Source: an optimization exercise on an open RTL-to-GDS flow (aim: small area). Production flows keep margins and buffers that such runs may drop. In this exercise RTL edits were held to simulation tests only and were not proved equivalent to the original. The series may have gaps, and a smaller design here may also do less where the tests do not look. No activity file was given, so power comes from the tool's default toggle rates.

--- config.mk ---
export PLATFORM = sky130hd
export DESIGN_NAME = top_master
export DESIGN_NICKNAME = top_master
export VERILOG_FILES = /design/flow/design.v
export SDC_FILE = /design/flow/constraint.sdc
export NUM_CORES = 4
export LEC_CHECK = 0
export CAP_MARGIN = 20
export CORE_MARGIN = 2
export CORE_UTILIZATION = 40
export SLEW_MARGIN = 20
--- constraint.sdc ---
create_clock -name core_clock -period 10.0 [get_ports {sys_clk}]
set_input_delay 2.0000 -clock core_clock [delete_from_list [all_inputs] [get_ports {sys_clk}]]
set_output_delay 2.0000 -clock core_clock [all_outputs]
set_load 0.01 [all_outputs]
--- design.v ---
module Clk200kHzGenerator(
    input clk_100MHz,
    input rst,
    output tick_200kHz
    );
    localparam DIV = 2;    
    reg [1:0] counter;
    reg clk_reg;
    always @(posedge clk_100MHz) begin
        if (rst) begin
            counter <= 0;
            clk_reg <= 1'b1;
        end
        else if(counter == DIV) begin
            counter <= 0;
            clk_reg <= ~clk_reg;
        end
        else
            counter <= counter + 1;
    end
    assign tick_200kHz = (counter == DIV) & ~clk_reg;
endmodule
module Temperature(
    input clk,
    input tick_200kHz,
    input reset,
    input SDA_in,
    output SDA_out,
    output SCL,
    output [7:0] temp,
    output SDA_dir
    );
    reg [3:0] counter;
    reg clk_reg;
    always @(posedge clk)
        if(reset) begin
            counter <= 4'b0;
            clk_reg <= 1'b1;
        end
        else if(tick_200kHz) begin
            if(counter == 9) begin
                counter <= 4'b0;
                clk_reg <= ~clk_reg;
            end
            else
                counter <= counter + 1;
        end
    assign SCL = clk_reg;
    parameter [7:0] sensor_address_read = 8'b1001_0111;
    reg [7:0] tMSB;
    reg [7:0] tLSB;
    reg ack_bit;
    reg [11:0] count;
    reg [7:0] temp_data;
    localparam [4:0] POWER_UP   = 5'h00,
                     START      = 5'h01, 
                     SEND_ADDR6 = 5'h02,
                     SEND_ADDR5 = 5'h03,
                     SEND_ADDR4 = 5'h04,
                     SEND_ADDR3 = 5'h05,
                     SEND_ADDR2 = 5'h06,
                     SEND_ADDR1 = 5'h07,
                     SEND_ADDR0 = 5'h08,
                     SEND_RW    = 5'h09,
                     REC_ACK    = 5'h0A,
                     REC_MSB7   = 5'h0B,
                     REC_MSB6   = 5'h0C,
                     REC_MSB5   = 5'h0D,
                     REC_MSB4   = 5'h0E,
                     REC_MSB3   = 5'h0F,
                     REC_MSB2   = 5'h10,
                     REC_MSB1   = 5'h11,
                     REC_MSB0   = 5'h12,
                     SEND_ACK   = 5'h13,
                     REC_LSB7   = 5'h14,
                     REC_LSB6   = 5'h15,
                     REC_LSB5   = 5'h16,
                     REC_LSB4   = 5'h17,
                     REC_LSB3   = 5'h18,
                     REC_LSB2   = 5'h19,
                     REC_LSB1   = 5'h1A,
                     REC_LSB0   = 5'h1B,
                     NACK        = 5'h1C;
     reg [4:0] state_reg;
    wire i_bit = SDA_in;
     always @(posedge clk) begin
        if(reset) begin
            state_reg <= POWER_UP;
            count <= 12'd0;
            ack_bit <= 1'b1;
            tMSB <= 8'b0;
            tLSB <= 8'b0;
        end
        else if(tick_200kHz) begin
            count <= count + 1;
            case(state_reg)
                POWER_UP: begin
                    if(count == 12'd1999)
                        state_reg <= START;
                end
                START: begin
                    if(count == 12'd2004)
                        ack_bit <= 1'b0;
                    if(count == 12'd2013)
                        state_reg <= SEND_ADDR6;
                end
                SEND_ADDR6: begin
                    ack_bit <= sensor_address_read[7];
                    if(count == 12'd2033)
                        state_reg <= SEND_ADDR5;
                end
                SEND_ADDR5: begin
                    ack_bit <= sensor_address_read[6];
                    if(count == 12'd2053)
                        state_reg <= SEND_ADDR4;
                end
                SEND_ADDR4: begin
                    ack_bit <= sensor_address_read[5];
                    if(count == 12'd2073)
                        state_reg <= SEND_ADDR3;
                end
                SEND_ADDR3: begin
                    ack_bit <= sensor_address_read[4];
                    if(count == 12'd2093)
                        state_reg <= SEND_ADDR2;
                end
                SEND_ADDR2: begin
                    ack_bit <= sensor_address_read[3];
                    if(count == 12'd2113)
                        state_reg <= SEND_ADDR1;
                end
                SEND_ADDR1: begin
                    ack_bit <= sensor_address_read[2];
                    if(count == 12'd2133)
                        state_reg <= SEND_ADDR0;
                end
                SEND_ADDR0: begin
                    ack_bit <= sensor_address_read[1];
                    if(count == 12'd2153)
                        state_reg <= SEND_RW;
                end
                SEND_RW: begin
                    ack_bit <= sensor_address_read[0];
                    if(count == 12'd2169)
                        state_reg <= REC_ACK;
                end
                REC_ACK: begin
                    if(count == 12'd2189)
                        state_reg <= REC_MSB7;
                end
                REC_MSB7: begin
                    tMSB[7] <= i_bit;
                    if(count == 12'd2209)
                        state_reg <= REC_MSB6;
                end
                REC_MSB6: begin
                    tMSB[6] <= i_bit;
                    if(count == 12'd2229)
                        state_reg <= REC_MSB5;
                end
                REC_MSB5: begin
                    tMSB[5] <= i_bit;
                    if(count == 12'd2249)
                        state_reg <= REC_MSB4;
                end
                REC_MSB4: begin
                    tMSB[4] <= i_bit;
                    if(count == 12'd2269)
                        state_reg <= REC_MSB3;
                end
                REC_MSB3: begin
                    tMSB[3] <= i_bit;
                    if(count == 12'd2289)
                        state_reg <= REC_MSB2;
                end
                REC_MSB2: begin
                    tMSB[2] <= i_bit;
                    if(count == 12'd2309)
                        state_reg <= REC_MSB1;
                end
                REC_MSB1: begin
                    tMSB[1] <= i_bit;
                    if(count == 12'd2329)
                        state_reg <= REC_MSB0;
                end
                REC_MSB0: begin
                    tMSB[0] <= i_bit;
                    if(count == 12'd2349)
                        state_reg <= SEND_ACK;
                end
                SEND_ACK: begin
                    if(count == 12'd2369)
                        state_reg <= REC_LSB7;
                end
                REC_LSB7: begin
                    tLSB[7] <= i_bit;
                    if(count == 12'd2389)
                        state_reg <= REC_LSB6;
                end
                REC_LSB6: begin
                    tLSB[6] <= i_bit;
                    if(count == 12'd2409)
                        state_reg <= REC_LSB5;
                end
                REC_LSB5: begin
                    tLSB[5] <= i_bit;
                    if(count == 12'd2429)
                        state_reg <= REC_LSB4;
                end
                REC_LSB4: begin
                    tLSB[4] <= i_bit;
                    if(count == 12'd2449)
                        state_reg <= REC_LSB3;
                end
                REC_LSB3: begin
                    tLSB[3] <= i_bit;
                    if(count == 12'd2469)
                        state_reg <= REC_LSB2;
                end
                REC_LSB2: begin
                    tLSB[2] <= i_bit;
                    if(count == 12'd2489)
                        state_reg <= REC_LSB1;
                end
                REC_LSB1: begin
                    tLSB[1] <= i_bit;
                    if(count == 12'd2509)
                        state_reg <= REC_LSB0;
                end
                REC_LSB0: begin
                    tLSB[0] <= i_bit;
                    if(count == 12'd2529)
                        state_reg <= NACK;
                end
                NACK: begin
                    if(count == 12'd2559) begin
                        count <= 12'd2000;
                        state_reg <= START;
       	            end
                end
            endcase
        end
    end
    always @(posedge clk)
        if(reset)
            temp_data <= 8'b0;
        else if(tick_200kHz && state_reg == NACK)
            temp_data <= {tMSB[6:0], tLSB[7]};
    assign SDA_dir = (state_reg == POWER_UP || state_reg == START || state_reg == SEND_ADDR6 || state_reg == SEND_ADDR5 ||
                      state_reg == SEND_ADDR4 || state_reg == SEND_ADDR3 || state_reg == SEND_ADDR2 || state_reg == SEND_ADDR1 ||
                      state_reg == SEND_ADDR0 || state_reg == SEND_RW || state_reg == SEND_ACK || state_reg == NACK) ? 1:0;
    assign SDA_out = ack_bit;
    assign temp = temp_data;
endmodule
module sound(
    input clk,            
    input rst,
    input enable,         
    output reg buzzer     
);
    localparam SND_DIV = 149;    
    reg [7:0] counter;    
    reg [26:0] timer;     
    reg clk_2hz;          
    reg [31:0] state;     
    reg [31:0] count;     
    wire tick_2hz = (counter == SND_DIV) & ~clk_2hz;
    always @(posedge clk) begin
        if (rst) begin
            counter <= 0;
            clk_2hz <= 0;
        end else if (counter == SND_DIV) begin
            counter <= 0;
            clk_2hz <= ~clk_2hz;
        end else begin
            counter <= counter + 1;
        end
    end
    always @(posedge clk) begin
        if (rst) begin
            buzzer <= 0;
            state <= 0;
            timer <= 0;
            count <= 0;
        end else if (tick_2hz) begin
        if (enable) begin
            case (state)
                0: begin
                    buzzer <= 0;
                    timer <= 0;
                    count <= 0;
                    state <= 1;
                end
                1: begin
                    if (timer < 1) begin
                        buzzer <= 1;
                        timer <= timer + 1;
                    end else begin
                        timer <= 0;
                        buzzer <= 0;
                        state <= 2;
                        count <= count + 1;
                    end
                end
                2: begin
                    if (timer < 1) begin
                        timer <= timer + 1;
                    end else if (count == 3) begin
                        timer <= 0;
                        state <= 3;
                    end else begin
                        timer <= 0;
                        state <= 1;
                    end
                end
                3: begin
                    buzzer <= 0;
                    state <= 4;
                end
                default: begin
                    state <= 3;
                end
            endcase
        end else begin
            buzzer <= 0;
            state <= 0;
            timer <= 0;
            count <= 0;
        end
        end
    end
endmodule
module seg7_digit(input [3:0] d, output reg [6:0] seg);
always @(*)
    case(d)
        4'b0000: seg = 7'b1000000;  
        4'b0001: seg = 7'b1111001;  
        4'b0010: seg = 7'b0100100;  
        4'b0011: seg = 7'b0110000;  
        4'b0100: seg = 7'b0011001;  
        4'b0101: seg = 7'b0010010;  
        4'b0110: seg = 7'b0000010;  
        4'b0111: seg = 7'b1111000;  
        4'b1000: seg = 7'b0000000;  
        4'b1001: seg = 7'b0010000;  
        default: seg = 7'b1111111;  
    endcase
endmodule
module display_7seg_timer(sel, minutes, seconds, mode, temp_data, AN, DP, display);
   input [2:0] sel;
   input [5:0] minutes, seconds;
   input [1:0] mode;
   input [7:0] temp_data;           
   output reg [7:0] AN;
   output DP;
   output reg [6:0] display;
   wire [3:0] min_D1, min_D0, sec_D1, sec_D0, temp_D0, temp_D1;
   wire [6:0] display_min_D1, display_min_D0, display_sec_D1, display_sec_D0, display_temp_D0, display_temp_D1;
   reg [6:0] display_words_3, display_words_0;
    assign temp_D1 = temp_data / 10;            
    assign temp_D0 = temp_data % 10;            
    assign min_D1 = minutes / 10;  
    assign min_D0 = minutes % 10;  
    assign sec_D1 = seconds / 10;
    assign sec_D0 = seconds % 10;
    assign DP = 1'b1;
    seg7_digit u_min_D1(min_D1, display_min_D1);
    seg7_digit u_min_D0(min_D0, display_min_D0);
    seg7_digit u_sec_D1(sec_D1, display_sec_D1);
    seg7_digit u_sec_D0(sec_D0, display_sec_D0);
    seg7_digit u_temp_D1(temp_D1, display_temp_D1);
    seg7_digit u_temp_D0(temp_D0, display_temp_D0);
always @(*)
    begin
        case(mode)
            2'b01 : display_words_3 = 7'b1000111;  
            2'b10 : display_words_3 = 7'b0101011;  
            2'b11 : display_words_3 = 7'b0001001;  
            default : display_words_3 = 7'b0111111;
        endcase
        case(mode)
            2'b00 : display_words_0 = 7'b0111111;
            default : display_words_0 = 7'b0011100;  
        endcase
    end
always@(*)
    begin
        case(sel)
            3'b000: begin display = display_sec_D0;  AN = 8'b11111110; end
            3'b001: begin display = display_sec_D1;  AN = 8'b11111101; end
            3'b010: begin display = display_min_D0;  AN = 8'b11111011; end
            3'b011: begin display = display_min_D1;  AN = 8'b11110111; end
            3'b100: begin display = display_words_0; AN = 8'b11101111; end
            3'b101: begin display = display_temp_D0; AN = 8'b11011111; end
            3'b110: begin display = display_temp_D1; AN = 8'b10111111; end
            default: begin display = display_words_3; AN = 8'b01111111; end
        endcase
    end
endmodule
module min_sec_down_counter(pizza, potato, start, rst, clk, tick_1Hz, load_minutes, load_seconds, minutes, seconds, timerEnd);
input pizza;
input potato;
input start;  
input rst;
input clk;
input tick_1Hz;
input [5:0] load_minutes, load_seconds;  
output reg [5:0] minutes, seconds;
output reg timerEnd;
reg [31:0] i;  
reg [5:0] m1, s1;
always @(*)
    begin
        m1 = minutes;
        s1 = seconds;
        if(i == 0)
            begin
                if(pizza)    
                    m1 = load_minutes + 6'b000010;
                else if(potato)  
                    m1 = load_minutes + 6'b000101;
                else
                    m1 = load_minutes;
                s1 = load_seconds;
            end
    end
always @(posedge clk)
    begin
    if (rst)
        begin
            minutes <= 0;
            seconds <= 0;
            timerEnd <= 0;
            i <= 0;
        end
    else if (tick_1Hz)
        begin
        timerEnd <= 0;
        minutes <= m1;
        seconds <= s1;
        if(start)  
            begin
            if(m1 == 0 && s1 == 0)  
                begin
                    i <= 0;
                    timerEnd <= 1;  
                end
            else if(s1 == 6'b000000)  
                begin
                    seconds <= 6'b111011;  
                    minutes <= m1 - 1;  
                    i <= i + 2;
                end
            else
                begin
                    seconds <= s1 - 1;  
                    i <= i + 1;
                end
            end
        end
    end
endmodule
module counter_refresh(clk, rst, en, select);
input clk, rst, en;
output reg [2:0] select;
always @(posedge clk)
    if (rst)
        select <= 0;
    else if (en)  
        select <= select + 1;  
endmodule
module clk_frequency_change(clk, rst, tick_1Hz, tick_400Hz);
input clk, rst;
output tick_1Hz, tick_400Hz;
localparam SEC_HALF = 600;
localparam REF_HALF = 20;
reg clk_1Hz, clk_400Hz;
reg [9:0] counter1;
reg [4:0] counter2;
always@(posedge clk)  
    begin
    if (rst)
        begin
            counter1 <= 0;
            counter2 <= 0;
            clk_1Hz <= 0;
            clk_400Hz <= 0;
        end
    else
        begin
        counter1 <= counter1 + 1;
        counter2 <= counter2 + 1;
        if (counter1 == SEC_HALF)
            begin
                clk_1Hz <= ~clk_1Hz;  
                counter1 <= 0;   
            end
        if (counter2 == REF_HALF)
            begin
                clk_400Hz <= ~clk_400Hz;  
                counter2 <= 0;   
            end
        end
    end
assign tick_1Hz = (counter1 == SEC_HALF) & ~clk_1Hz;
assign tick_400Hz = (counter2 == REF_HALF) & ~clk_400Hz;
endmodule
module top_7seg_master(
    input sys_clk,
    input [1:0] mode,
    input rst,
    input [5:0] load_minutes,
    input [5:0] load_seconds,
    input start,
    input idle,
    input [7:0] temp_data,           
    input pizza,
    input potato,
    output [7:0] AN,
    output [6:0] display,
    output DP,
    output [5:0] minutes,
    output [5:0] seconds,
    output timerEnd
    );
wire tick_1Hz, tick_400Hz;
wire [2:0] sel;
clk_frequency_change slowerClock(sys_clk, rst, tick_1Hz, tick_400Hz);
counter_refresh refreshCounter(sys_clk, rst, tick_400Hz, sel);  
min_sec_down_counter timerCounter(pizza, potato, start, rst, sys_clk, tick_1Hz, load_minutes, load_seconds, minutes, seconds, timerEnd);
display_7seg_timer timerDisplay(sel, minutes, seconds, mode, temp_data, AN, DP, display);
endmodule
module foursixteendecoder(
    input [3:0]I,
    input start,
    input idle,
    input [1:0] mode,
    output [15:0]LED
    );
reg [15:0] tmp;
always @ (*)
begin
    if (start == 1'b1)
        begin
            case(I)
                4'b0000: tmp = 16'b0000000000000001;
                4'b0001: tmp = 16'b0000000000000010;
                4'b0010: tmp = 16'b0000000000000100;
                4'b0011: tmp = 16'b0000000000001000;
                4'b0100: tmp = 16'b0000000000010000;
                4'b0101: tmp = 16'b0000000000100000;
                4'b0110: tmp = 16'b0000000001000000;
                4'b0111: tmp = 16'b0000000010000000;
                4'b1000: tmp = 16'b0000000100000000;
                4'b1001: tmp = 16'b0000001000000000;
                4'b1010: tmp = 16'b0000010000000000;
                4'b1011: tmp = 16'b0000100000000000;
                4'b1100: tmp = 16'b0001000000000000;
                4'b1101: tmp = 16'b0010000000000000;
                4'b1110: tmp = 16'b0100000000000000;
                4'b1111: tmp = 16'b1000000000000000;
              default: tmp = 16'b0000000000000000;
            endcase
        end
    else
        begin
            case(mode)
                2'b01: tmp = 16'b0000000000000001;  
                2'b10: tmp = 16'b0000000000000011;  
                2'b11: tmp = 16'b0000000000000111;  
              default: tmp = 16'b0001111111111000;
            endcase
        end
end
assign LED = tmp;
endmodule
module udalt_counter(
    input Clk,
    input reset,en,
    output [3:0]count
    );
    reg [3:0]temp;
    reg UD;  
    always @(posedge Clk)
    begin
    if(reset)
        begin
        UD <= 1'b0;
        temp <= 4'd0;
        end
    else
        begin
        if(en)
            begin
            if(UD)
                begin
                if(temp > 4'd0)
                temp <= temp - 1;
                else
                    begin
                    UD <= 1'b0;
                    temp <= temp + 1;
                    end
                end
            else
                begin
                if(temp < 4'd15)
                temp <= temp + 1;
                else
                    begin
                    UD <= 1'b1;
                    temp <= temp - 1;
                    end
                end
            end
        end
    end
    assign count = temp;
endmodule
module mux_32to1(
    input [7:0]c,
    input [4:0]sw,
    output o
    );
    assign o = c[sw[2:0]];
endmodule
module sys_counter(
    input Clk,Rst,En,
    output [7:0]count
    );
    reg [7:0]temp;
    always @(posedge Clk)
    begin
    if(Rst)
    temp <= 8'd0;
    else
        if(En)
        temp <= temp + 8'd1;
    end
    assign count = temp;
endmodule
module clock_manage(
    input sys_clk,rst,en,
    input [4:0]sw,
    output out_clk
    );
    wire [7:0]inClk;
    sys_counter a(.Clk(sys_clk),.Rst(rst),.En(en),.count(inClk));
    mux_32to1 b(.c(inClk),.sw(sw),.o(out_clk));
endmodule
module led_mode_select(
    input [1:0]mode,
    output reg [4:0]compareNUM
    );
    always @(*)  
    begin
        case(mode)
        2'b01: compareNUM = 5'd7;  
        2'b10: compareNUM = 5'd6;  
        2'b11: compareNUM = 5'd5;  
        default: compareNUM = 5'd6;
        endcase
    end
endmodule
module top_LED_master(
    input sys_clk, sys_rst,
    input mini_rst,
    input start, idle,
    input [1:0]mode,  
    output [15:0]LED  
    );
    wire [4:0]compareSW;  
    wire out_clk;
    reg out_clk_q;
    led_mode_select A(.mode(mode),.compareNUM(compareSW));  
    clock_manage B(.sys_clk(sys_clk),.rst(sys_rst),.en(1'b1),.sw(compareSW),.out_clk(out_clk));  
    always @(posedge sys_clk)
        if (sys_rst) out_clk_q <= 1'b0;
        else out_clk_q <= out_clk;
    wire [3:0]i;
    udalt_counter C(.Clk(sys_clk),.reset(mini_rst),.en(out_clk & ~out_clk_q),.count(i));
    foursixteendecoder D(.I(i),.mode(mode),.start(start),.idle(idle),.LED(LED));
endmodule
module btn_mode_select(
    input clk,           
    input rst,           
    input start,         
    input idle,          
    input btn_up,        
    input btn_dwn,       
    output [1:0] mode    
    );
reg [1:0] modereg;                
reg [2:0] state;         
reg [2:0] next_state;    
assign mode = modereg;
always @ (posedge clk)           
begin
    if (rst)                     
        state <= 3'b010;         
    else if (idle)               
        state <= next_state;      
end
always @ (*)        
begin
next_state = state;
case (state)                                 
    3'b010:                                 
      begin
            if (btn_up)                          
                next_state = 3'b100;              
            else if (btn_dwn)                    
                next_state = 3'b001;               
      end
    3'b100:                                   
      begin
            if (btn_up)                          
                next_state = 3'b001;               
            else if (btn_dwn)                    
                next_state = 3'b010;            
      end
    3'b001:                                    
      begin
            if (btn_up)                          
                next_state = 3'b010;            
            else if (btn_dwn)                    
                next_state = 3'b100;              
      end
    default: next_state = 3'b010;
endcase
end
always @(*)                      
begin
case (state)                         
    3'b001: modereg = 2'b01;              
    3'b010: modereg = 2'b10;           
    3'b100: modereg = 2'b11;             
    default: modereg = 2'b10;
endcase
end
endmodule
module btn_start_button(
    input clk,               
    input rst,               
    input btn_start,         
    input timerEnd,          
    output start,            
    output idle              
    );
reg startreg;           
reg idlereg;            
always @ (posedge clk)           
begin
    if (rst)                         
        begin
            startreg <= 'b0;            
            idlereg <= 'b1;
        end
    else if (btn_start)          
        begin
            startreg <= ~startreg;       
            idlereg <= ~idlereg;
        end
    if (timerEnd)                
        begin
            startreg <= 'b0;        
            idlereg <= 'b1;
        end
end
assign start = startreg;
assign idle = idlereg;
endmodule
module edge_detector(
input clk,
    input rst,
    input level,
    output p_edge, n_edge, _edge
    );
reg state;
reg next_state;
parameter s0 = 0;
parameter s1 = 1;
always @(posedge clk)
begin
    if(rst)
        state <= s0;
    else
        state <= next_state;
end
always @(*)
begin
    case(state)
        s0:
            begin
                if(level)
                    next_state = s1;
                else
                    next_state = s0;
            end
        s1:
            begin
                if(level)
                    next_state = s1;
                else
                    next_state = s0;
            end
      default: next_state = s0;
    endcase
end
assign p_edge = (state == 0) & level;
assign n_edge = (state == s1) & ~level;
assign _edge = p_edge | n_edge;
endmodule
module timer_parameter #(parameter FINAL_VALUE = 1999999)(
    input clk,
    input rst,
    input en,
    output done
    );
    localparam BITS = $clog2(FINAL_VALUE);
reg [BITS - 1:0] Q_reg, Q_next;
always @ (posedge clk)
begin
    if (rst)
        Q_reg <= 'b0;
    else if(en)
        Q_reg <= Q_next;
    else
        Q_reg <= Q_reg;
end
assign done = Q_reg == FINAL_VALUE;
always @(*)
    Q_next = done? 'b0: Q_reg + 1;
endmodule
module debouncer_delayed_fsm(
    input clk,
    input rst,
    input noisy,
    input timer_done,
    output timer_reset,
    output debounced
    );
reg [1:0] state, next_state;
parameter s0 = 0, s1 = 1, s2 = 2, s3 = 3;
always @(posedge clk)
begin
    if(rst)
        state <= 0;
    else
        state <= next_state;
end
always @(*)
begin
    next_state = state;
    case(state)
        s0:
            begin
                if(~noisy)
                    next_state = s0;
                else if (noisy)
                    next_state = s1;
            end
        s1:
            begin
                if(~noisy)
                    next_state = s0;
                else if (noisy & ~timer_done)
                    next_state = s1;
                else if (noisy & timer_done)
                    next_state = s2;
            end
        s2:
            begin
                if(~noisy)
                    next_state = s3;
                else if (noisy)
                    next_state = s2;
            end
        s3:
            begin
                if(noisy)
                    next_state = s2;
                else if (~noisy & ~timer_done)
                    next_state = s3;
                else if (~noisy & timer_done)
                    next_state = s0;
            end
      default: next_state = s0;
    endcase
end
assign timer_reset = (state == s0) | (state == s2);
assign debounced = (state == s2) | (state == s3);
endmodule
module debouncer_delayed(
    input clk, rst,
    input noisy,
    output debounced
    );
wire timer_done, timer_reset;
debouncer_delayed_fsm FSM(
    .clk(clk),
    .rst(rst),
    .noisy(noisy),
    .timer_done(timer_done),
    .timer_reset(timer_reset),
    .debounced(debounced)
    );
timer_parameter #(.FINAL_VALUE(19)) T(
    .clk(clk),
    .rst(rst | timer_reset),
    .en(~timer_reset),
    .done(timer_done)
    );
endmodule
module posedge_button_debounced(
    input clk, rst,
    input btn,
    output debounced,
    output p_edge, n_edge, _edge
    );
debouncer_delayed DD(
    .clk(clk),
    .rst(rst),
    .noisy(btn),
    .debounced(debounced)
    );
edge_detector ED(
    .clk(clk),
    .rst(rst),
    .level(debounced),
    .p_edge(p_edge),
    .n_edge(n_edge),
    ._edge(_edge)
    );
endmodule
module top_button_master(
    input clk,
    input rst,
    input timerEnd,
    input btn_up,
    input btn_dwn,
    input btn_start,
    output [1:0] mode,
    output start,
    output idle
    );
wire s;
wire i;
assign start = s;
assign idle = i;
wire up_debounced, down_debounced, start_debounced;
posedge_button_debounced buttonUp(
    .clk(clk),
    .rst(rst),
    .btn(btn_up),
    .debounced(),
    .p_edge(up_debounced),
    .n_edge(),
    ._edge()
    );
posedge_button_debounced buttonDown(
    .clk(clk),
    .rst(rst),
    .btn(btn_dwn),
    .debounced(),
    .p_edge(down_debounced),
    .n_edge(),
    ._edge()
    );
posedge_button_debounced buttonStart(
    .clk(clk),
    .rst(rst),
    .btn(btn_start),
    .debounced(),
    .p_edge(start_debounced),
    .n_edge(),
    ._edge()
    );
btn_start_button startButton(
    .clk(clk),
    .rst(rst),
    .btn_start(start_debounced),
    .timerEnd(timerEnd),
    .start(s),
    .idle(i)
    );
btn_mode_select modeSelect(
    .clk(clk),
    .rst(rst),
    .start(s),
    .idle(i),
    .btn_up(up_debounced),
    .btn_dwn(down_debounced),
    .mode(mode)
    );
endmodule
module top_btn_LED_master(
    input sys_clk, sys_rst,
    input mini_rst,
    input timerEnd,
    input btn_up,
    input btn_dwn,
    input btn_start,
    output [15:0] LED,
    output [1:0] mode,
    output start,
    output idle
    );
wire s;
wire i;
wire [1:0] modes;
assign start = s;
assign idle = i;
assign mode = modes;
top_button_master btnMaster(
    .clk(sys_clk),
    .rst(sys_rst),
    .timerEnd(timerEnd),
    .btn_up(btn_up),
    .btn_dwn(btn_dwn),
    .btn_start(btn_start),
    .mode(modes),
    .start(s),
    .idle(i)
    );
top_LED_master LEDMaster(
    .sys_clk(sys_clk),
    .sys_rst(sys_rst),
    .mini_rst(mini_rst),
    .start(s),
    .idle(i),
    .mode(modes),
    .LED(LED)
    );
endmodule
module top_master(
    input sys_clk,
    input sys_rst,
    input btn_up,
    input btn_dwn,
    input btn_start,
    input pizza,
    input potato,
    input [5:0] load_minutes,     
    input [5:0] load_seconds,     
    input temp_SDA_in,            
    output [7:0] AN,              
    output [6:0] display,         
    output DP,                    
    output [15:0] LED,            
    output start,
    output idle,
    output temp_SDA_out,          
    output temp_SDA_oe,           
    output temp_SCL,              
    output buzzer                 
);
    wire timer_done;
    wire [1:0] modes;
    wire timerEnd;
    wire s;
    wire i;
    wire [5:0] minutes, seconds;
    wire tick_200kHz;                
    wire [7:0] temp_data;            
    assign start = s;
    assign idle = i;
    assign timer_done = (timerEnd == 1 && minutes == 6'd0 && seconds == 6'd0);   
    top_btn_LED_master btnLEDMaster (
        .sys_clk(sys_clk),
        .sys_rst(sys_rst),
        .mini_rst(sys_rst),
        .timerEnd(timerEnd),
        .btn_up(btn_up),
        .btn_dwn(btn_dwn),
        .btn_start(btn_start),
        .LED(LED),
        .mode(modes),
        .start(s),
        .idle(i)
    );
    top_7seg_master ssegMaster (
        .sys_clk(sys_clk),
        .mode(modes),
        .rst(sys_rst),
        .load_minutes(load_minutes),
        .load_seconds(load_seconds),
        .start(s),
        .idle(i),
        .AN(AN),
        .display(display),
        .DP(DP),
        .timerEnd(timerEnd),
        .minutes(minutes),
        .seconds(seconds),
        .pizza(pizza),
        .potato(potato),
        .temp_data(temp_data)
    );
    sound beep_generator (
        .clk(sys_clk),
        .rst(sys_rst),
        .enable(timer_done),    
        .buzzer(buzzer)
    );
    Temperature temp_sensor(
        .clk(sys_clk),
        .tick_200kHz(tick_200kHz),
        .reset(sys_rst),
        .temp(temp_data),
        .SDA_in(temp_SDA_in),
        .SDA_out(temp_SDA_out),
        .SDA_dir(temp_SDA_oe),
        .SCL(temp_SCL)
    );
    Clk200kHzGenerator cgen(
        .clk_100MHz(sys_clk),
        .rst(sys_rst),
        .tick_200kHz(tick_200kHz)
    );
endmodule
--- run.sh ---
#!/bin/bash
# synth_recipe.tcl (not shown) runs the flow's synth.tcl, then flattens the netlist and writes it again
# the make line also repeats each setting of config.mk as NAME=value (left out here)
make -C /OpenROAD-flow-scripts/flow DESIGN_CONFIG=/design/flow/config.mk WORK_HOME=/design/flow/orfs CLKGATE_MAP_FILE= SYNTH_SCRIPT=/design/flow/synth_recipe.tcl finish
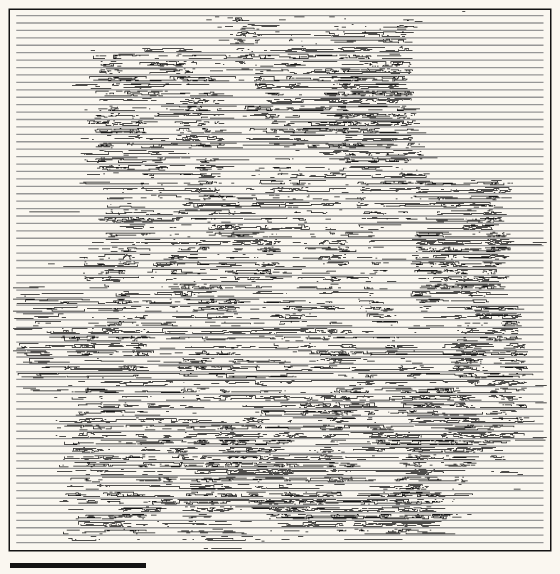
run_1/layer_met1.png
The bar under the picture is 50 um long. Supply wires on this layer in gray.
wire length on this layer: 17800 um
nets with wire on the layer: 1893
Post-Route WL: 36250 um
DR vias: 13470
Global Route met1 Usage: 25.89%

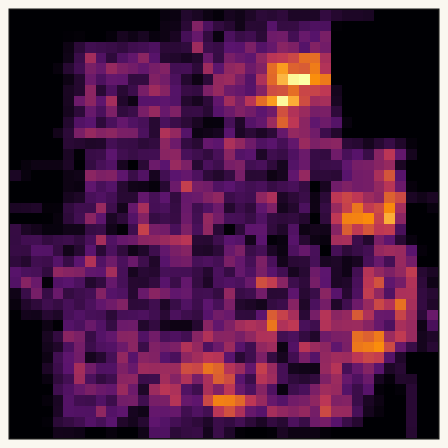
run_1/metal_density.png
40 x 40 tiles, from black (low) to pale yellow (high), scaled to the fullest tile. Values are wire area over tile area, all layers added.
nearly empty tiles: 22%
tiles over half the peak: 5.4%
emptiest ninth of the die: top left
fullest tile: 0.75
densest ninth of the die: bottom middle
mean over tiles: 0.15
total track usage: 18.49%
detailed-route wire length per cell: 15.02 um

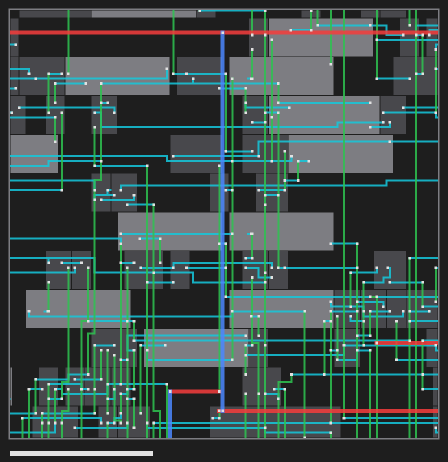
run_1/detail.png
The bar under the picture is 10 um long. Window x 84 to 114, y 44 to 74 um. Cells in gray, sequential cells in the stronger gray; small squares are vias.
| layer | color |
|---|---|
| metal 3 | red |
| metal 2 | green |
| metal 1 | cyan |
| metal 4 | blue |
sequential cells in the window: 10
netlist names of flops here include: ssegMaster.timerCounter.minutes (4), btnLEDMaster.LEDMaster.B.a.temp (2)
most frequent: dfxtp_1 (9), nor2_1 (7), nand2_1 (7)
cells with their middle in the window: 50

-- run 1: power by group through the flow --
stage	combinational, mW	clock [mW]	sequential [mW]
6_report	0.128	1.03	0.983
4_1_cts	0.129	1.06	0.983
3_3_place_gp	0.126	0	1.00
2_1_floorplan	0.103	0	0.995
5_1_grt	0.148	1.10	0.986
3_5_place_dp	0.128	0	1.00
-- run 1: logic make-up (layout without fill, tap and decap cells) --
kind of cell | Yosys count | after routing | synth area share, %
compound gates | 399 | 399 | 17.62
buf+inv | 185 | 190 | 5.267
mux | 39 | 39 | 2.654
simple gates | 875 | 875 | 29.36
flops | 238 | 238 | 31.69
xor+xnor | 123 | 123 | 7.164
fa+ha+maj | 75 | 75 | 6.224
other cells | 1 | 1 | 0.02494
-- run 1: per-stage QoR --
stage,util [%],hold slack [ns],worst slack (ns),cells
2_1_floorplan,-,0.3975,4.106,1935
3_3_place_gp,42.26,0.4049,3.344,2368
3_5_place_dp,42.26,0.4134,3.231,2368
4_1_cts,44.75,0.4216,2.641,2414
5_1_grt,44.76,0.4397,2.167,2414
6_report,44.76,0.4206,2.588,2414
-- run 1: per-layer routing --
| layer | GRT usage [%] | vias to the layer above | share of wire (%) |
|---|---|---|---|
| li1 | - | 6849 | - |
| met1 | 25.89 | 6297 | 49 |
| met2 | 30.10 | 266 | 45 |
| met3 | 2.095 | 62 | 4.3 |
| met4 | 4.957 | 0 | 2.1 |
| met5 | 0 | - | 0 |
-- run 1: path summary, 6_finish.rpt --
| kind | endpoint | cells past startpoint | slack [ns] | start |
|---|---|---|---|---|
| max | display[1] | 18 | 2.59 | temp_sensor.temp_data[5] |
| min | cgen.counter[0] | 1 | 0.42 | cgen.counter[0] |
| max reg2reg | ssegMaster.timerCounter.i[21] | 15 | 5.13 | ssegMaster.timerCounter.i[1] |
| min reg2reg | cgen.counter[0] | 1 | 0.42 | cgen.counter[0] |
-- run 1: cell type report --
type,count,area (um^2),area share [%]
Clock inverter,8,143.9,0.8617
Multi-Input combinational cell,1512,9487,56.81
Tap cell,474,593.1,3.552
Sequential cell,238,4766,28.54
Timing Repair Buffer,65,625.6,3.746
Clock buffer,38,787.0,4.713
Inverter,79,296.5,1.776
==> summary.txt, run 1 <==
Yosys
The most area-hungry cell type in the Yosys netlist is sky130_fd_sc_hd__dfxtp_1. When the netlist entered floorplanning its net count stood at 2029. The number of warnings reported in the yosys synthesis log is 18. The synthesized instance count is 1935. Sequential elements use 31.69% of the synthesized area.

The most used standard cell by instance count after synthesis is sky130_fd_sc_hd__nor2_1. The top-area cell type share of the netlist area is 31.69%. The most used flip-flop cell after synthesis is sky130_fd_sc_hd__dfxtp_1.

The number of enable-type register cells in the synthesized netlist is 0. After synthesis, the most frequently instantiated cells are sky130_fd_sc_hd__nor2_1 (274), sky130_fd_sc_hd__dfxtp_1 (238), sky130_fd_sc_hd__nand2_1 (159), sky130_fd_sc_hd__a21oi_1 (113), sky130_fd_sc_hd__nand3_1 (100). The synthesized netlist occupies a cell area of 15040 um^2.

The count of state elements after synthesis is 238. Ranked by total cell area, the synthesized netlist is headed by sky130_fd_sc_hd__dfxtp_1 (32%), sky130_fd_sc_hd__nor2_1 (6.8%), sky130_fd_sc_hd__ha_1 (6.2%). The distinct cell type count after synthesis is 102. The share of synthesized flip-flops with an asynchronous set or reset is 0%. Dividing the synthesized area by the synthesized cell count gives 7.771 um^2.

Outcome
The flow ran to the end and the layout has no timing, DRC or antenna violations.

STA
The hold violation count in the final report was 0. The final critical path takes up 74.12% of the cycle. Setup repair after global routing left no endpoint under its margin.

The highest achievable clock rate is 134.9 MHz. The final critical delay including setup and external delays is 7.412 ns. Setup violations remaining at the end of the flow were counted as 0.

The number of pins exceeding their max-slew limit in the final report is 0. The final total negative setup slack is 0 ns. The transition time of the tightest slew-check pin is 1.026 ns. The worst clock skew is 0.01495 ns. The worst pin sits at a relative slew slack of 31.57%.

Power
The internal power of the cells totals 1.663 mW. The net switching power is 0.4741 mW. The sequential power share is 46.0%. The static leakage is 6.207 nW.

Combinational cells account for 6.0% of the total power. The switching share of power is 22.18%. Dividing total power by cell area gives a power density of 128.0 nW/um^2.

The design draws 2.137 mW. The worst ir drop on vdd is 0.0001126 V. Per report_power, the clock group accounts for 48.0% of the total.

Finish
Compared with the post-synthesis result, the final layout area differs by 11.05%. The fraction of final layout cells sized beyond drive strength 1 is 5.103%. The area of all placed cells without fillers is 16700 um^2. The filler cell count is 3745. The library cells used most frequently in the layout, excluding fill and tap cells, are sky130_fd_sc_hd__nor2_1 (274), sky130_fd_sc_hd__dfxtp_1 (237), sky130_fd_sc_hd__nand2_1 (159). The leading cell type in the layout, fill and taps excluded is sky130_fd_sc_hd__nor2_1. The final layout contains 2016 nets. The antenna diode instance count is 0. The largest registers in the layout are beep_generator.count: 32 flops, ssegMaster.timerCounter.i: 32 flops, beep_generator.timer: 27 flops.

Clocking
CTS built an H-tree with a depth of 1. Clock latency on the worst-skew pair, taken at its later pin, is 0.53 ns. The CTS tree is built. In this run, post-CTS repair resized a total of 0 instances. After clock tree synthesis, the flow added hold-fix buffers numbering 0. TritonCTS created 26 clock buffers. The largest buffer count on any clock path is 3.

The number of sinks driven by the clock tree is 238. The number of setup buffers added after CTS is 0. Clock-pin slew was measured on the worst setup and hold paths at 0.06 ns. The tree is rooted in a sky130_fd_sc_hd__clkbuf_16.

Global routing
The initial antenna violation count was 0. Entering global routing, the biggest net connects 77 pins. The first-pass GRT wire length is 61320 um. The number of global-route vias before repair is 12450.

The final global-route overflow total is 0.

Drt
After the first detailed-routing iteration, the DRC count stood at 773. Using the TritonRoute via totals, the vias-per-cell ratio works out to 5.582. After detailed routing, the number of remaining DRC violations is 0. The first-pass iteration count of the detailed router is 5. The final antenna-violating net count is 0.

Setup path
For this design, the slowest cell found on the critical path is sky130_fd_sc_hd__clkdlybuf4s50_1. For the worst setup path, the data required time is 8.00 ns. The critical path launch point type is a flop. The endpoint class of the critical path is a primary output. Among the stages of the critical path, the cell type that occurs most often is sky130_fd_sc_hd__ha_1. The largest stage delay on the critical path is 0.54 ns. Walking the worst path, the cells encountered are nor2_1 > inv_1 > ha_1 > nand2b_1 > o21ai_1 > a31oi_2 > o211ai_2 > a211o_2 > inv_2 > maj3_1 > o21ai_0 > nand2_1 > xnor2_1 > ha_1 > or2_1 > a21oi_1 > o22a_1 > clkdlybuf4s50_1. The arrival time at the worst endpoint is 5.41 ns.

The cell type group with the largest total delay on the critical path is compound AO/OA/AOI/OAI gates. The setup path with the least slack is of type flop to primary output. The sum of buffers and inverters on the critical path is 3. Along the worst path, the maximum fanout reaches 12.

Die
During I/O placement, the number of pins put on the boundary was 58. The vertical extent of the die is 197.9 um. The initial cell density of the core is 40.30%. The floorplan step set the die width to 197.9 um.

The area inside the core boundary is 37310 um^2. The total number of placement rows is 71. The area of the die is 39160 um^2.

Placement
After legalization and detailed placement, the total HPWL measured 25950 um. Once placement finished, the instance area stood at 15770 um^2. During placement, the flow inserted port buffers numbering 56. At the end of routability-driven placement, the weighted congestion stood at 0.8960.

Job
Max-cap violations in this run came to 0.

Min path
The tightest min-delay check is of the flop to flop type.
--- run 2 (changed files replaced; the others as in run 1) ---
==> design.v <==
module top_master(
    input sys_clk,
    input sys_rst,
    input btn_up,
    input btn_dwn,
    input btn_start,
    input pizza,
    input potato,
    input [5:0] load_minutes,
    input [5:0] load_seconds,
    input temp_SDA_in,
    output [7:0] AN,
    output [6:0] display,
    output DP,
    output [15:0] LED,
    output start,
    output idle,
    output temp_SDA_out,
    output temp_SDA_oe,
    output temp_SCL,
    output buzzer
);
    reg [7:0] lc;
    reg [1:0] m3;
    reg [2:0] m5b, m5a;
    reg [2:0] m7;
    reg [9:0] m601;
    always @(posedge sys_clk) begin
        if (sys_rst) begin
            lc <= 8'd0; m3 <= 2'd0; m5b <= 3'd0; m5a <= 3'd0; m7 <= 3'd0; m601 <= 10'd0;
        end else begin
            lc <= lc + 8'd1;
            m3 <= (m3 == 2'd2) ? 2'd0 : m3 + 2'd1;
            m5b <= (m5b == 3'd4) ? 3'd0 : m5b + 3'd1;
            if (m5b == 3'd4) m5a <= (m5a == 3'd4) ? 3'd0 : m5a + 3'd1;
            m7 <= (m7 == 3'd6) ? 3'd0 : m7 + 3'd1;
            m601 <= (m601 == 10'd600) ? 10'd0 : m601 + 10'd1;
        end
    end
    wire m3is2   = (m3 == 2'd2);
    wire t_1hz   = ~lc[0] & (m601 == 10'd600);               
    wire t_400   = ~lc[0] & m3is2 & (m7 == 3'd6);            
    wire e_x4    = lc[0] & m3is2 & (m5b == 3'd4);            
    wire e_29    = e_x4 & ~lc[1];                            
    wire e_59    = e_x4 & lc[1];                             
    wire e_05    = lc[0] & ~lc[1] & m3is2 & (m5b == 3'd0);   
    wire t_2hz   = e_29 & (m5a == 3'd4);                     
    wire up_p, dn_p, st_p;
    mw_button bu(.clk(sys_clk), .rst(sys_rst), .noisy(btn_up),    .p_edge(up_p));
    mw_button bd(.clk(sys_clk), .rst(sys_rst), .noisy(btn_dwn),   .p_edge(dn_p));
    mw_button bs(.clk(sys_clk), .rst(sys_rst), .noisy(btn_start), .p_edge(st_p));
    reg s;
    reg timerEnd;
    reg [1:0] mode;    
    always @(posedge sys_clk) begin
        if (sys_rst | timerEnd) s <= 1'b0;
        else if (st_p) s <= ~s;
    end
    assign start = s;
    assign idle = ~s;
    always @(posedge sys_clk) begin
        if (sys_rst) mode <= 2'b10;
        else if (~s) begin
            if (up_p) mode <= (mode == 2'b10) ? 2'b11 : (mode == 2'b11) ? 2'b01 : 2'b10;
            else if (dn_p) mode <= (mode == 2'b10) ? 2'b01 : (mode == 2'b01) ? 2'b11 : 2'b10;
        end
    end
    reg [5:0] minutes, seconds;
    reg running;
    wire [5:0] m1 = running ? minutes : (load_minutes + (pizza ? 6'd2 : potato ? 6'd5 : 6'd0));
    wire [5:0] s1 = running ? seconds : load_seconds;
    always @(posedge sys_clk) begin
        if (sys_rst) begin
            minutes <= 6'd0; seconds <= 6'd0; timerEnd <= 1'b0; running <= 1'b0;
        end else if (t_1hz) begin
            timerEnd <= 1'b0;
            minutes <= m1;
            seconds <= s1;
            if (s) begin
                if (m1 == 6'd0 && s1 == 6'd0) begin
                    running <= 1'b0;
                    timerEnd <= 1'b1;
                end else if (s1 == 6'd0) begin
                    seconds <= 6'd59;
                    minutes <= m1 - 6'd1;
                    running <= 1'b1;
                end else begin
                    seconds <= s1 - 6'd1;
                    running <= 1'b1;
                end
            end
        end
    end
    reg [3:0] bp;
    always @(posedge sys_clk) begin
        if (sys_rst) bp <= 4'd2;
        else if (t_2hz) begin
            if (~timerEnd) bp <= 4'd2;
            else if (bp != 4'd15) bp <= bp + 4'd1;
        end
    end
    assign buzzer = ~bp[1] & ~bp[0];
    reg oq;
    reg [3:0] pos;
    reg ud;
    wire oc = (mode == 2'b01) ? lc[7] : (mode == 2'b10) ? lc[6] : lc[5];
    always @(posedge sys_clk) oq <= oc;
    wire len = oc & ~oq;
    always @(posedge sys_clk) begin
        if (sys_rst) begin
            pos <= 4'd0; ud <= 1'b0;
        end else if (len) begin
            if (ud) begin
                if (pos != 4'd0) pos <= pos - 4'd1;
                else begin ud <= 1'b0; pos <= 4'd1; end
            end else begin
                if (pos != 4'd15) pos <= pos + 4'd1;
                else begin ud <= 1'b1; pos <= 4'd14; end
            end
        end
    end
    assign LED = s ? (16'd1 << pos) : {13'd0, mode == 2'b11, mode[1], 1'b1};
    reg scl;
    reg [6:0] hi;
    reg ack;
    reg [3:0] aq, ar;      
    reg [3:0] tq, tr;      
    always @(posedge sys_clk) begin
        if (sys_rst) begin
            scl <= 1'b1; hi <= 7'd0;
        end else if (e_59) begin
            scl <= ~scl;
            if (~scl) hi <= (hi == 7'd127) ? 7'd100 : hi + 7'd1;
        end
    end
    assign temp_SCL = scl;
    assign temp_SDA_oe = (hi < 7'd108) | (hi == 7'd108 & scl) | (hi == 7'd117 & ~scl) |
                         (hi == 7'd118 & scl) | (hi == 7'd126 & ~scl) | (hi == 7'd127);
    always @(posedge sys_clk) begin
        if (sys_rst) ack <= 1'b1;
        else if (e_29) begin
            if (~scl) ack <= ~(hi == 7'd101 | hi == 7'd102 | hi == 7'd104);
            else if (hi == 7'd100) ack <= 1'b0;
        end
    end
    assign temp_SDA_out = ack;
    wire samp = e_59 & scl & ((hi >= 7'd111 && hi <= 7'd117) || hi == 7'd119);
    wire [3:0] rin = (hi == 7'd111) ? 4'd0 : ar;
    wire [4:0] sv = {rin, temp_SDA_in};
    wire sc = (sv >= 5'd10);
    wire [4:0] sr = sc ? sv - 5'd10 : sv;
    always @(posedge sys_clk)
        if (samp) begin
            ar <= sr[3:0];
            aq <= {aq[2:0], sc};
        end
    always @(posedge sys_clk) begin
        if (sys_rst) begin
            tq <= 4'd0; tr <= 4'd0;
        end else if (e_05 & ~scl & hi == 7'd126) begin
            tq <= aq; tr <= ar;
        end
    end
    reg [2:0] sel;
    always @(posedge sys_clk)
        if (sys_rst) sel <= 3'd0;
        else if (t_400) sel <= sel + 3'd1;
    wire [5:0] tv = sel[1] ? minutes : seconds;
    wire [2:0] tv1 = tv / 6'd10;
    wire [3:0] tv0 = tv % 6'd10;
    wire [3:0] dig = sel[2] ? (sel[0] ? tr : tq) : (sel[0] ? {1'b0, tv1} : tv0);
    reg [6:0] segd;
    always @(*)
        case (dig)
            4'd0: segd = 7'b1000000;
            4'd1: segd = 7'b1111001;
            4'd2: segd = 7'b0100100;
            4'd3: segd = 7'b0110000;
            4'd4: segd = 7'b0011001;
            4'd5: segd = 7'b0010010;
            4'd6: segd = 7'b0000010;
            4'd7: segd = 7'b1111000;
            4'd8: segd = 7'b0000000;
            4'd9: segd = 7'b0010000;
            default: segd = 7'b1111111;
        endcase
    reg [6:0] seg;
    always @(*)
        case (sel)
            3'd4: seg = 7'b0011100;
            3'd7: seg = (mode == 2'b01) ? 7'b1000111 : (mode == 2'b10) ? 7'b0101011 : 7'b0001001;
            default: seg = segd;
        endcase
    assign display = seg;
    assign AN = ~(8'd1 << sel);
    assign DP = 1'b1;
endmodule
module mw_button(
    input clk,
    input rst,
    input noisy,
    output p_edge
    );
    reg lvl;
    reg [4:0] q;
    reg prev;
    wire x = noisy ^ lvl;
    wire done = q[4] & q[2];    
    always @(posedge clk) begin
        if (rst) begin
            lvl <= 1'b0; q <= 5'd0;
        end else begin
            q <= (x & ~done) ? q + 5'd1 : 5'd0;
            if (x & done) lvl <= ~lvl;
        end
    end
    always @(posedge clk) prev <= lvl;
    assign p_edge = lvl & ~prev;
endmodule
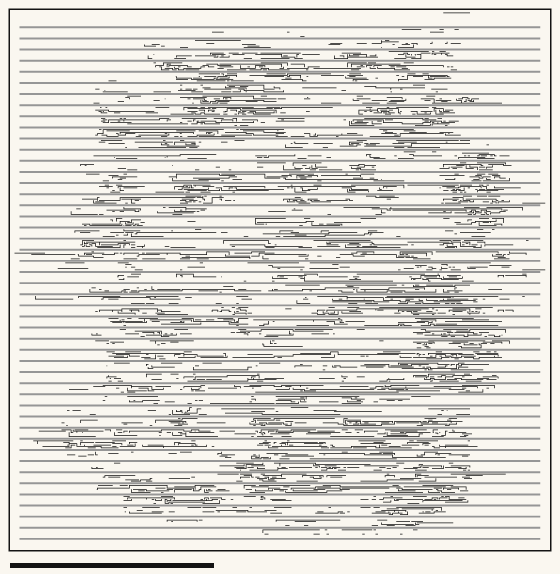
run_2/layer_met1.png
The bar under the picture is 50 um long. Supply wires on this layer in gray.
nets with wire on the layer: 818
main direction: horizontal
Post-Route WL: 15270 um
Global Route met1 Usage: 23.34%
DR vias: 5700

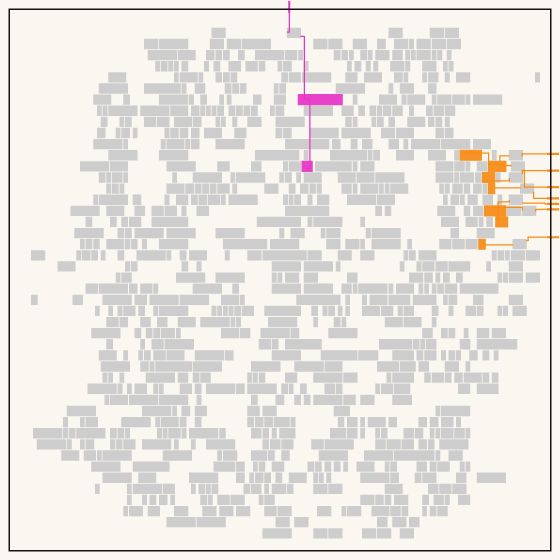
run_2/io_fan.png
| port | color | direction | end cells | buffers | wire |
|---|---|---|---|---|---|
| temp_SDA_in | magenta | input | 2 | 1 | 41.4 um |
| display | orange | output | 7 | 7 | 104 um |
# IOs: 58
number of buffer cells added on primary ports: 56

==> run 2 against run 1 <==
  * Register-to-register slack improved by 1.7 ns
  * Global-route usage shrank 1.0 points
  * Hold slack worse by 0.014 ns
  * Sequential share of layout area rose by 0.39 points
  * Critical endpoint unchanged
  * Flip-flop and latch count shrank 133
  * Critical path depth shrank 6
  * Still clean on timing, DRC and antenna
  * Utilization is 2.6 points higher
  * Synthesized area down 56%
  * Fmax up 14%
  * Combinational power decreased by 58%
  * Largest power group is now registers
  * Non-clock buffer count is 5 lower
==> summary.txt, run 2 <==
Outcome
The run finished with no timing, DRC or antenna violations.

STA
The hold violation count in the final report is 0 (unchanged). The ratio of final minimum period to clock period is 65.08% (-9.0 points). The transition time of the tightest slew-check pin is 0.9240 ns (-0.1025 ns). The remaining max-slew budget at the tightest pin is 38.32% (+6.7 points). The final setup violation count is 0 (unchanged). The worst clock skew is 0.01235 ns (-0.002598 ns). The number of pins exceeding their max-slew limit in the final report came to 0 (unchanged). The highest achievable clock rate is 153.7 MHz (+14%).

The final critical delay including setup and external delays is 6.508 ns (-0.9037 ns). The final total negative setup slack is 0 ns (unchanged). Setup repair after global routing left no endpoint under its margin.

Clocking
The largest buffer count on any clock path came to 2 (-1). The CTS tree is built. The post-cts resize count was 0 (unchanged). The cell sitting at the root of the clock tree is a sky130_fd_sc_hd__clkbuf_16. The number of sinks driven by the clock tree is 105 (-56%). The clock transition at the registers of the reported paths is 0.07 ns (about the same). The number of setup buffers added after CTS is 0 (unchanged). The H-tree depth was 3 (+2). The number of CTS-inserted buffers is 9 (-65%). The insertion delay to the later sink of the worst-skew pair was 0.35 ns (-0.18 ns). The number of hold-repair buffers added at the cts stage is 0 (unchanged).

Finish
The largest registers in the layout are m601: 10 flops, lc: 8 flops, hi: 7 flops. The area of all placed cells without fillers was 7543 um^2 (-55%). The leading cell type in the layout, fill and taps excluded is sky130_fd_sc_hd__nor2_1. The count of non-filler cells in the finished layout is 1045 (-57%). The fraction of final layout cells sized beyond drive strength 1 came to 6.876% (+1.8 points). The storage element area was 2182 um^2 (-54%). The filler cell count is 1529 (-59%). The register with the most flip-flops in the layout has 10 of them. The antenna diode instance count is 0 (unchanged). The post-synthesis to final-layout area growth is 14.95%. The final net count was 895 (-56%).

The combined area of the multi-input logic cells is 4041 um^2 (-57%). Counting flops per register, the top entry is m601. Leaving out fill and tap cells, the most frequent cells in the layout are sky130_fd_sc_hd__nor2_1 (105), sky130_fd_sc_hd__dfxtp_1 (97), sky130_fd_sc_hd__nand2_1 (76).

Yosys
Of all cell types, the one taking the most synthesized area is sky130_fd_sc_hd__dfxtp_1. The share of synthesized flip-flops with an asynchronous set or reset is 0% (unchanged). The number of enable-type register cells in the synthesized netlist is 8 (+8). The number of warnings reported in the yosys synthesis log is 2 (-16). The distinct cell type count after synthesis is 78 (-24%). By instance count, the leading cell after synthesis is sky130_fd_sc_hd__nor2_1. The number of nets produced by synthesis is 859 (-58%). In the synthesized netlist the dominant register cell turns out to be sky130_fd_sc_hd__dfxtp_1. The commonest cells after synthesis are sky130_fd_sc_hd__nor2_1 (105), sky130_fd_sc_hd__dfxtp_1 (97), sky130_fd_sc_hd__nand2_1 (76), sky130_fd_sc_hd__ha_1 (50), sky130_fd_sc_hd__a21oi_1 (47).

The post-synthesis cell area came to 6563 um^2 (-56%). The top-area cell type share of the netlist area was 29.59% (-2.1 points). The count of state elements after synthesis is 105 (-56%). The synthesized area per cell is 8.328 um^2 (+7.2%).

The synthesized instance count is 788 (-59%). By area the synthesized netlist is led by sky130_fd_sc_hd__dfxtp_1 (30%), sky130_fd_sc_hd__ha_1 (9.5%), sky130_fd_sc_hd__nor2_1 (6.0%). The post-synthesis sequential area ratio came to 33.25% (+1.6 points).

Setup path
The launching element of the worst setup path is sel[1]. The critical path goes through mux2_2 > inv_2 > ha_1 > nand2_1 > nand3_1 > or3_1 > o2111ai_1 > inv_1 > ha_1 > o21a_1 > a221oi_2 > clkdlybuf4s50_1. Among the stages of the critical path, the cell type that occurs most often is sky130_fd_sc_hd__ha_1. The slowest stage of the critical path is the sky130_fd_sc_hd__dfxtp_1 cell. The sum of buffers and inverters on the critical path was 3 (unchanged). STA classifies the critical path endpoint as a primary output. The startpoint of the worst register-to-register path is running. The highest fanout seen on the critical path is 15 (+3). The path type of the worst setup path is flop to primary output. The arrival time at the worst endpoint was 4.51 ns (-0.90 ns).

The required time reported for the critical path endpoint is 8.00 ns (about the same). Grouping stages by cell kind, the critical path spends the most delay in buffers and inverters. The largest stage delay on the critical path is 0.81 ns (+0.27 ns). STA classifies the critical path startpoint as a flop.

Die
The total number of placement rows is 46 (-35%). The area of the die is 17450 um^2 (-55%). The width of the die was 132.1 um (-33%). The area inside the core boundary is 15940 um^2 (-57%).

The vertical extent of the die is 132.1 um (-33%). The initial cell density of the core is 41.16% (+0.86 points).

Drt
The initial DRC count is 374 (-52%). The DRC violations left was 0 (unchanged). The final antenna-violating net count is 0 (unchanged).

The first-pass iteration count of the detailed router was 5 (unchanged). The mean number of vias per cell is 5.455 (-2.3%).

Min path
The worst hold path startpoint is bd.lvl. The class of the most critical hold timing path is flop to flop.

Power
The net switching power is 0.2060 mW (-57%). The clock network power share was 41.2% (-6.8 points). The static leakage is 2.687 nW (-57%).

The worst ir drop on vdd is 0.00008404 V (-25%). The sequential power share is 52.3% (+6.3 points). The switching share of power is 24.73% (+2.5 points). The total power consumption of the routed design is 0.8327 mW (-61%).

The internal cell power was 0.6268 mW (-62%). The proportion of power drawn by combinational gates is 6.5% (+0.5 points). The cell area power density is 110.4 nW/um^2 (-14%).

Placement
The post-place instance area is 7246 um^2 (-54%). The sum of net half-perimeters after detailed placement is 11210 um (-57%). The number of placed instances with taps included came to 1029 (-57%). The weighted congestion reported at the end of routability-driven placement is 0.8629 (-3.7%).

Global routing
The first-pass GRT wire length was 25650 um (-58%). The final global-route overflow total is 0 (unchanged). The number of global-route vias before repair is 5335 (-57%). The maximum number of pins on one net before global-route repair is 62 (-19%). The initial antenna violation count is 0 (unchanged).

Job
The count of max-cap constraint violations is 0 (unchanged).
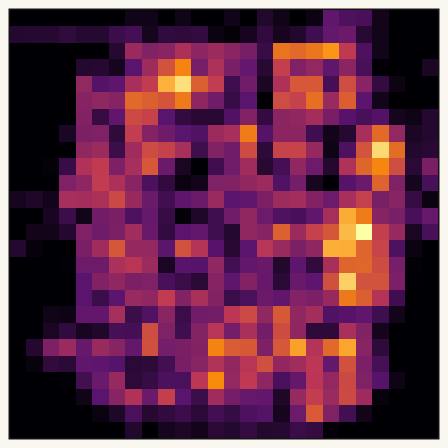
run_2/metal_density.png
26 x 26 tiles, from black (low) to pale yellow (high), scaled to the fullest tile. Values are wire area over tile area, all layers added.
mean over tiles: 0.14
tiles over half the peak: 14%
nearly empty tiles: 22%
densest ninth of the die: right middle
fullest tile: 0.55
detailed-route wire length per cell: 14.61 um
total track usage: 17.49%

## run 2: cell count changes after synthesis, moves of 51 or more
cell and change:
sky130_fd_sc_hd__nand2_1 -83, sky130_fd_sc_hd__dfxtp_1 -141, sky130_fd_sc_hd__clkbuf_1 -51, sky130_fd_sc_hd__a21oi_1 -66, sky130_fd_sc_hd__xor2_1 -52, sky130_fd_sc_hd__nand3_1 -57
sky130_fd_sc_hd__nor2_1 -169
## run 2: cell type report
cell class	count	share of cell area, %
repair buffers	60	7.762
flip-flops and latches	105	28.93
clock inverters	7	0.8293
well taps	216	3.583
clock buffers	9	2.986
multi-input cells	601	53.57
inverters	47	2.339
## run 2: logic make-up (layout without fill, tap and decap cells)
kind of cell	Yosys count	count (layout)	synth area share [%]
flip-flops	105	105	33.25
AND/OR/NAND/NOR	319	319	22.94
XOR/XNOR	35	35	4.671
multiplexers	37	37	6.254
buffers and inverters	82	123	5.415
other	1	1	0.05714
AO/OA/AOI/OAI	158	158	17.58
adder cells (fa/ha/maj)	51	51	9.838
## run 2: path summary, 6_finish.rpt
kind | end | slack, ns | cells after the start
max | display[1] | 3.49 | 12
min | bd.prev | 0.41 | 0
max reg2reg | seconds[3] | 6.82 | 9
min reg2reg | bd.prev | 0.41 | 0
## run 2: power groups by stage
stage | registers, mW | clock network [mW] | logic (mW)
after global routing | 0.437 | 0.373 | 0.0609
after global placement | 0.445 | 0 | 0.0519
after floorplan | 0.444 | 0 | 0.0358
after detailed placement | 0.445 | 0 | 0.0542
after CTS | 0.435 | 0.355 | 0.0545
final | 0.436 | 0.343 | 0.0542
## run 2: routing by layer
metal | routed length (um) | track usage [%] | vias to the layer above | part of all wire, %
li1 | - | - | 2862 | -
met1 | 7152 | 23.34 | 2704 | 47
met2 | 7305 | 28.82 | 113 | 48
met3 | 530 | 2.884 | 21 | 3.5
met4 | 278 | 5.676 | 0 | 1.8
met5 | 0 | 0 | - | 0
## run 2: stage by stage
stage | util [%] | setup slack (ns) | hold WS, ns
after floorplan | - | 5.016 | 0.3707
after global placement | 45.45 | 4.002 | 0.3928
after detailed placement | 45.45 | 3.880 | 0.3954
after CTS | 47.25 | 3.487 | 0.4045
after global routing | 47.32 | 3.143 | 0.4155
final | 47.32 | 3.492 | 0.4064
run_2/detail.png
The bar under the picture is 10 um long. Window x 51 to 81, y 25 to 55 um. Cells in gray, sequential cells in the stronger gray; small squares are vias.
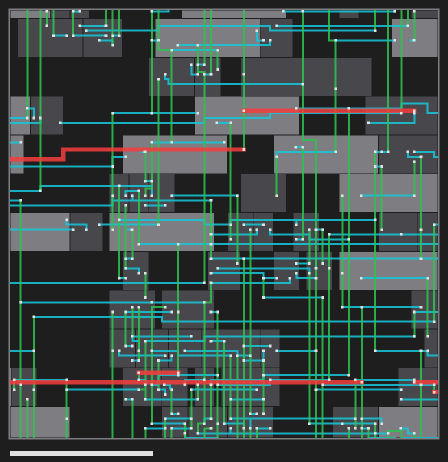

==> inputs of run 3 (changes only) <==
--- a/design.v
+++ b/design.v
@@ -23,26 +23,28 @@
     reg [7:0] lc;
-    reg [1:0] m3;
-    reg [2:0] m5b, m5a;
-    reg [2:0] m7;
-    reg [9:0] m601;
-    always @(posedge sys_clk) begin
-        if (sys_rst) begin
-            lc <= 8'd0; m3 <= 2'd0; m5b <= 3'd0; m5a <= 3'd0; m7 <= 3'd0; m601 <= 10'd0;
+    reg [1:0] m3;            
+    reg [2:0] m5b, m5a;      
+    reg [2:0] m7;            
+    reg [9:0] m601;          
+    wire m5b4 = m5b[2] & ~m5b[1];
+    wire m601_end = m601[0] & m601[2] & m601[3] & ~m601[4] & m601[6] & m601[9];
+    always @(posedge sys_clk) begin
+        if (sys_rst) begin
+            lc <= 8'd0; m3 <= 2'd0; m5b <= 3'd0; m5a <= 3'd0; m7 <= 3'b110; m601 <= 10'b0010110000;
         end else begin
             lc <= lc + 8'd1;
-            m3 <= (m3 == 2'd2) ? 2'd0 : m3 + 2'd1;
-            m5b <= (m5b == 3'd4) ? 3'd0 : m5b + 3'd1;
-            if (m5b == 3'd4) m5a <= (m5a == 3'd4) ? 3'd0 : m5a + 3'd1;
-            m7 <= (m7 == 3'd6) ? 3'd0 : m7 + 3'd1;
-            m601 <= (m601 == 10'd600) ? 10'd0 : m601 + 10'd1;
-        end
-    end
-    wire m3is2   = (m3 == 2'd2);
-    wire t_1hz   = ~lc[0] & (m601 == 10'd600);               
-    wire t_400   = ~lc[0] & m3is2 & (m7 == 3'd6);            
-    wire e_x4    = lc[0] & m3is2 & (m5b == 3'd4);            
+            m3 <= {m3[0], ~(m3[1] | m3[0])};
+            m5b <= {m5b[1:0], ~(m5b[2] | m5b[1])};
+            if (m5b4) m5a <= {m5a[1:0], ~(m5a[2] | m5a[1])};
+            m7 <= {m7[1:0], ~(m7[2] ^ m7[1])};
+            m601 <= m601_end ? 10'b0010110000 : {m601[8:0], ~(m601[9] ^ m601[6])};
+        end
+    end
+    wire m3is2   = m3[1];
+    wire t_1hz   = ~lc[0] & m601_end;               
+    wire t_400   = ~lc[0] & m3is2 & (m7[1] & m7[0]);            
+    wire e_x4    = lc[0] & m3is2 & m5b4;            
     wire e_29    = e_x4 & ~lc[1];                            
     wire e_59    = e_x4 & lc[1];                             
-    wire e_05    = lc[0] & ~lc[1] & m3is2 & (m5b == 3'd0);   
-    wire t_2hz   = e_29 & (m5a == 3'd4);                     
+    wire e_05    = lc[0] & ~lc[1] & m3is2 & (~m5b[2] & ~m5b[0]);   
+    wire t_2hz   = e_29 & (m5a[2] & ~m5a[1]);                     
     wire up_p, dn_p, st_p;
@@ -204,11 +206,11 @@
     reg lvl;
-    reg [4:0] q;
+    reg [4:0] q;       
     reg prev;
     wire x = noisy ^ lvl;
-    wire done = q[4] & q[2];    
+    wire done = q[0] & ~q[1] & q[2];
     always @(posedge clk) begin
         if (rst) begin
-            lvl <= 1'b0; q <= 5'd0;
+            lvl <= 1'b0; q <= 5'b11010;
         end else begin
-            q <= (x & ~done) ? q + 5'd1 : 5'd0;
+            q <= (x & ~done) ? {q[3:0], ~(q[4] ^ q[2])} : 5'b11010;
             if (x & done) lvl <= ~lvl;
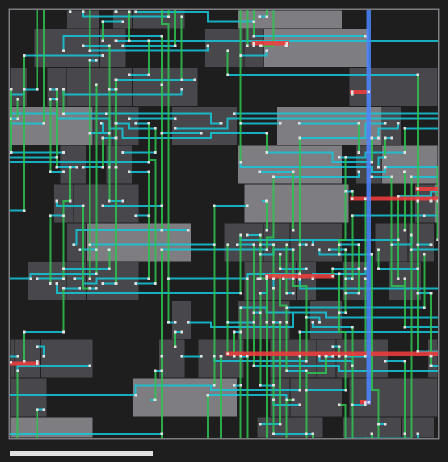
run_3/detail.png
The bar under the picture is 10 um long. Window x 48 to 78, y 23 to 53 um. Cells in gray, sequential cells in the stronger gray; small squares are vias.
| layer | color |
|---|---|
| metal 3 | red |
| metal 2 | green |
| metal 1 | cyan |
| metal 4 | blue |
netlist names of flops here include: seconds (3), mode (2)
sequential cells in the window: 9
cells with their middle in the window: 58
most frequent: dfxtp_1 (9), a21oi_1 (8)

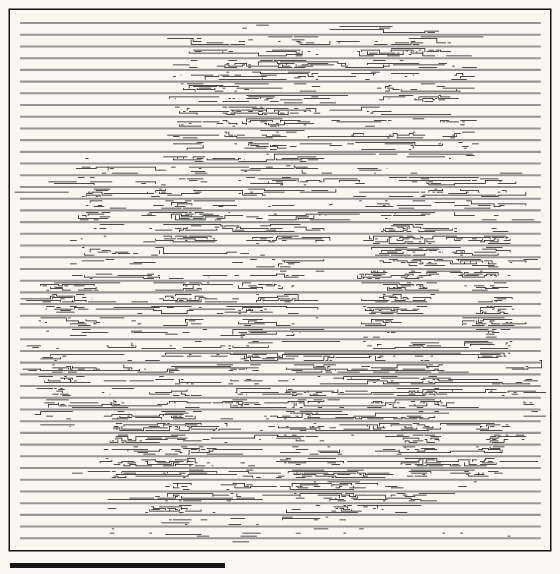
run_3/layer_met1.png
The bar under the picture is 50 um long. Supply wires on this layer in gray.
wire length on this layer: 6340 um
longest straight run: 57.0 um
share of all routed wire: 49%
main direction: horizontal
Global Route met1 Usage: 21.97%
Post-Route WL: 13070 um
DR vias: 4914

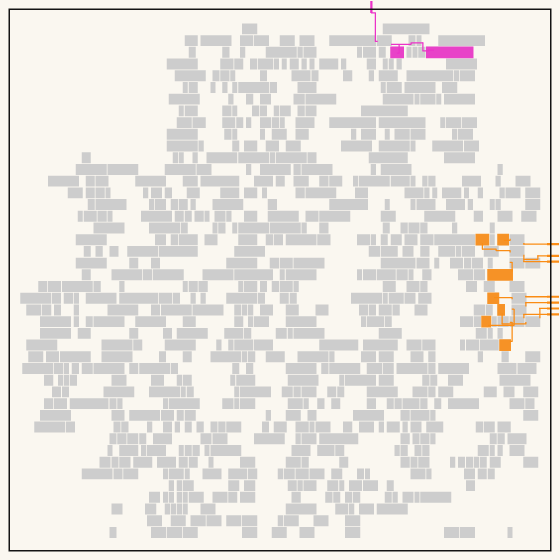
run_3/io_fan.png
| port | color | direction | end cells | buffers | wire |
|---|---|---|---|---|---|
| display | orange | output | 7 | 7 | 80.0 um |
| temp_SDA_in | magenta | input | 2 | 1 | 23.2 um |

==> run 3 against run 2 <==
  * Clock power is 3% lower
  * Non-clock buffer count is 2 lower
  * Register-to-register slack worse by 0.06 ns
  * Via count is 14% lower
  * Critical endpoint is now display[3]
  * Largest cell class unchanged
  * Largest power group unchanged
==> summary.txt, run 3 <==
Outcome
The flow ran to the end and the layout has no timing, DRC or antenna violations.

Finish
The flip-flop count of the largest register after layout is 10 (unchanged). The register bank with the most flops is m601. The largest registers in the layout are m601: 10 flops, lc: 8 flops, hi: 7 flops. The post-layout utilization of the core is 47.21% (-0.11 points). The storage element area came to 2182 um^2 (unchanged). The count of non-filler cells in the finished layout is 904 (-13%). The post-synthesis to final-layout area growth is 15.89%. The combined area of the multi-input logic cells came to 3466 um^2 (-14%). The area of all placed cells without fillers came to 6835 um^2 (-9.4%).

Yosys
The primary flip-flop cell chosen by synthesis mapping is sky130_fd_sc_hd__dfxtp_1. After synthesis, the cell types taking the most area are sky130_fd_sc_hd__dfxtp_1 (33%), sky130_fd_sc_hd__ha_1 (7.2%), sky130_fd_sc_hd__mux2i_1 (6.3%). The post-synthesis cell area is 5898 um^2 (-10%). The number of nets produced by synthesis came to 734 (-15%). The distinct cell type count after synthesis is 76 (-2.6%). The top-area cell type share of the netlist area was 32.92% (+3.3 points). The post-synthesis sequential area ratio was 37.00% (+3.7 points). The most used standard cell by instance count after synthesis is sky130_fd_sc_hd__dfxtp_1.

STA
Setup repair after global routing left no endpoint under its margin. The final setup violation count is 0 (unchanged). The hold violation count in the final report came to 0 (unchanged). The final-layout worst hold slack is 0.3942 ns (-0.01220 ns). The final total negative setup slack is 0 ns (unchanged). The remaining max-slew budget at the tightest pin is 34.77% (-3.5 points). The worst clock skew is 0.01128 ns (-0.001069 ns). The number of pins exceeding their max-slew limit in the final report is 0 (unchanged).

Global routing
The number of global-route vias before repair was 4632 (-13%). The initial antenna violation count is 0 (unchanged). The met3 layer usage reported by global route came to 2.567% (-0.32 points).

Job
The count of max-cap constraint violations was 0 (unchanged).

Die
The width of the die was 125.4 um (-5.0%). The total I/O pin count is 58 (unchanged). The total number of placement rows was 44 (-4.3%).

Clocking
The number of sinks driven by the clock tree is 105 (unchanged). The root buffer cell is sky130_fd_sc_hd__clkbuf_16. The H-tree depth is 3 (unchanged). The number of hold-repair buffers added at the cts stage is 0 (unchanged). The number of CTS-inserted buffers was 9 (unchanged). The post-cts resize count is 0 (unchanged).

Drt
The first-pass iteration count of the detailed router is 4 (-1). The initial DRC count is 311 (-17%).

Setup path
The arrival time at the worst endpoint is 4.23 ns (-0.28 ns). The last element of the critical path is display[3]. The number of cells traversed by the worst register-to-register path is 7 (-2).

The launching element of the worst setup path is sel[1]. The highest fanout seen on the critical path is 12 (-3). The required time reported for the critical path endpoint is 8.00 ns (about the same).

Placement
The weighted congestion reported at the end of routability-driven placement was 0.8514 (-1.3%). The number of placed instances with taps included was 888 (-14%). The number of input and output port buffers inserted came to 56 (unchanged).

Power
The proportion of power drawn by combinational gates was 6.7% (+0.2 points). The sequential-cell power consumption is 0.438 mW (about the same). The sequential power share is 52.9% (+0.6 points).

The cell area power density is 121.1 nW/um^2 (+9.7%). The reported clock group power is 0.334 mW (-3%).

Min path
The sink of the worst hold path is bs.prev.
## run 3: changes by cell type in the layout (fill, tap and decap cells not counted), sizes merged, moves of 7 or more
cell | before | now
a21oi | 48 | 38
and2 | 5 | 17
ha | 50 | 34
inv | 48 | 30
mux2i | 30 | 38
nand2 | 76 | 59
nand3 | 43 | 27
nor2 | 105 | 70
o21ai | 30 | 22
or3 | 5 | 12
## run 3: layer usage
| metal | up-vias | part of all wire [%] |
|---|---|---|
| met5 | - | 0 |
| met4 | 0 | 2.5 |
| met3 | 23 | 3.3 |
| met2 | 87 | 46 |
| met1 | 2313 | 49 |
| li1 | 2491 | - |
## run 3: layout make-up
type | count | share of cell area [%]
flip-flops and latches | 105 | 31.92
repair buffers | 58 | 8.347
well taps | 184 | 3.368
clock buffers | 9 | 3.295
multi-input cells | 513 | 50.70
inverters | 28 | 1.574
clock inverters | 7 | 0.7871
## run 3: per-stage QoR
| stage | setup slack, ns | total power, mW |
|---|---|---|
| 4_1_cts | 3.787 | 0.8404 |
| 3_5_place_dp | 4.181 | 0.5030 |
| 5_1_grt | 3.541 | 0.8625 |
| 3_3_place_gp | 4.266 | 0.5008 |
| 2_1_floorplan | 5.024 | 0.4823 |
| 6_report | 3.772 | 0.8280 |
## run 3: worst max-delay path: stages, from the launching register on
cell	delay, ns
sky130_fd_sc_hd__dfxtp_1	0.70
sky130_fd_sc_hd__mux2i_4	0.37
sky130_fd_sc_hd__inv_4	0.09
sky130_fd_sc_hd__ha_1	0.32
sky130_fd_sc_hd__o221a_2	0.36
sky130_fd_sc_hd__or2_2	0.31
sky130_fd_sc_hd__o221ai_1	0.18
sky130_fd_sc_hd__o221a_2	0.35
sky130_fd_sc_hd__ha_1	0.28
sky130_fd_sc_hd__o21a_1	0.19
sky130_fd_sc_hd__a31oi_1	0.14
sky130_fd_sc_hd__clkdlybuf4s50_1	0.56
## run 3: logic make-up after synthesis
kind of cell             share of synthesized area, %
AO/OA/AOI/OAI                                   15.23
XOR/XNOR                                        4.603
adder cells (fa/ha/maj)                         7.552
buffers and inverters                           4.328
flip-flops                                      37.00
multiplexers                                    7.679
other                                         0.06358
AND/OR/NAND/NOR                                 23.55
run_3/metal_density.png
25 x 25 tiles, from black (low) to pale yellow (high), scaled to the fullest tile. Values are wire area over tile area, all layers added.
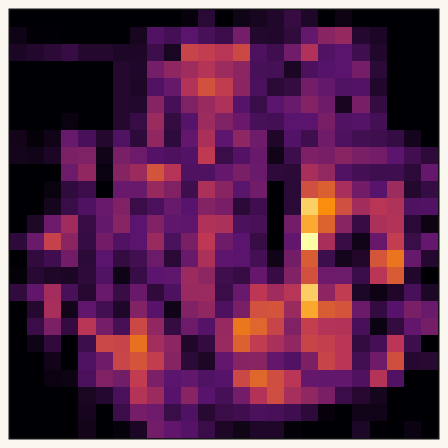

## Run 4: files that changed since run 3, shown whole
==> design.v <==
module top_master(
    input sys_clk,
    input sys_rst,
    input btn_up,
    input btn_dwn,
    input btn_start,
    input pizza,
    input potato,
    input [5:0] load_minutes,
    input [5:0] load_seconds,
    input temp_SDA_in,
    output [7:0] AN,
    output [6:0] display,
    output DP,
    output [15:0] LED,
    output start,
    output idle,
    output temp_SDA_out,
    output temp_SDA_oe,
    output temp_SCL,
    output buzzer
);
    wire [7:0] lc;
    wire t_1hz, t_400, e_29, e_59, e_05, t_2hz;
    mw_timebase tb(.clk(sys_clk), .rst(sys_rst), .lc(lc), .t_1hz(t_1hz), .t_400(t_400),
                   .e_29(e_29), .e_59(e_59), .e_05(e_05), .t_2hz(t_2hz));
    wire up_p, dn_p, st_p;
    mw_button bu(.clk(sys_clk), .rst(sys_rst), .noisy(btn_up),    .p_edge(up_p));
    mw_button bd(.clk(sys_clk), .rst(sys_rst), .noisy(btn_dwn),   .p_edge(dn_p));
    mw_button bs(.clk(sys_clk), .rst(sys_rst), .noisy(btn_start), .p_edge(st_p));
    wire s, timerEnd;
    wire [1:0] mode;
    mw_ctrl ctrl(.clk(sys_clk), .rst(sys_rst), .up_p(up_p), .dn_p(dn_p), .st_p(st_p),
                 .timerEnd(timerEnd), .s(s), .mode(mode));
    assign start = s;
    assign idle = ~s;
    wire [5:0] minutes, seconds;
    mw_timer tmr(.clk(sys_clk), .rst(sys_rst), .tick(t_1hz), .s(s), .pizza(pizza), .potato(potato),
                 .load_minutes(load_minutes), .load_seconds(load_seconds),
                 .minutes(minutes), .seconds(seconds), .timerEnd(timerEnd));
    mw_buzzer bz(.clk(sys_clk), .rst(sys_rst), .tick(t_2hz), .en(timerEnd), .buzzer(buzzer));
    mw_led led(.clk(sys_clk), .rst(sys_rst), .lc(lc[7:5]), .mode(mode), .s(s), .LED(LED));
    wire [3:0] tq, tr;
    mw_i2c i2c(.clk(sys_clk), .rst(sys_rst), .e_29(e_29), .e_59(e_59), .e_05(e_05),
               .sda_in(temp_SDA_in), .sda_out(temp_SDA_out), .sda_oe(temp_SDA_oe), .scl(temp_SCL),
               .tq(tq), .tr(tr));
    mw_display disp(.clk(sys_clk), .rst(sys_rst), .tick(t_400), .minutes(minutes), .seconds(seconds),
                    .tq(tq), .tr(tr), .mode(mode), .AN(AN), .display(display));
    assign DP = 1'b1;
endmodule
module mw_timebase(
    input clk, rst,
    output reg [7:0] lc,
    output t_1hz,      
    output t_400,      
    output e_29,       
    output e_59,       
    output e_05,       
    output t_2hz       
    );
    reg [1:0] m3;            
    reg [2:0] m5b, m5a;      
    reg [2:0] m7;            
    reg [9:0] m601;          
    wire m5b4 = m5b[2] & ~m5b[1];
    wire m601_end = m601[0] & m601[2] & m601[3] & ~m601[4] & m601[6] & m601[9];
    always @(posedge clk) begin
        if (rst) begin
            lc <= 8'd0; m3 <= 2'd0; m5b <= 3'd0; m5a <= 3'd0; m7 <= 3'b110; m601 <= 10'b0010110000;
        end else begin
            lc <= lc + 8'd1;
            m3 <= {m3[0], ~(m3[1] | m3[0])};
            m5b <= {m5b[1:0], ~(m5b[2] | m5b[1])};
            if (m5b4) m5a <= {m5a[1:0], ~(m5a[2] | m5a[1])};
            m7 <= {m7[1:0], ~(m7[2] ^ m7[1])};
            m601 <= m601_end ? 10'b0010110000 : {m601[8:0], ~(m601[9] ^ m601[6])};
        end
    end
    wire m3is2 = m3[1];
    assign t_1hz = ~lc[0] & m601_end;
    assign t_400 = ~lc[0] & m3is2 & m7[1] & m7[0];
    wire e_x4 = lc[0] & m3is2 & m5b4;
    assign e_29 = e_x4 & ~lc[1];
    assign e_59 = e_x4 & lc[1];
    assign e_05 = lc[0] & ~lc[1] & m3is2 & ~m5b[2] & ~m5b[0];
    assign t_2hz = e_29 & m5a[2] & ~m5a[1];
endmodule
module mw_button(
    input clk,
    input rst,
    input noisy,
    output p_edge
    );
    reg lvl;
    reg [4:0] q;       
    reg prev;
    wire x = noisy ^ lvl;
    wire done = q[0] & ~q[1] & q[2];
    always @(posedge clk) begin
        if (rst) begin
            lvl <= 1'b0; q <= 5'b11010;
        end else begin
            q <= (x & ~done) ? {q[3:0], ~(q[4] ^ q[2])} : 5'b11010;
            if (x & done) lvl <= ~lvl;
        end
    end
    always @(posedge clk) prev <= lvl;
    assign p_edge = lvl & ~prev;
endmodule
module mw_ctrl(
    input clk, rst, up_p, dn_p, st_p, timerEnd,
    output reg s,
    output reg [1:0] mode    
    );
    always @(posedge clk) begin
        if (rst | timerEnd) s <= 1'b0;
        else if (st_p) s <= ~s;
    end
    always @(posedge clk) begin
        if (rst) mode <= 2'b10;
        else if (~s) begin
            if (up_p) mode <= (mode == 2'b10) ? 2'b11 : (mode == 2'b11) ? 2'b01 : 2'b10;
            else if (dn_p) mode <= (mode == 2'b10) ? 2'b01 : (mode == 2'b01) ? 2'b11 : 2'b10;
        end
    end
endmodule
module mw_timer(
    input clk, rst, tick, s, pizza, potato,
    input [5:0] load_minutes, load_seconds,
    output reg [5:0] minutes, seconds,
    output reg timerEnd
    );
    reg running;
    wire [5:0] m1 = running ? minutes : (load_minutes + (pizza ? 6'd2 : potato ? 6'd5 : 6'd0));
    wire [5:0] s1 = running ? seconds : load_seconds;
    always @(posedge clk) begin
        if (rst) begin
            minutes <= 6'd0; seconds <= 6'd0; timerEnd <= 1'b0; running <= 1'b0;
        end else if (tick) begin
            timerEnd <= 1'b0;
            minutes <= m1;
            seconds <= s1;
            if (s) begin
                if (m1 == 6'd0 && s1 == 6'd0) begin
                    running <= 1'b0;
                    timerEnd <= 1'b1;
                end else if (s1 == 6'd0) begin
                    seconds <= 6'd59;
                    minutes <= m1 - 6'd1;
                    running <= 1'b1;
                end else begin
                    seconds <= s1 - 6'd1;
                    running <= 1'b1;
                end
            end
        end
    end
endmodule
module mw_buzzer(
    input clk, rst, tick, en,
    output buzzer
    );
    reg [3:0] bp;
    always @(posedge clk) begin
        if (rst) bp <= 4'd2;
        else if (tick) begin
            if (~en) bp <= 4'd2;
            else if (bp != 4'd15) bp <= bp + 4'd1;
        end
    end
    assign buzzer = ~bp[1] & ~bp[0];
endmodule
module mw_led(
    input clk, rst, s,
    input [7:5] lc,
    input [1:0] mode,
    output [15:0] LED
    );
    reg oq;
    reg [3:0] pos;
    reg ud;
    wire oc = (mode == 2'b01) ? lc[7] : (mode == 2'b10) ? lc[6] : lc[5];
    always @(posedge clk) oq <= oc;
    wire len = oc & ~oq;
    always @(posedge clk) begin
        if (rst) begin
            pos <= 4'd0; ud <= 1'b0;
        end else if (len) begin
            if (ud) begin
                if (pos != 4'd0) pos <= pos - 4'd1;
                else begin ud <= 1'b0; pos <= 4'd1; end
            end else begin
                if (pos != 4'd15) pos <= pos + 4'd1;
                else begin ud <= 1'b1; pos <= 4'd14; end
            end
        end
    end
    assign LED = s ? (16'd1 << pos) : {13'd0, mode == 2'b11, mode[1], 1'b1};
endmodule
module mw_i2c(
    input clk, rst, e_29, e_59, e_05, sda_in,
    output sda_out, sda_oe, scl,
    output reg [3:0] tq, tr
    );
    reg sclr;
    reg [6:0] hi;
    reg ack;
    reg [3:0] aq, ar;
    always @(posedge clk) begin
        if (rst) begin
            sclr <= 1'b1; hi <= 7'd0;
        end else if (e_59) begin
            sclr <= ~sclr;
            if (~sclr) hi <= (hi == 7'd127) ? 7'd100 : hi + 7'd1;
        end
    end
    assign scl = sclr;
    assign sda_oe = (hi < 7'd108) | (hi == 7'd108 & sclr) | (hi == 7'd117 & ~sclr) |
                    (hi == 7'd118 & sclr) | (hi == 7'd126 & ~sclr) | (hi == 7'd127);
    always @(posedge clk) begin
        if (rst) ack <= 1'b1;
        else if (e_29) begin
            if (~sclr) ack <= ~(hi == 7'd101 | hi == 7'd102 | hi == 7'd104);
            else if (hi == 7'd100) ack <= 1'b0;
        end
    end
    assign sda_out = ack;
    wire samp = e_59 & sclr & ((hi >= 7'd111 && hi <= 7'd117) || hi == 7'd119);
    wire [3:0] rin = (hi == 7'd111) ? 4'd0 : ar;
    wire [4:0] sv = {rin, sda_in};
    wire sc = (sv >= 5'd10);
    wire [4:0] sr = sc ? sv - 5'd10 : sv;
    always @(posedge clk)
        if (samp) begin
            ar <= sr[3:0];
            aq <= {aq[2:0], sc};
        end
    always @(posedge clk) begin
        if (rst) begin
            tq <= 4'd0; tr <= 4'd0;
        end else if (e_05 & ~sclr & hi == 7'd126) begin
            tq <= aq; tr <= ar;
        end
    end
endmodule
module mw_display(
    input clk, rst, tick,
    input [5:0] minutes, seconds,
    input [3:0] tq, tr,
    input [1:0] mode,
    output [7:0] AN,
    output reg [6:0] display
    );
    reg [2:0] sel;
    always @(posedge clk)
        if (rst) sel <= 3'd0;
        else if (tick) sel <= sel + 3'd1;
    wire [5:0] tv = sel[1] ? minutes : seconds;
    wire [2:0] tv1 = tv / 6'd10;
    wire [3:0] tv0 = tv % 6'd10;
    wire [3:0] dig = sel[2] ? (sel[0] ? tr : tq) : (sel[0] ? {1'b0, tv1} : tv0);
    reg [6:0] segd;
    always @(*)
        case (dig)
            4'd0: segd = 7'b1000000;
            4'd1: segd = 7'b1111001;
            4'd2: segd = 7'b0100100;
            4'd3: segd = 7'b0110000;
            4'd4: segd = 7'b0011001;
            4'd5: segd = 7'b0010010;
            4'd6: segd = 7'b0000010;
            4'd7: segd = 7'b1111000;
            4'd8: segd = 7'b0000000;
            4'd9: segd = 7'b0010000;
            default: segd = 7'b1111111;
        endcase
    always @(*)
        case (sel)
            3'd4: display = 7'b0011100;
            3'd7: display = (mode == 2'b01) ? 7'b1000111 : (mode == 2'b10) ? 7'b0101011 : 7'b0001001;
            default: display = segd;
        endcase
    assign AN = ~(8'd1 << sel);
endmodule
==> config.mk <==
export PLATFORM = sky130hd
export DESIGN_NAME = top_master
export DESIGN_NICKNAME = top_master
export VERILOG_FILES = /design/flow/design.v
export SDC_FILE = /design/flow/constraint.sdc
export NUM_CORES = 4
export LEC_CHECK = 0
export ABC_AREA = 1
export CAP_MARGIN = 20
export CORE_MARGIN = 2
export CORE_UTILIZATION = 40
export SLEW_MARGIN = 20
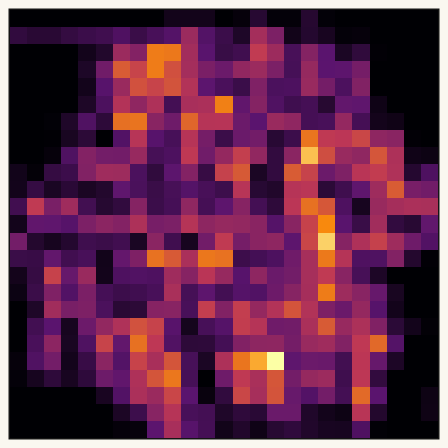
run_4/metal_density.png
25 x 25 tiles, from black (low) to pale yellow (high), scaled to the fullest tile. Values are wire area over tile area, all layers added.
nearly empty tiles: 19%
mean over tiles: 0.13
tiles over half the peak: 11%
fullest tile: 0.53
detailed-route wire length per cell: 12.45 um
total track usage: 17.81%
DR vias: 5094

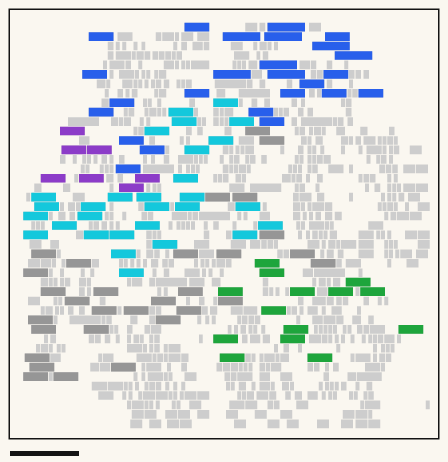
run_4/by_instance.png
The bar under the picture is 20 um long. Other sequential cells in the stronger gray, the rest of the logic in the fainter gray.
| scope | color | flops |
|---|---|---|
| tb | cyan | 29 |
| i2c | blue | 25 |
| bu | purple | 7 |
| tmr | green | 14 |
Die Footprint: 15190 um^2
final cell utilization of the core: 48.35%
non-filler instance count after layout: 1029

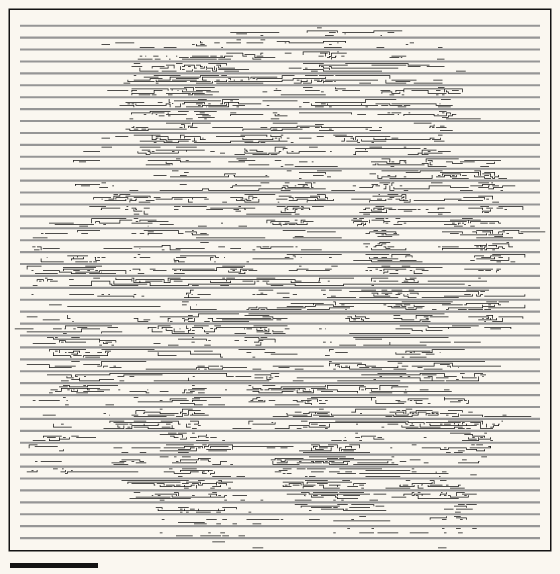
run_4/layer_met1.png
The bar under the picture is 20 um long. Supply wires on this layer in gray.
longest straight run: 44.6 um
main direction: horizontal
nets with wire on the layer: 828
wire length on this layer: 5980 um
share of all routed wire: 47%
Post-Route WL: 12820 um
Global Route met1 Usage: 22.16%

==> run 4 against run 3 <==
  * Still clean on timing, DRC and antenna
  * Utilization grew 1.1 points
  * Via count grew 3.7%
  * Critical path depth grew 11
  * Synthesized cell count grew 17%
  * Design area shrank 1.8%
  * Sequential share of layout area grew 0.59 points
  * Non-clock buffer count is the same
  * Flip-flop and latch count is the same
  * Synthesized area shrank 3.5%
  * Hold slack gained 0.013 ns
  * Largest cell class unchanged
  * Highest routed layer unchanged
==> summary.txt, run 4 <==
Yosys
The top-area cell type share of the netlist area is 34.13% (+1.2 points). The area share of fa/ha/maj cells after synthesis is 8.049% (+0.50 points). The post-synthesis sequential area ratio is 38.35% (+1.4 points). The combinational family with the most area after synthesis is simple AND/OR/NAND/NOR gates. The post-synthesis cell area is 5689 um^2 (-3.5%). The synthesized instance count is 792. The share of the synthesized netlist area taken by xor and xnor gates is 2.463% (-2.1 points). The synthesized-area fraction occupied by ao, oa, aoi and oai cells is 15.15% (-0.078 points). The distinct cell type count after synthesis was 47 (-38%). The simple-gate portion of the synthesized area came to 24.57% (+1.0 points). The number of nets produced by synthesis is 848 (+16%). Yosys attributes the largest share of cell area to sky130_fd_sc_hd__dfxtp_1 (34%), sky130_fd_sc_hd__nand2_1 (8.5%), sky130_fd_sc_hd__inv_1 (8.4%). The post-synthesis mux area share is 0.8797% (-6.8 points).

Drt
The first-pass iteration count of the detailed router is 4 (unchanged). The initial DRC count is 228 (-27%).

Finish
tb.m601 holds more flip-flops than any other register. The final net count is 900. Relative to the synthesized area, the layout overhead comes to 17.97%. The area of all placed cells without fillers is 6711 um^2 (-1.8%). In the final layout, the registers with the most flip-flops are tb.m601: 10 flops, tb.lc: 8 flops, i2c.hi: 7 flops. The post-route netlist has 7.067% of its cells at a drive strength greater than 1. The combined area of the multi-input logic cells is 2918 um^2 (-16%). The leading cell type in the layout, fill and taps excluded is sky130_fd_sc_hd__nand2_1. The storage element area is 2182 um^2 (unchanged).

STA
The remaining max-slew budget at the tightest pin is 30.05% (-4.7 points). Setup repair after global routing left no endpoint under its margin. The final-layout worst hold slack is 0.4071 ns (+0.01296 ns). The final setup violation count is 0 (unchanged). The final total negative setup slack came to 0 ns (unchanged). The worst path setup slack after routing is 4.155 ns (+0.3825 ns).

The worst clock skew was 0.009125 ns (-0.002155 ns). The number of pins exceeding their max-slew limit in the final report came to 0 (unchanged).

Placement
The worst slack after detailed placement was 4.549 ns (+0.3678 ns). The weighted congestion reported at the end of routability-driven placement came to 0.8592 (+0.92%). The number of input and output port buffers inserted is 56 (unchanged).

The number of placed instances with taps included came to 1013 (+14%). The placed instances occupy a cell area of 6421 um^2.

Power
The total power consumption of the routed design is 0.8479 mW (+2.4%). The reported clock group power is 0.340 mW (+2%). The sequential-cell power consumption is 0.438 mW (about the same). The sequential power share came to 51.6% (-1.3 points). The proportion of power drawn by combinational gates was 8.3% (+1.6 points).

Setup path
The required time reported for the critical path endpoint came to 8.00 ns (about the same). The highest fanout seen on the critical path is 10 (-2). The arrival time at the worst endpoint was 3.85 ns (-0.38 ns).

Global routing
The number of global-route vias before repair is 4730 (+2.1%). The initial antenna violation count is 0 (unchanged).

Clocking
The number of sinks driven by the clock tree is 105 (unchanged). The number of hold-repair buffers added at the cts stage came to 0 (unchanged). The number of CTS-inserted buffers is 9 (unchanged).

The H-tree depth is 3 (unchanged). Clock tree synthesis selected as its root buffer the cell sky130_fd_sc_hd__clkbuf_16.

Die
For this configuration, the core starts out at a cell density of 40.99%. The width of the die is 123.3 um (-1.7%). The total number of placement rows was 43 (-2.3%).

The total I/O pin count came to 58 (unchanged).

Job
The count of max-cap constraint violations came to 0 (unchanged).

Outcome
The run finished with no timing, DRC or antenna violations.
[run 4: changes by cell type after synthesis, moves of 18 or more]
cell and delta:
sky130_fd_sc_hd__a21oi_1 +18, sky130_fd_sc_hd__inv_1 +102, sky130_fd_sc_hd__mux2i_1 -32, sky130_fd_sc_hd__nand2_1 +70, sky130_fd_sc_hd__nor2_1 +27, sky130_fd_sc_hd__o21ai_0 +38
[run 4: per-layer routing]
layer  track usage (%)  share of wire (%)
met5                 0                  0
met4             4.830                1.0
met3             4.151                3.1
met1             22.16                 47
met2             30.80                 49
[run 4: critical path, cell delays in order, from the launching register on]
cell	delay, ns
sky130_fd_sc_hd__dfxtp_1	0.58
sky130_fd_sc_hd__inv_4	0.10
sky130_fd_sc_hd__nand2_1	0.09
sky130_fd_sc_hd__nand2_1	0.09
sky130_fd_sc_hd__inv_2	0.09
sky130_fd_sc_hd__ha_1	0.22
sky130_fd_sc_hd__inv_1	0.05
sky130_fd_sc_hd__nand2_1	0.04
sky130_fd_sc_hd__nand2_1	0.08
sky130_fd_sc_hd__nor2_1	0.05
sky130_fd_sc_hd__o21ai_1	0.17
sky130_fd_sc_hd__nand3_1	0.16
sky130_fd_sc_hd__nand2_2	0.15
sky130_fd_sc_hd__nand2_2	0.06
sky130_fd_sc_hd__nand2_1	0.08
sky130_fd_sc_hd__nand3_1	0.09
sky130_fd_sc_hd__nand2_2	0.14
sky130_fd_sc_hd__inv_1	0.07
sky130_fd_sc_hd__ha_1	0.29
sky130_fd_sc_hd__nand2_1	0.09
sky130_fd_sc_hd__nand3_1	0.08
sky130_fd_sc_hd__a21oi_1	0.17
sky130_fd_sc_hd__clkdlybuf4s50_1	0.56
[run 4: final cells by class]
cell class | instances | area share, %
multi-input combinational | 532 | 43.48
sequential | 105 | 32.51
timing repair buffer | 58 | 8.576
inverter | 138 | 7.755
clock buffer | 11 | 3.784
tap | 180 | 3.356
clock inverter | 5 | 0.5406
[run 4: path summary, 6_finish.rpt]
check | from | endpoint | cells past startpoint
min reg2reg | bu.lvl | bu.prev | 0
max reg2reg | tmr.running | tmr.minutes[2] | 15
max | disp.sel[1] | display[3] | 22
min | bu.lvl | bu.prev | 0
run_4/detail.png
The bar under the picture is 10 um long. Window x 47 to 77, y 22 to 52 um. Cells in gray, sequential cells in the stronger gray; small squares are vias.
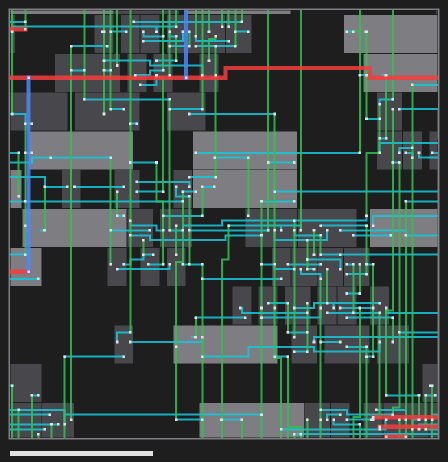

==> inputs of run 5 (changes only) <==
==> flow/run.sh (new file) <==
#!/bin/bash
# Own layout flow: the standard flow (standard.sh) with
#  - combinational mapping by an area-oriented ABC script (flow/area.script) and no
#    adder extraction; registers are mapped exactly as in the standard synthesis;
#  - the smallest buffer cell for the port buffers.
set -euo pipefail
W=$(pwd)
cat > "$W/own_synth.tcl" <<EOT
proc abc {args} {
  set i [lsearch -exact \$args -script]
  if {\$i >= 0} { set args [lreplace \$args \$i [expr {\$i+1}]] }
  yosys abc -script $W/flow/area.script {*}\$args
}
source $W/synth_recipe.tcl
EOT
export BUFFER_PORTS_ARGS="-buffer_cell sky130_fd_sc_hd__buf_1"
bash "$W/standard.sh" SYNTH_SCRIPT="$W/own_synth.tcl" ADDER_MAP_FILE= finish > "$W/flow_make.log" 2>&1
==> flow/area.script (new file) <==
&get -n
&st
&dch
&nf -R 1000
&put
topo
==> standard.sh (new file) <==
#!/bin/bash
# synth_recipe.tcl (not shown) runs the flow's synth.tcl, then flattens the netlist and writes it again
# the make line also repeats each setting of config.mk as NAME=value (left out here)
make -C /OpenROAD-flow-scripts/flow DESIGN_CONFIG=/design/flow/config.mk WORK_HOME=/design/flow/orfs CLKGATE_MAP_FILE= SYNTH_SCRIPT=/design/flow/synth_recipe.tcl "${@:-finish}"
--- a/config.mk
+++ b/config.mk
@@ -7,3 +7,2 @@
 export LEC_CHECK = 0
-export ABC_AREA = 1
 export CAP_MARGIN = 20
removed: run.sh
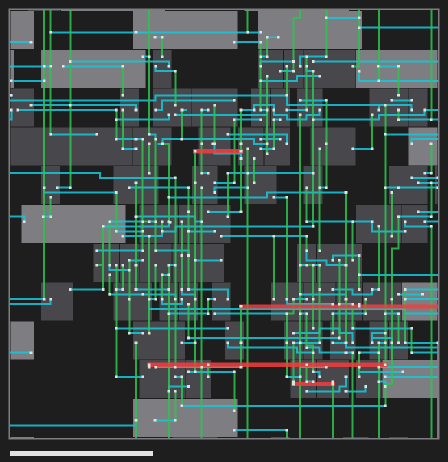
run_5/detail.png
The bar under the picture is 10 um long. Window x 42 to 72, y 19 to 49 um. Cells in gray, sequential cells in the stronger gray; small squares are vias.
| layer | color |
|---|---|
| metal 2 | green |
| metal 3 | red |
| metal 1 | cyan |
cells with their middle in the window: 64
sequential cells in the window: 7
netlist names of flops here include: tmr.minutes (4), tmr.seconds (2)
most frequent: nor2_1 (9), nand2_1 (8), dfxtp_1 (7)

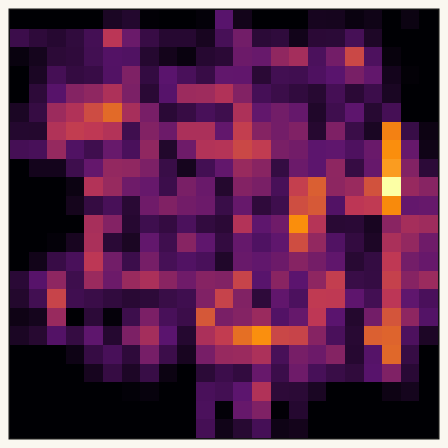
run_5/metal_density.png
23 x 23 tiles, from black (low) to pale yellow (high), scaled to the fullest tile. Values are wire area over tile area, all layers added.
nearly empty tiles: 20%
emptiest ninth of the die: bottom left
densest ninth of the die: right middle
tiles over half the peak: 7.4%
fullest tile: 0.57
DR vias: 4223
Post-Route WL: 10030 um
total track usage: 16.35%
detailed-route wire length per cell: 12.46 um

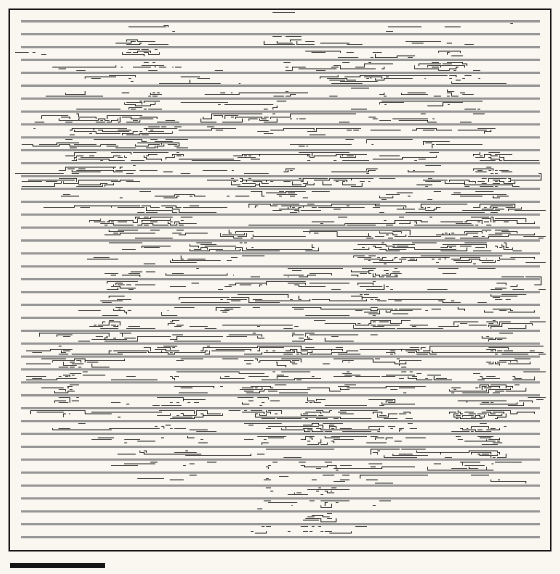
run_5/layer_met1.png
The bar under the picture is 20 um long. Supply wires on this layer in gray.
share of all routed wire: 48%
longest straight run: 23.9 um
wire length on this layer: 4840 um
Global Route met1 Usage: 20.67%

==> run 5 against run 4 <==
  * Still clean
  * First-iteration DRC count fell by 2.2%
  * Clock skew increased by 0.0018 ns
  * Design area fell by 18%
  * Sequential share of layout area rose by 7.0 points
  * Largest cell class unchanged
  * Highest routed layer unchanged
==> summary.txt, run 5 <==
Outcome
The flow ran to the end and the layout has no timing, DRC or antenna violations.

Drt
The met3 layer wire length in the routed design was 371 um (-7.5%). The uppermost layer routed is met4. The first-pass iteration count of the detailed router is 4 (unchanged). The detailed-routing wirelength on met1 is 4843 um (-19%).

The wire length on met2 is 4686 um (-26%). The initial DRC count is 223 (-2.2%).

Min path
The worst hold path begins at bu.lvl. The worst hold path terminates at bu.prev. The cell depth of the worst hold path came to 0 (unchanged).

Power
The proportion of power drawn by combinational gates is 4.8% (-3.5 points). The total power consumption of the routed design is 0.8128 mW (-4.1%). The sequential power share is 54.0% (+2.4 points).

Clocking
The root buffer cell chosen for the clock tree is sky130_fd_sc_hd__clkbuf_16. The number of hold-repair buffers added at the cts stage is 0 (unchanged). The number of CTS-inserted buffers is 9 (unchanged).

The number of sinks driven by the clock tree is 105 (unchanged).

Placement
The number of placed instances with taps included was 789 (-22%). The weighted congestion reported at the end of routability-driven placement was 0.8837 (+2.9%).

STA
The remaining max-slew budget at the tightest pin came to 42.44% (+12 points). The worst clock skew is 0.01094 ns (+0.001818 ns). The worst path setup slack after routing is 3.139 ns (-1.016 ns).

Yosys
The distinct cell type count after synthesis is 42 (-11%). The post-synthesis mux area share is 3.134% (+2.3 points). The share of the synthesized netlist area taken by xor and xnor gates is 6.346% (+3.9 points). The number of nets produced by synthesis is 605 (-29%). The top-area cell type share of the netlist area is 40.20% (+6.1 points).

The post-synthesis cell area is 4831 um^2 (-15%). The simple-gate portion of the synthesized area is 30.87% (+6.3 points). The area share of fa/ha/maj cells after synthesis is 0% (-8.0 points).

Setup path
The cell type of the slowest stage on the worst timing path is sky130_fd_sc_hd__dfxtp_1. Counting stages on the worst path, the most repeated cell is sky130_fd_sc_hd__a21oi_1. The largest stage delay on the critical path is 0.71 ns (+0.13 ns). The number of cells traversed by the worst register-to-register path came to 10 (-5). The startpoint identified for the worst register-to-register timing path is tmr.running. The critical path goes through mux2i_1 > a21oi_1 > xor2_1 > nand2_1 > a21oi_1 > clkinv_1 > a21oi_1 > a21oi_1 > or2_0 > and2_0 > nor2_1 > xor2_1 > mux2i_1 > o22ai_1 > nand2b_1 > and2_0 > a31oi_1 > o22ai_1 > buf_1. The endpoint identified for the worst register-to-register timing path is tmr.seconds[1].

Global routing
The initial antenna violation count is 0 (unchanged).

Finish
The fraction of final layout cells sized beyond drive strength 1 is 2.888% (-4.2 points). The largest registers in the layout are tb.m601: 10 flops, tb.lc: 8 flops, i2c.hi: 7 flops. The leading cell type in the layout, fill and taps excluded is sky130_fd_sc_hd__nor2_1. The final net count was 673 (-25%).

Die
The initial cell density of the core is 40.56% (-0.43 points). The area of the die is 12970 um^2 (-15%).

Job
The count of max-cap constraint violations was 0 (unchanged).
## run 5: worst max-delay path by stage
stage | cells after the start | startpoint | endpoint
after floorplan | 18 | disp.sel[1] | display[6]
after global placement | 19 | disp.sel[1] | display[3]
after detailed placement | 19 | disp.sel[1] | display[3]
after CTS | 19 | disp.sel[1] | display[3]
after global routing | 19 | disp.sel[1] | display[6]
final | 19 | disp.sel[1] | display[1]
## run 5: critical path: cells and delay by family (launching register included)
kind            cells  cell delay [ns]
buf+inv             2             0.28
simple gates        6             1.15
xor+xnor            2             0.43
compound gates      7             1.63
flops               1             0.71
mux                 2             0.32
## run 5: routing by layer
| metal | GRT usage (%) | vias up |
|---|---|---|
| met3 | 3.241 | 10 |
| met2 | 27.94 | 87 |
| li1 | - | 2205 |
| met5 | 0 | - |
| met4 | 5.610 | 0 |
| met1 | 20.67 | 1921 |
## run 5: kinds of logic (layout without fill, tap and decap cells)
group / Yosys count / after routing
and+or+nand+nor: 306 / 306
AOI/OAI and AO/OA: 108 / 108
buffers and inverters: 15 / 88
DFF: 105 / 105
other: 1 / 1
muxes: 15 / 15
xor gates and xnor gates: 35 / 35
## run 5: area by class of cell
cell class,instances,area [um^2],share of cell area [%]
Clock buffer,12,246.5,4.460
Inverter,14,52.55,0.9509
Tap cell,147,183.9,3.328
Timing Repair Buffer,58,226.5,4.098
Clock inverter,4,35.03,0.6339
Sequential cell,105,2182,39.48
Multi-Input combinational cell,465,2600,47.05
## run 5: power groups by stage
stage | Combinational, mW | Clock, mW | Sequential [mW]
2_1_floorplan | 0.0261 | 0 | 0.447
3_3_place_gp | 0.0388 | 0 | 0.448
3_5_place_dp | 0.0396 | 0 | 0.449
4_1_cts | 0.0400 | 0.345 | 0.439
5_1_grt | 0.0453 | 0.359 | 0.440
6_report | 0.0393 | 0.335 | 0.439
## run 5: metrics by stage
stage	cell area, um^2	util, %
floorplan	4831	-
global placement	5240	43.99
detailed placement	5240	43.99
CTS	5522	46.36
global route	5527	46.40
finish	5527	46.40
run_5/by_instance.png
The bar under the picture is 20 um long. Other sequential cells in the stronger gray, the rest of the logic in the fainter gray.
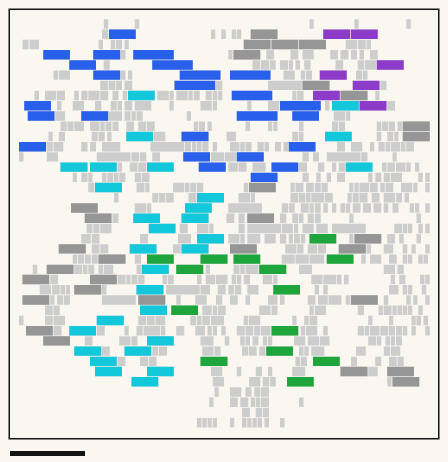

==> inputs of run 6 (changes only) <==
--- a/flow/run.sh
+++ b/flow/run.sh
@@ -16,2 +16,3 @@
 export BUFFER_PORTS_ARGS="-buffer_cell sky130_fd_sc_hd__buf_1"
+export CTS_ARGS="-sink_clustering_enable -repair_clock_nets -buf_list sky130_fd_sc_hd__clkbuf_8 -sink_clustering_size 30 -dont_use_dummy_load"
 bash "$W/standard.sh" SYNTH_SCRIPT="$W/own_synth.tcl" ADDER_MAP_FILE= finish > "$W/flow_make.log" 2>&1
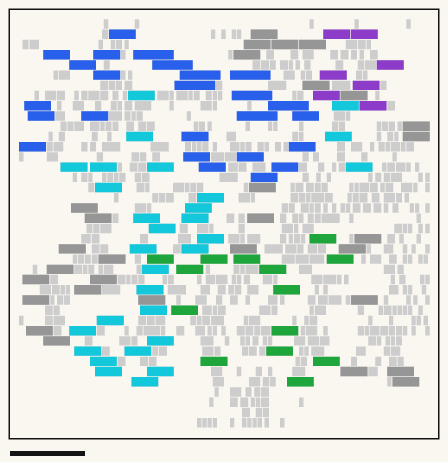
run_6/by_instance.png
The bar under the picture is 20 um long. Other sequential cells in the stronger gray, the rest of the logic in the fainter gray.
| scope | color | flops |
|---|---|---|
| tb | cyan | 29 |
| i2c | blue | 25 |
| tmr | green | 14 |
| bu | purple | 7 |
not colored: 30
non-filler instance count after layout: 798
Die Footprint: 12970 um^2

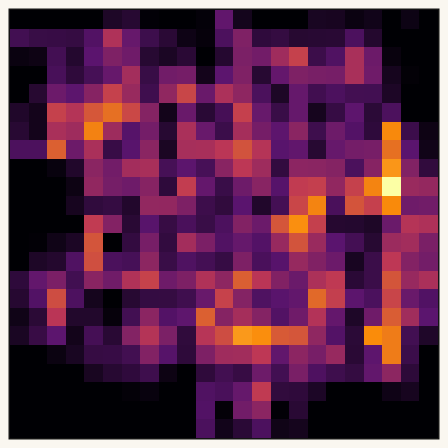
run_6/metal_density.png
23 x 23 tiles, from black (low) to pale yellow (high), scaled to the fullest tile. Values are wire area over tile area, all layers added.
tiles over half the peak: 9.8%
nearly empty tiles: 20%
emptiest ninth of the die: bottom left
mean over tiles: 0.12
fullest tile: 0.52
densest ninth of the die: right middle
Post-Route WL: 9948 um
detailed-route wire length per cell: 12.47 um

==> run 6 against run 5 <==
  * Still clean on timing, DRC and antenna
  * Power fell by 16%
  * Routed wire length fell by 0.82%
  * Combinational power barely moved
  * Setup slack improved by 0.035 ns
  * Register-to-register slack got worse by 0.02 ns
  * Hold slack improved by 0.0030 ns
  * Critical path type unchanged
==> summary.txt, run 6 <==
Finish
The post-layout utilization of the core is 45.07% (-1.3 points). The library cell used most frequently in the layout, excluding fill and tap cells, is sky130_fd_sc_hd__nor2_1. The largest registers in the layout are tb.m601: 10 flops, tb.lc: 8 flops, i2c.hi: 7 flops.

The fraction of final layout cells sized beyond drive strength 1 came to 2.151% (-0.74 points). The final net count is 673 (unchanged). The area of all placed cells without fillers came to 5369 um^2 (-2.9%). From synthesis to final layout, the design area changed by 11.14%.

Setup path
The sum of buffers and inverters on the critical path was 2 (unchanged). The register-to-register setup slack is 7.09 ns. At the worst endpoint, the arrival time is 4.83 ns.

In this run the worst path has a maximum fanout of 17. The signal on the critical path passes through mux2i_1 > a21oi_1 > xor2_1 > nand2_1 > a21oi_1 > clkinv_1 > a21oi_1 > a21oi_1 > or2_0 > and2_0 > nor2_1 > nor3_1 > a21oi_1 > o21ai_0 > or2_0 > nand2b_1 > or3_1 > o2111ai_1 > buf_1. The cell with the most instances on the worst path is sky130_fd_sc_hd__a21oi_1. The cell type of the slowest stage on the worst timing path is sky130_fd_sc_hd__dfxtp_1. Grouping stages by cell kind, the critical path spends the most delay in simple AND/OR/NAND/NOR gates. The critical path is of the flop to primary output type. The largest stage delay on the critical path is 0.72 ns (about the same).

Placement
The number of placed instances with taps included is 789 (unchanged). Summed over all nets, the half-perimeter wirelength after detailed placement is 7149 um. The post-place instance area came to 5240 um^2 (unchanged). The weighted congestion reported at the end of routability-driven placement came to 0.8837 (unchanged).

Drt
The met3 layer wire length in the routed design was 325 um (-12%). The initial DRC count was 205 (-8.1%). The wire length on met2 is 4760 um (+1.6%). The DRC violations left is 0. Using the TritonRoute via totals, the vias-per-cell ratio works out to 5.237.

The total number of vias is 4179 (-1.0%). The uppermost layer routed is met4. The first-pass iteration count of the detailed router is 4 (unchanged). The detailed-routing wirelength on met1 was 4802 um (-0.85%).

Global routing
The final global-route overflow total is 0. The initial antenna violation count is 0 (unchanged). The total routing resource utilization after global routing is 16.37% (+0.023 points). The first-pass GRT wire length is 17370 um.

Die
The die is 113.9 um wide. The total I/O pin count is 58. The initial cell density of the core is 40.56% (unchanged). The floorplan has 40 rows.

Yosys
The commonest cells after synthesis are sky130_fd_sc_hd__nor2_1 (100), sky130_fd_sc_hd__dfxtp_1 (97), sky130_fd_sc_hd__nand2_1 (50), sky130_fd_sc_hd__nor3_1 (47), sky130_fd_sc_hd__a21oi_1 (42). In the synthesized netlist the async set-or-reset flop fraction comes to 0%. The number of nets produced by synthesis is 605 (unchanged). Each instance of the synthesized netlist takes up on average 8.258 um^2.

The top-area cell type share of the netlist area was 40.20% (unchanged). In the synthesized netlist the dominant register cell turns out to be sky130_fd_sc_hd__dfxtp_1. The distinct cell type count after synthesis came to 42 (unchanged). The number of enable-type register cells in the synthesized netlist is 8.

The post-synthesis cell area is 4831 um^2 (unchanged).

Clocking
The root buffer cell is sky130_fd_sc_hd__clkbuf_8. The number of setup buffers added after CTS is 0. The number of hold-repair buffers added at the cts stage is 0 (unchanged). The number of sinks driven by the clock tree is 105 (unchanged). The post-cts resize count is 0. The number of CTS-inserted buffers was 9 (unchanged).

The clock transition at the registers of the reported paths is 0.10 ns.

STA
The remaining max-slew budget at the tightest pin was 43.17% (+0.73 points). The worst clock skew is 0.02480 ns (+0.01386 ns). The final critical delay including setup and external delays is 6.826 ns. Hold is met by 0.3989 ns. The hold violation count in the final report came to 0.

Outcome
The flow ran to the end and the layout has no timing, DRC or antenna violations.

Power
Dividing total power by cell area gives a power density of 127.2 nW/um^2.

Job
The count of max-cap constraint violations was 0 (unchanged).
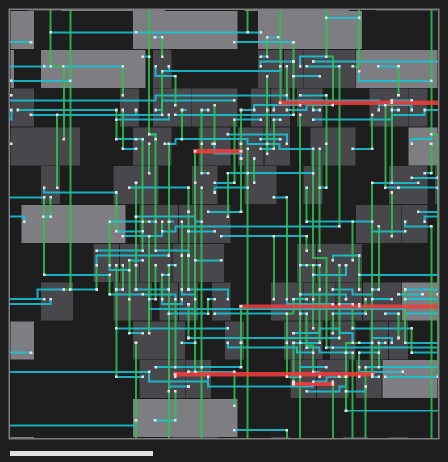
run_6/detail.png
The bar under the picture is 10 um long. Window x 42 to 72, y 19 to 49 um. Cells in gray, sequential cells in the stronger gray; small squares are vias.
| layer | color |
|---|---|
| metal 1 | cyan |
| metal 2 | green |
| metal 3 | red |
sequential cells in the window: 7
netlist names of flops here include: tmr.minutes (4), tmr.seconds (2)
cells with their middle in the window: 64
most frequent: nor2_1 (9), nand2_1 (8), dfxtp_1 (7)

-- run 6: where the power goes --
group / switching [mW] / total [mW] / internal (mW)
Combinational: 0.0227 / 0.0392 / 0.0165
Clock: 0.124 / 0.205 / 0.0812
Sequential: 0.00700 / 0.439 / 0.432
-- run 6: routing by layer --
metal  global-route usage, %  up-vias
li1                        -     2200
met1                   20.67     1899
met2                   27.90       76
met3                   4.357        4
met4                   4.146        0
met5                       0        -
-- run 6: logic make-up after synthesis --
group	after synthesis	synth area share (%)
AOI/OAI and AO/OA	108	13.16
xor gates and xnor gates	35	6.345
buffers and inverters	15	1.243
DFF	105	45.17
muxes	15	3.134
other	1	0.07763
and+or+nand+nor	306	30.87
-- run 6: final cells by class --
class / instances / area (um^2) / share of cell area (%)
clock buffer: 9 / 123.9 / 2.307
sequential: 105 / 2182 / 40.64
timing repair buffer: 58 / 226.5 / 4.218
multi-input combinational: 465 / 2600 / 48.43
tap: 147 / 183.9 / 3.426
inverter: 14 / 52.55 / 0.9788
-- run 6: metrics by stage --
step,setup slack [ns],total power [mW]
floorplan,4.209,0.4729
detailed placement,3.559,0.4882
CTS,3.168,0.6965
global route,2.609,0.7180
global placement,3.803,0.4870
finish,3.174,0.6830
-- run 6: worst paths after layout --
| check | cells after the start | start | end |
|---|---|---|---|
| hold / removal | 0 | bu.lvl | bu.prev |
| setup reg to reg | 10 | tmr.running | tmr.seconds[1] |
| setup / recovery | 19 | disp.sel[1] | display[3] |
| hold reg to reg | 0 | bu.lvl | bu.prev |
run_6/layer_met1.png
The bar under the picture is 20 um long. Supply wires on this layer in gray.
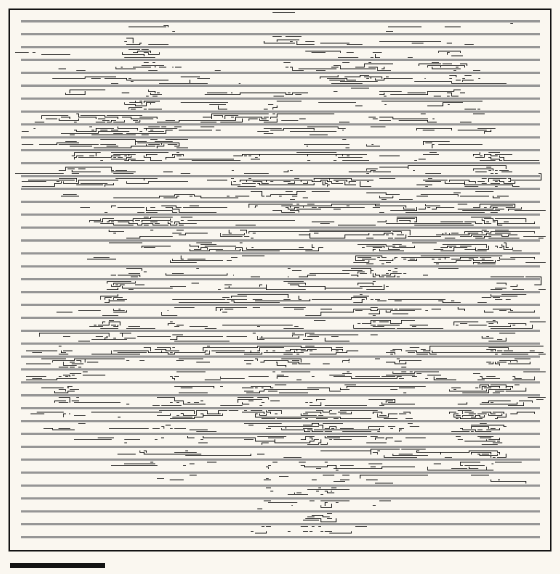

==> inputs of run 7 (changes only) <==
==> flow/area.script (replaced) <==
strash
ifraig
dc2
dch -f
amap
topo
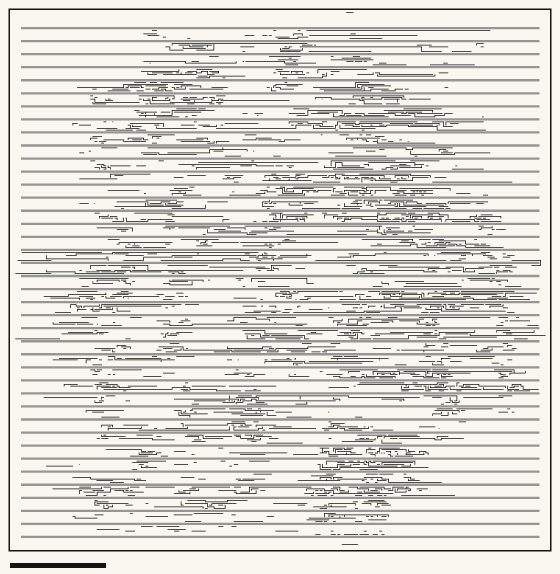
run_7/layer_met1.png
The bar under the picture is 20 um long. Supply wires on this layer in gray.
share of all routed wire: 50%
main direction: horizontal
nets with wire on the layer: 644
wire length on this layer: 5580 um
Global Route met1 Usage: 24.55%
Post-Route WL: 11180 um
DR vias: 4385

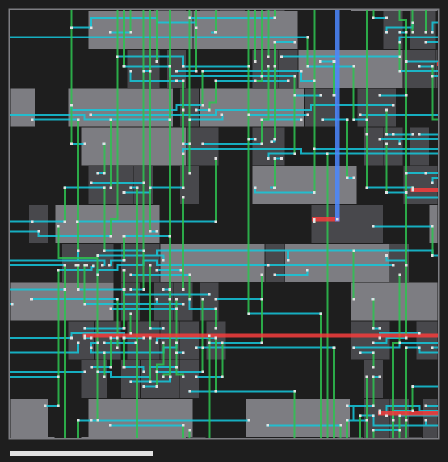
run_7/detail.png
The bar under the picture is 10 um long. Window x 41 to 71, y 19 to 49 um. Cells in gray, sequential cells in the stronger gray; small squares are vias.
| layer | color |
|---|---|
| metal 4 | blue |
| metal 1 | cyan |
| metal 3 | red |
| metal 2 | green |
sequential cells in the window: 14
most frequent: dfxtp_1 (14), nor2_1 (12), clkinv_1 (10)
cells with their middle in the window: 59
netlist names of flops here include: tb.m601 (6), ctrl.mode (2)

==> run 7 against run 6 <==
  * First-iteration DRC count rose by 28%
  * Via count rose by 4.9%
  * Synthesized cell count increased by 2.7%
  * Flip-flop and latch count did not move
  * Sequential power is essentially flat
  * Setup slack improved by 0.42 ns
  * Combinational power down 2%
  * Clock skew increased by 0.0071 ns
  * Critical path depth is the same
  * Hold slack worse by 0.013 ns
  * Critical path type unchanged
==> summary.txt, run 7 <==
Outcome
The run finished with no timing, DRC or antenna violations.

Power
The clock network power share came to 30.4% (+0.4 points). The internal cell power was 0.5271 mW (-0.48%). The total power consumption of the routed design came to 0.6830 mW (about the same). The switching share of power is 22.83% (+0.38 points). The net switching power came to 0.1559 mW (+1.7%). The cell area power density came to 130.5 nW/um^2 (+2.6%).

Die
The total I/O pin count is 58 (unchanged). The width of the die was 112.6 um (-1.2%).

Finish
The final net count is 688 (+2.2%). The fraction of final layout cells sized beyond drive strength 1 was 1.802% (-0.35 points). The leading cell type in the layout, fill and taps excluded is sky130_fd_sc_hd__nor2_1.

The largest registers in the layout are tb.m601: 10 flops, tb.lc: 8 flops, i2c.hi: 7 flops.

Drt
The mean number of vias per cell is 5.420 (+3.5%). The detailed-route wire length per cell is 13.82 um (+11%). The DRC violations left is 0 (unchanged). The initial DRC count is 262 (+28%). The first-pass iteration count of the detailed router was 8 (+4).

Yosys
The number of nets produced by synthesis is 621 (+2.6%). The top-area cell type share of the netlist area is 41.19% (+0.99 points). The number of enable-type register cells in the synthesized netlist came to 8 (unchanged). The primary flip-flop cell chosen by synthesis mapping is sky130_fd_sc_hd__dfxtp_1.

Counting instances in the post-synthesis netlist gives the leading cell types as sky130_fd_sc_hd__nor2_1 (130), sky130_fd_sc_hd__dfxtp_1 (97), sky130_fd_sc_hd__clkinv_1 (69), sky130_fd_sc_hd__nand2_1 (43), sky130_fd_sc_hd__a21oi_1 (34). The post-synthesis cell area is 4715 um^2 (-2.4%).

Job
The count of max-cap constraint violations is 0 (unchanged).

Global routing
The first-pass GRT wire length came to 18350 um (+5.6%).

Setup path
The largest stage delay on the critical path is 0.56 ns (-0.16 ns). The sum of buffers and inverters on the critical path is 2 (unchanged). The arrival time at the worst endpoint is 4.41 ns (-0.42 ns). Walking the worst path, the cells encountered are clkinv_1 > o22ai_1 > nor2_1 > nor2_1 > nor2_1 > o22ai_1 > nor2_1 > a21oi_1 > nor2b_1 > nor2_1 > nor2_1 > a21oi_1 > a221oi_1 > o21bai_1 > or2_0 > nand2_1 > o21a_1 > o22ai_1 > buf_1. The path type of the worst setup path is flop to primary output. The cell with the most instances on the worst path is sky130_fd_sc_hd__nor2_1.

Grouping stages by cell kind, the critical path spends the most delay in compound AO/OA/AOI/OAI gates. The startpoint identified for the worst register-to-register timing path is tmr.running. The cell type of the slowest stage on the worst timing path is sky130_fd_sc_hd__dfxtp_1. The highest fanout seen on the critical path is 12 (-5).

STA
The hold violation count in the final report was 0 (unchanged). The remaining max-slew budget at the tightest pin is 40.52% (-2.6 points). The worst clock skew is 0.03189 ns (+0.007086 ns). The final critical delay including setup and external delays is 6.409 ns (-0.4172 ns).

Min path
The startpoint identified for the worst hold timing path is tb.m7[2].

Clocking
The number of setup buffers added after CTS came to 0 (unchanged). The root buffer cell is sky130_fd_sc_hd__clkbuf_8. The number of CTS-inserted buffers is 9 (unchanged). The clock transition at the registers of the reported paths is 0.10 ns (about the same).

The post-cts resize count is 0 (unchanged). The number of hold-repair buffers added at the cts stage is 0 (unchanged).

Placement
The weighted congestion reported at the end of routability-driven placement is 0.9270 (+4.9%). The number of placed instances with taps included is 800 (+1.4%). The sum of net half-perimeters after detailed placement is 8207 um (+15%).
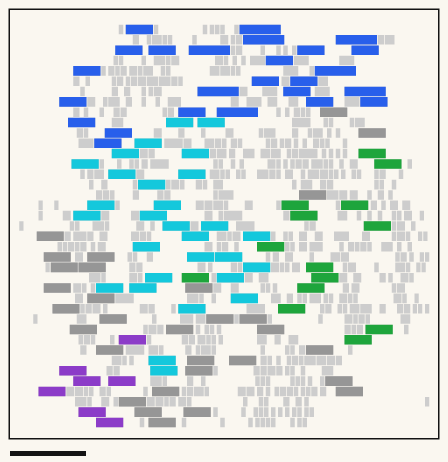
run_7/by_instance.png
The bar under the picture is 20 um long. Other sequential cells in the stronger gray, the rest of the logic in the fainter gray.
| scope | color | flops |
|---|---|---|
| tb | cyan | 29 |
| bu | purple | 7 |
| i2c | blue | 25 |
| tmr | green | 14 |
not colored: 30
non-filler instance count after layout: 809
Die Footprint: 12670 um^2
final cell utilization of the core: 45.64%

run 7: changes by cell type after synthesis, sizes merged, moves of 7 or more:
cell and change:
nand2 -7, nor2 +30, nor3 -22, and2 -11, xnor2 -19, clkinv +55
xor2 -16, o221a +10, a21oi -8, o21a +8, nand2b -13, o22ai +18
mux2i -14
run 7: final cells by class:
type                       instances  area [um^2]
sequential                       105         2182
tap                              143        178.9
fill                            1142         6233
timing repair buffer              57        219.0
multi-input combinational        426         2271
clock buffer                       9        123.9
inverter                          69        259.0
run 7: power groups by stage:
stage          clock network [mW]  logic (mW)  registers, mW
2_1_floorplan                   0      0.0251          0.445
3_3_place_gp                    0      0.0378          0.446
3_5_place_dp                    0      0.0387          0.446
4_1_cts                     0.212      0.0388          0.437
5_1_grt                     0.229      0.0442          0.438
6_report                    0.208      0.0384          0.437
run 7: cells by family (layout without fill, tap and decap cells):
logic type / count (synthesis) / count (layout) / synth area share, %
other cells: 1 / 1 / 0.07954
buf+inv: 70 / 135 / 5.653
flops: 105 / 105 / 46.28
simple gates: 269 / 269 / 25.58
compound gates: 156 / 156 / 22.40
run 7: routing by layer:
metal | track usage [%] | up-vias | part of all wire (%)
met1 | 24.55 | 2028 | 50
met2 | 27.98 | 78 | 45
met4 | 6.098 | 0 | 1.4
li1 | - | 2267 | -
met5 | 0 | - | 0
met3 | 2.754 | 12 | 3.4
run 7: stage by stage:
step	area [um^2]	worst slack, ns	hold WS (ns)
floorplan	4715	4.742	0.3680
global placement	5105	4.300	0.3744
detailed placement	5105	4.045	0.3807
CTS	5229	3.655	0.3869
global route	5234	3.078	0.4107
finish	5234	3.591	0.3856
run 7: worst paths after layout:
path	endpoint	slack [ns]	cells past startpoint
hold reg to reg	tb.m7[0]	0.39	1
hold / removal	tb.m7[0]	0.39	1
setup reg to reg	tmr.minutes[1]	6.02	17
setup / recovery	display[1]	3.59	19

[afterwards: timing with drivers on the ports]
In the flow no input, the clock included, has a driving cell. The finished layouts below were timed again as built, in two steps. Step 1 (the two cells are an assumption about what drives the block):
set clk [get_ports {sys_clk}]
set_driving_cell -lib_cell sky130_fd_sc_hd__clkbuf_16 $clk
set_driving_cell -lib_cell sky130_fd_sc_hd__buf_2 [delete_from_list [all_inputs] $clk]
Step 2 times the ports against the registers' clock, not the clock port: input delays grow and output delays shrink by t, the midpoint of the rising clock arrivals with the driver on. a / b / c = ideal ports / drivers / drivers and shift; a / b = the first two.
| run | shift t [ns] | setup slack, ns | worst register clock-pin slew, ns |
|---|---|---|---|
| run 1 | 0.577 | 2.588 / 2.536 / 3.114 | 0.07 / 0.07 |
| run 2 | 0.388 | 3.492 / 3.451 / 3.839 | 0.08 / 0.08 |
| run 3 | 0.380 | 3.772 / 3.734 / 4.114 | 0.08 / 0.08 |
| run 4 | 0.386 | 4.155 / 4.115 / 4.500 | 0.07 / 0.07 |
| run 5 | 0.373 | 3.139 / 3.102 / 3.475 | 0.07 / 0.07 |
| run 6 | 0.374 | 3.174 / 3.141 / 3.515 | 0.10 / 0.10 |
| run 7 | 0.383 | 3.591 / 3.557 / 3.940 | 0.10 / 0.10 |
After both steps setup and hold are still met in every run listed.
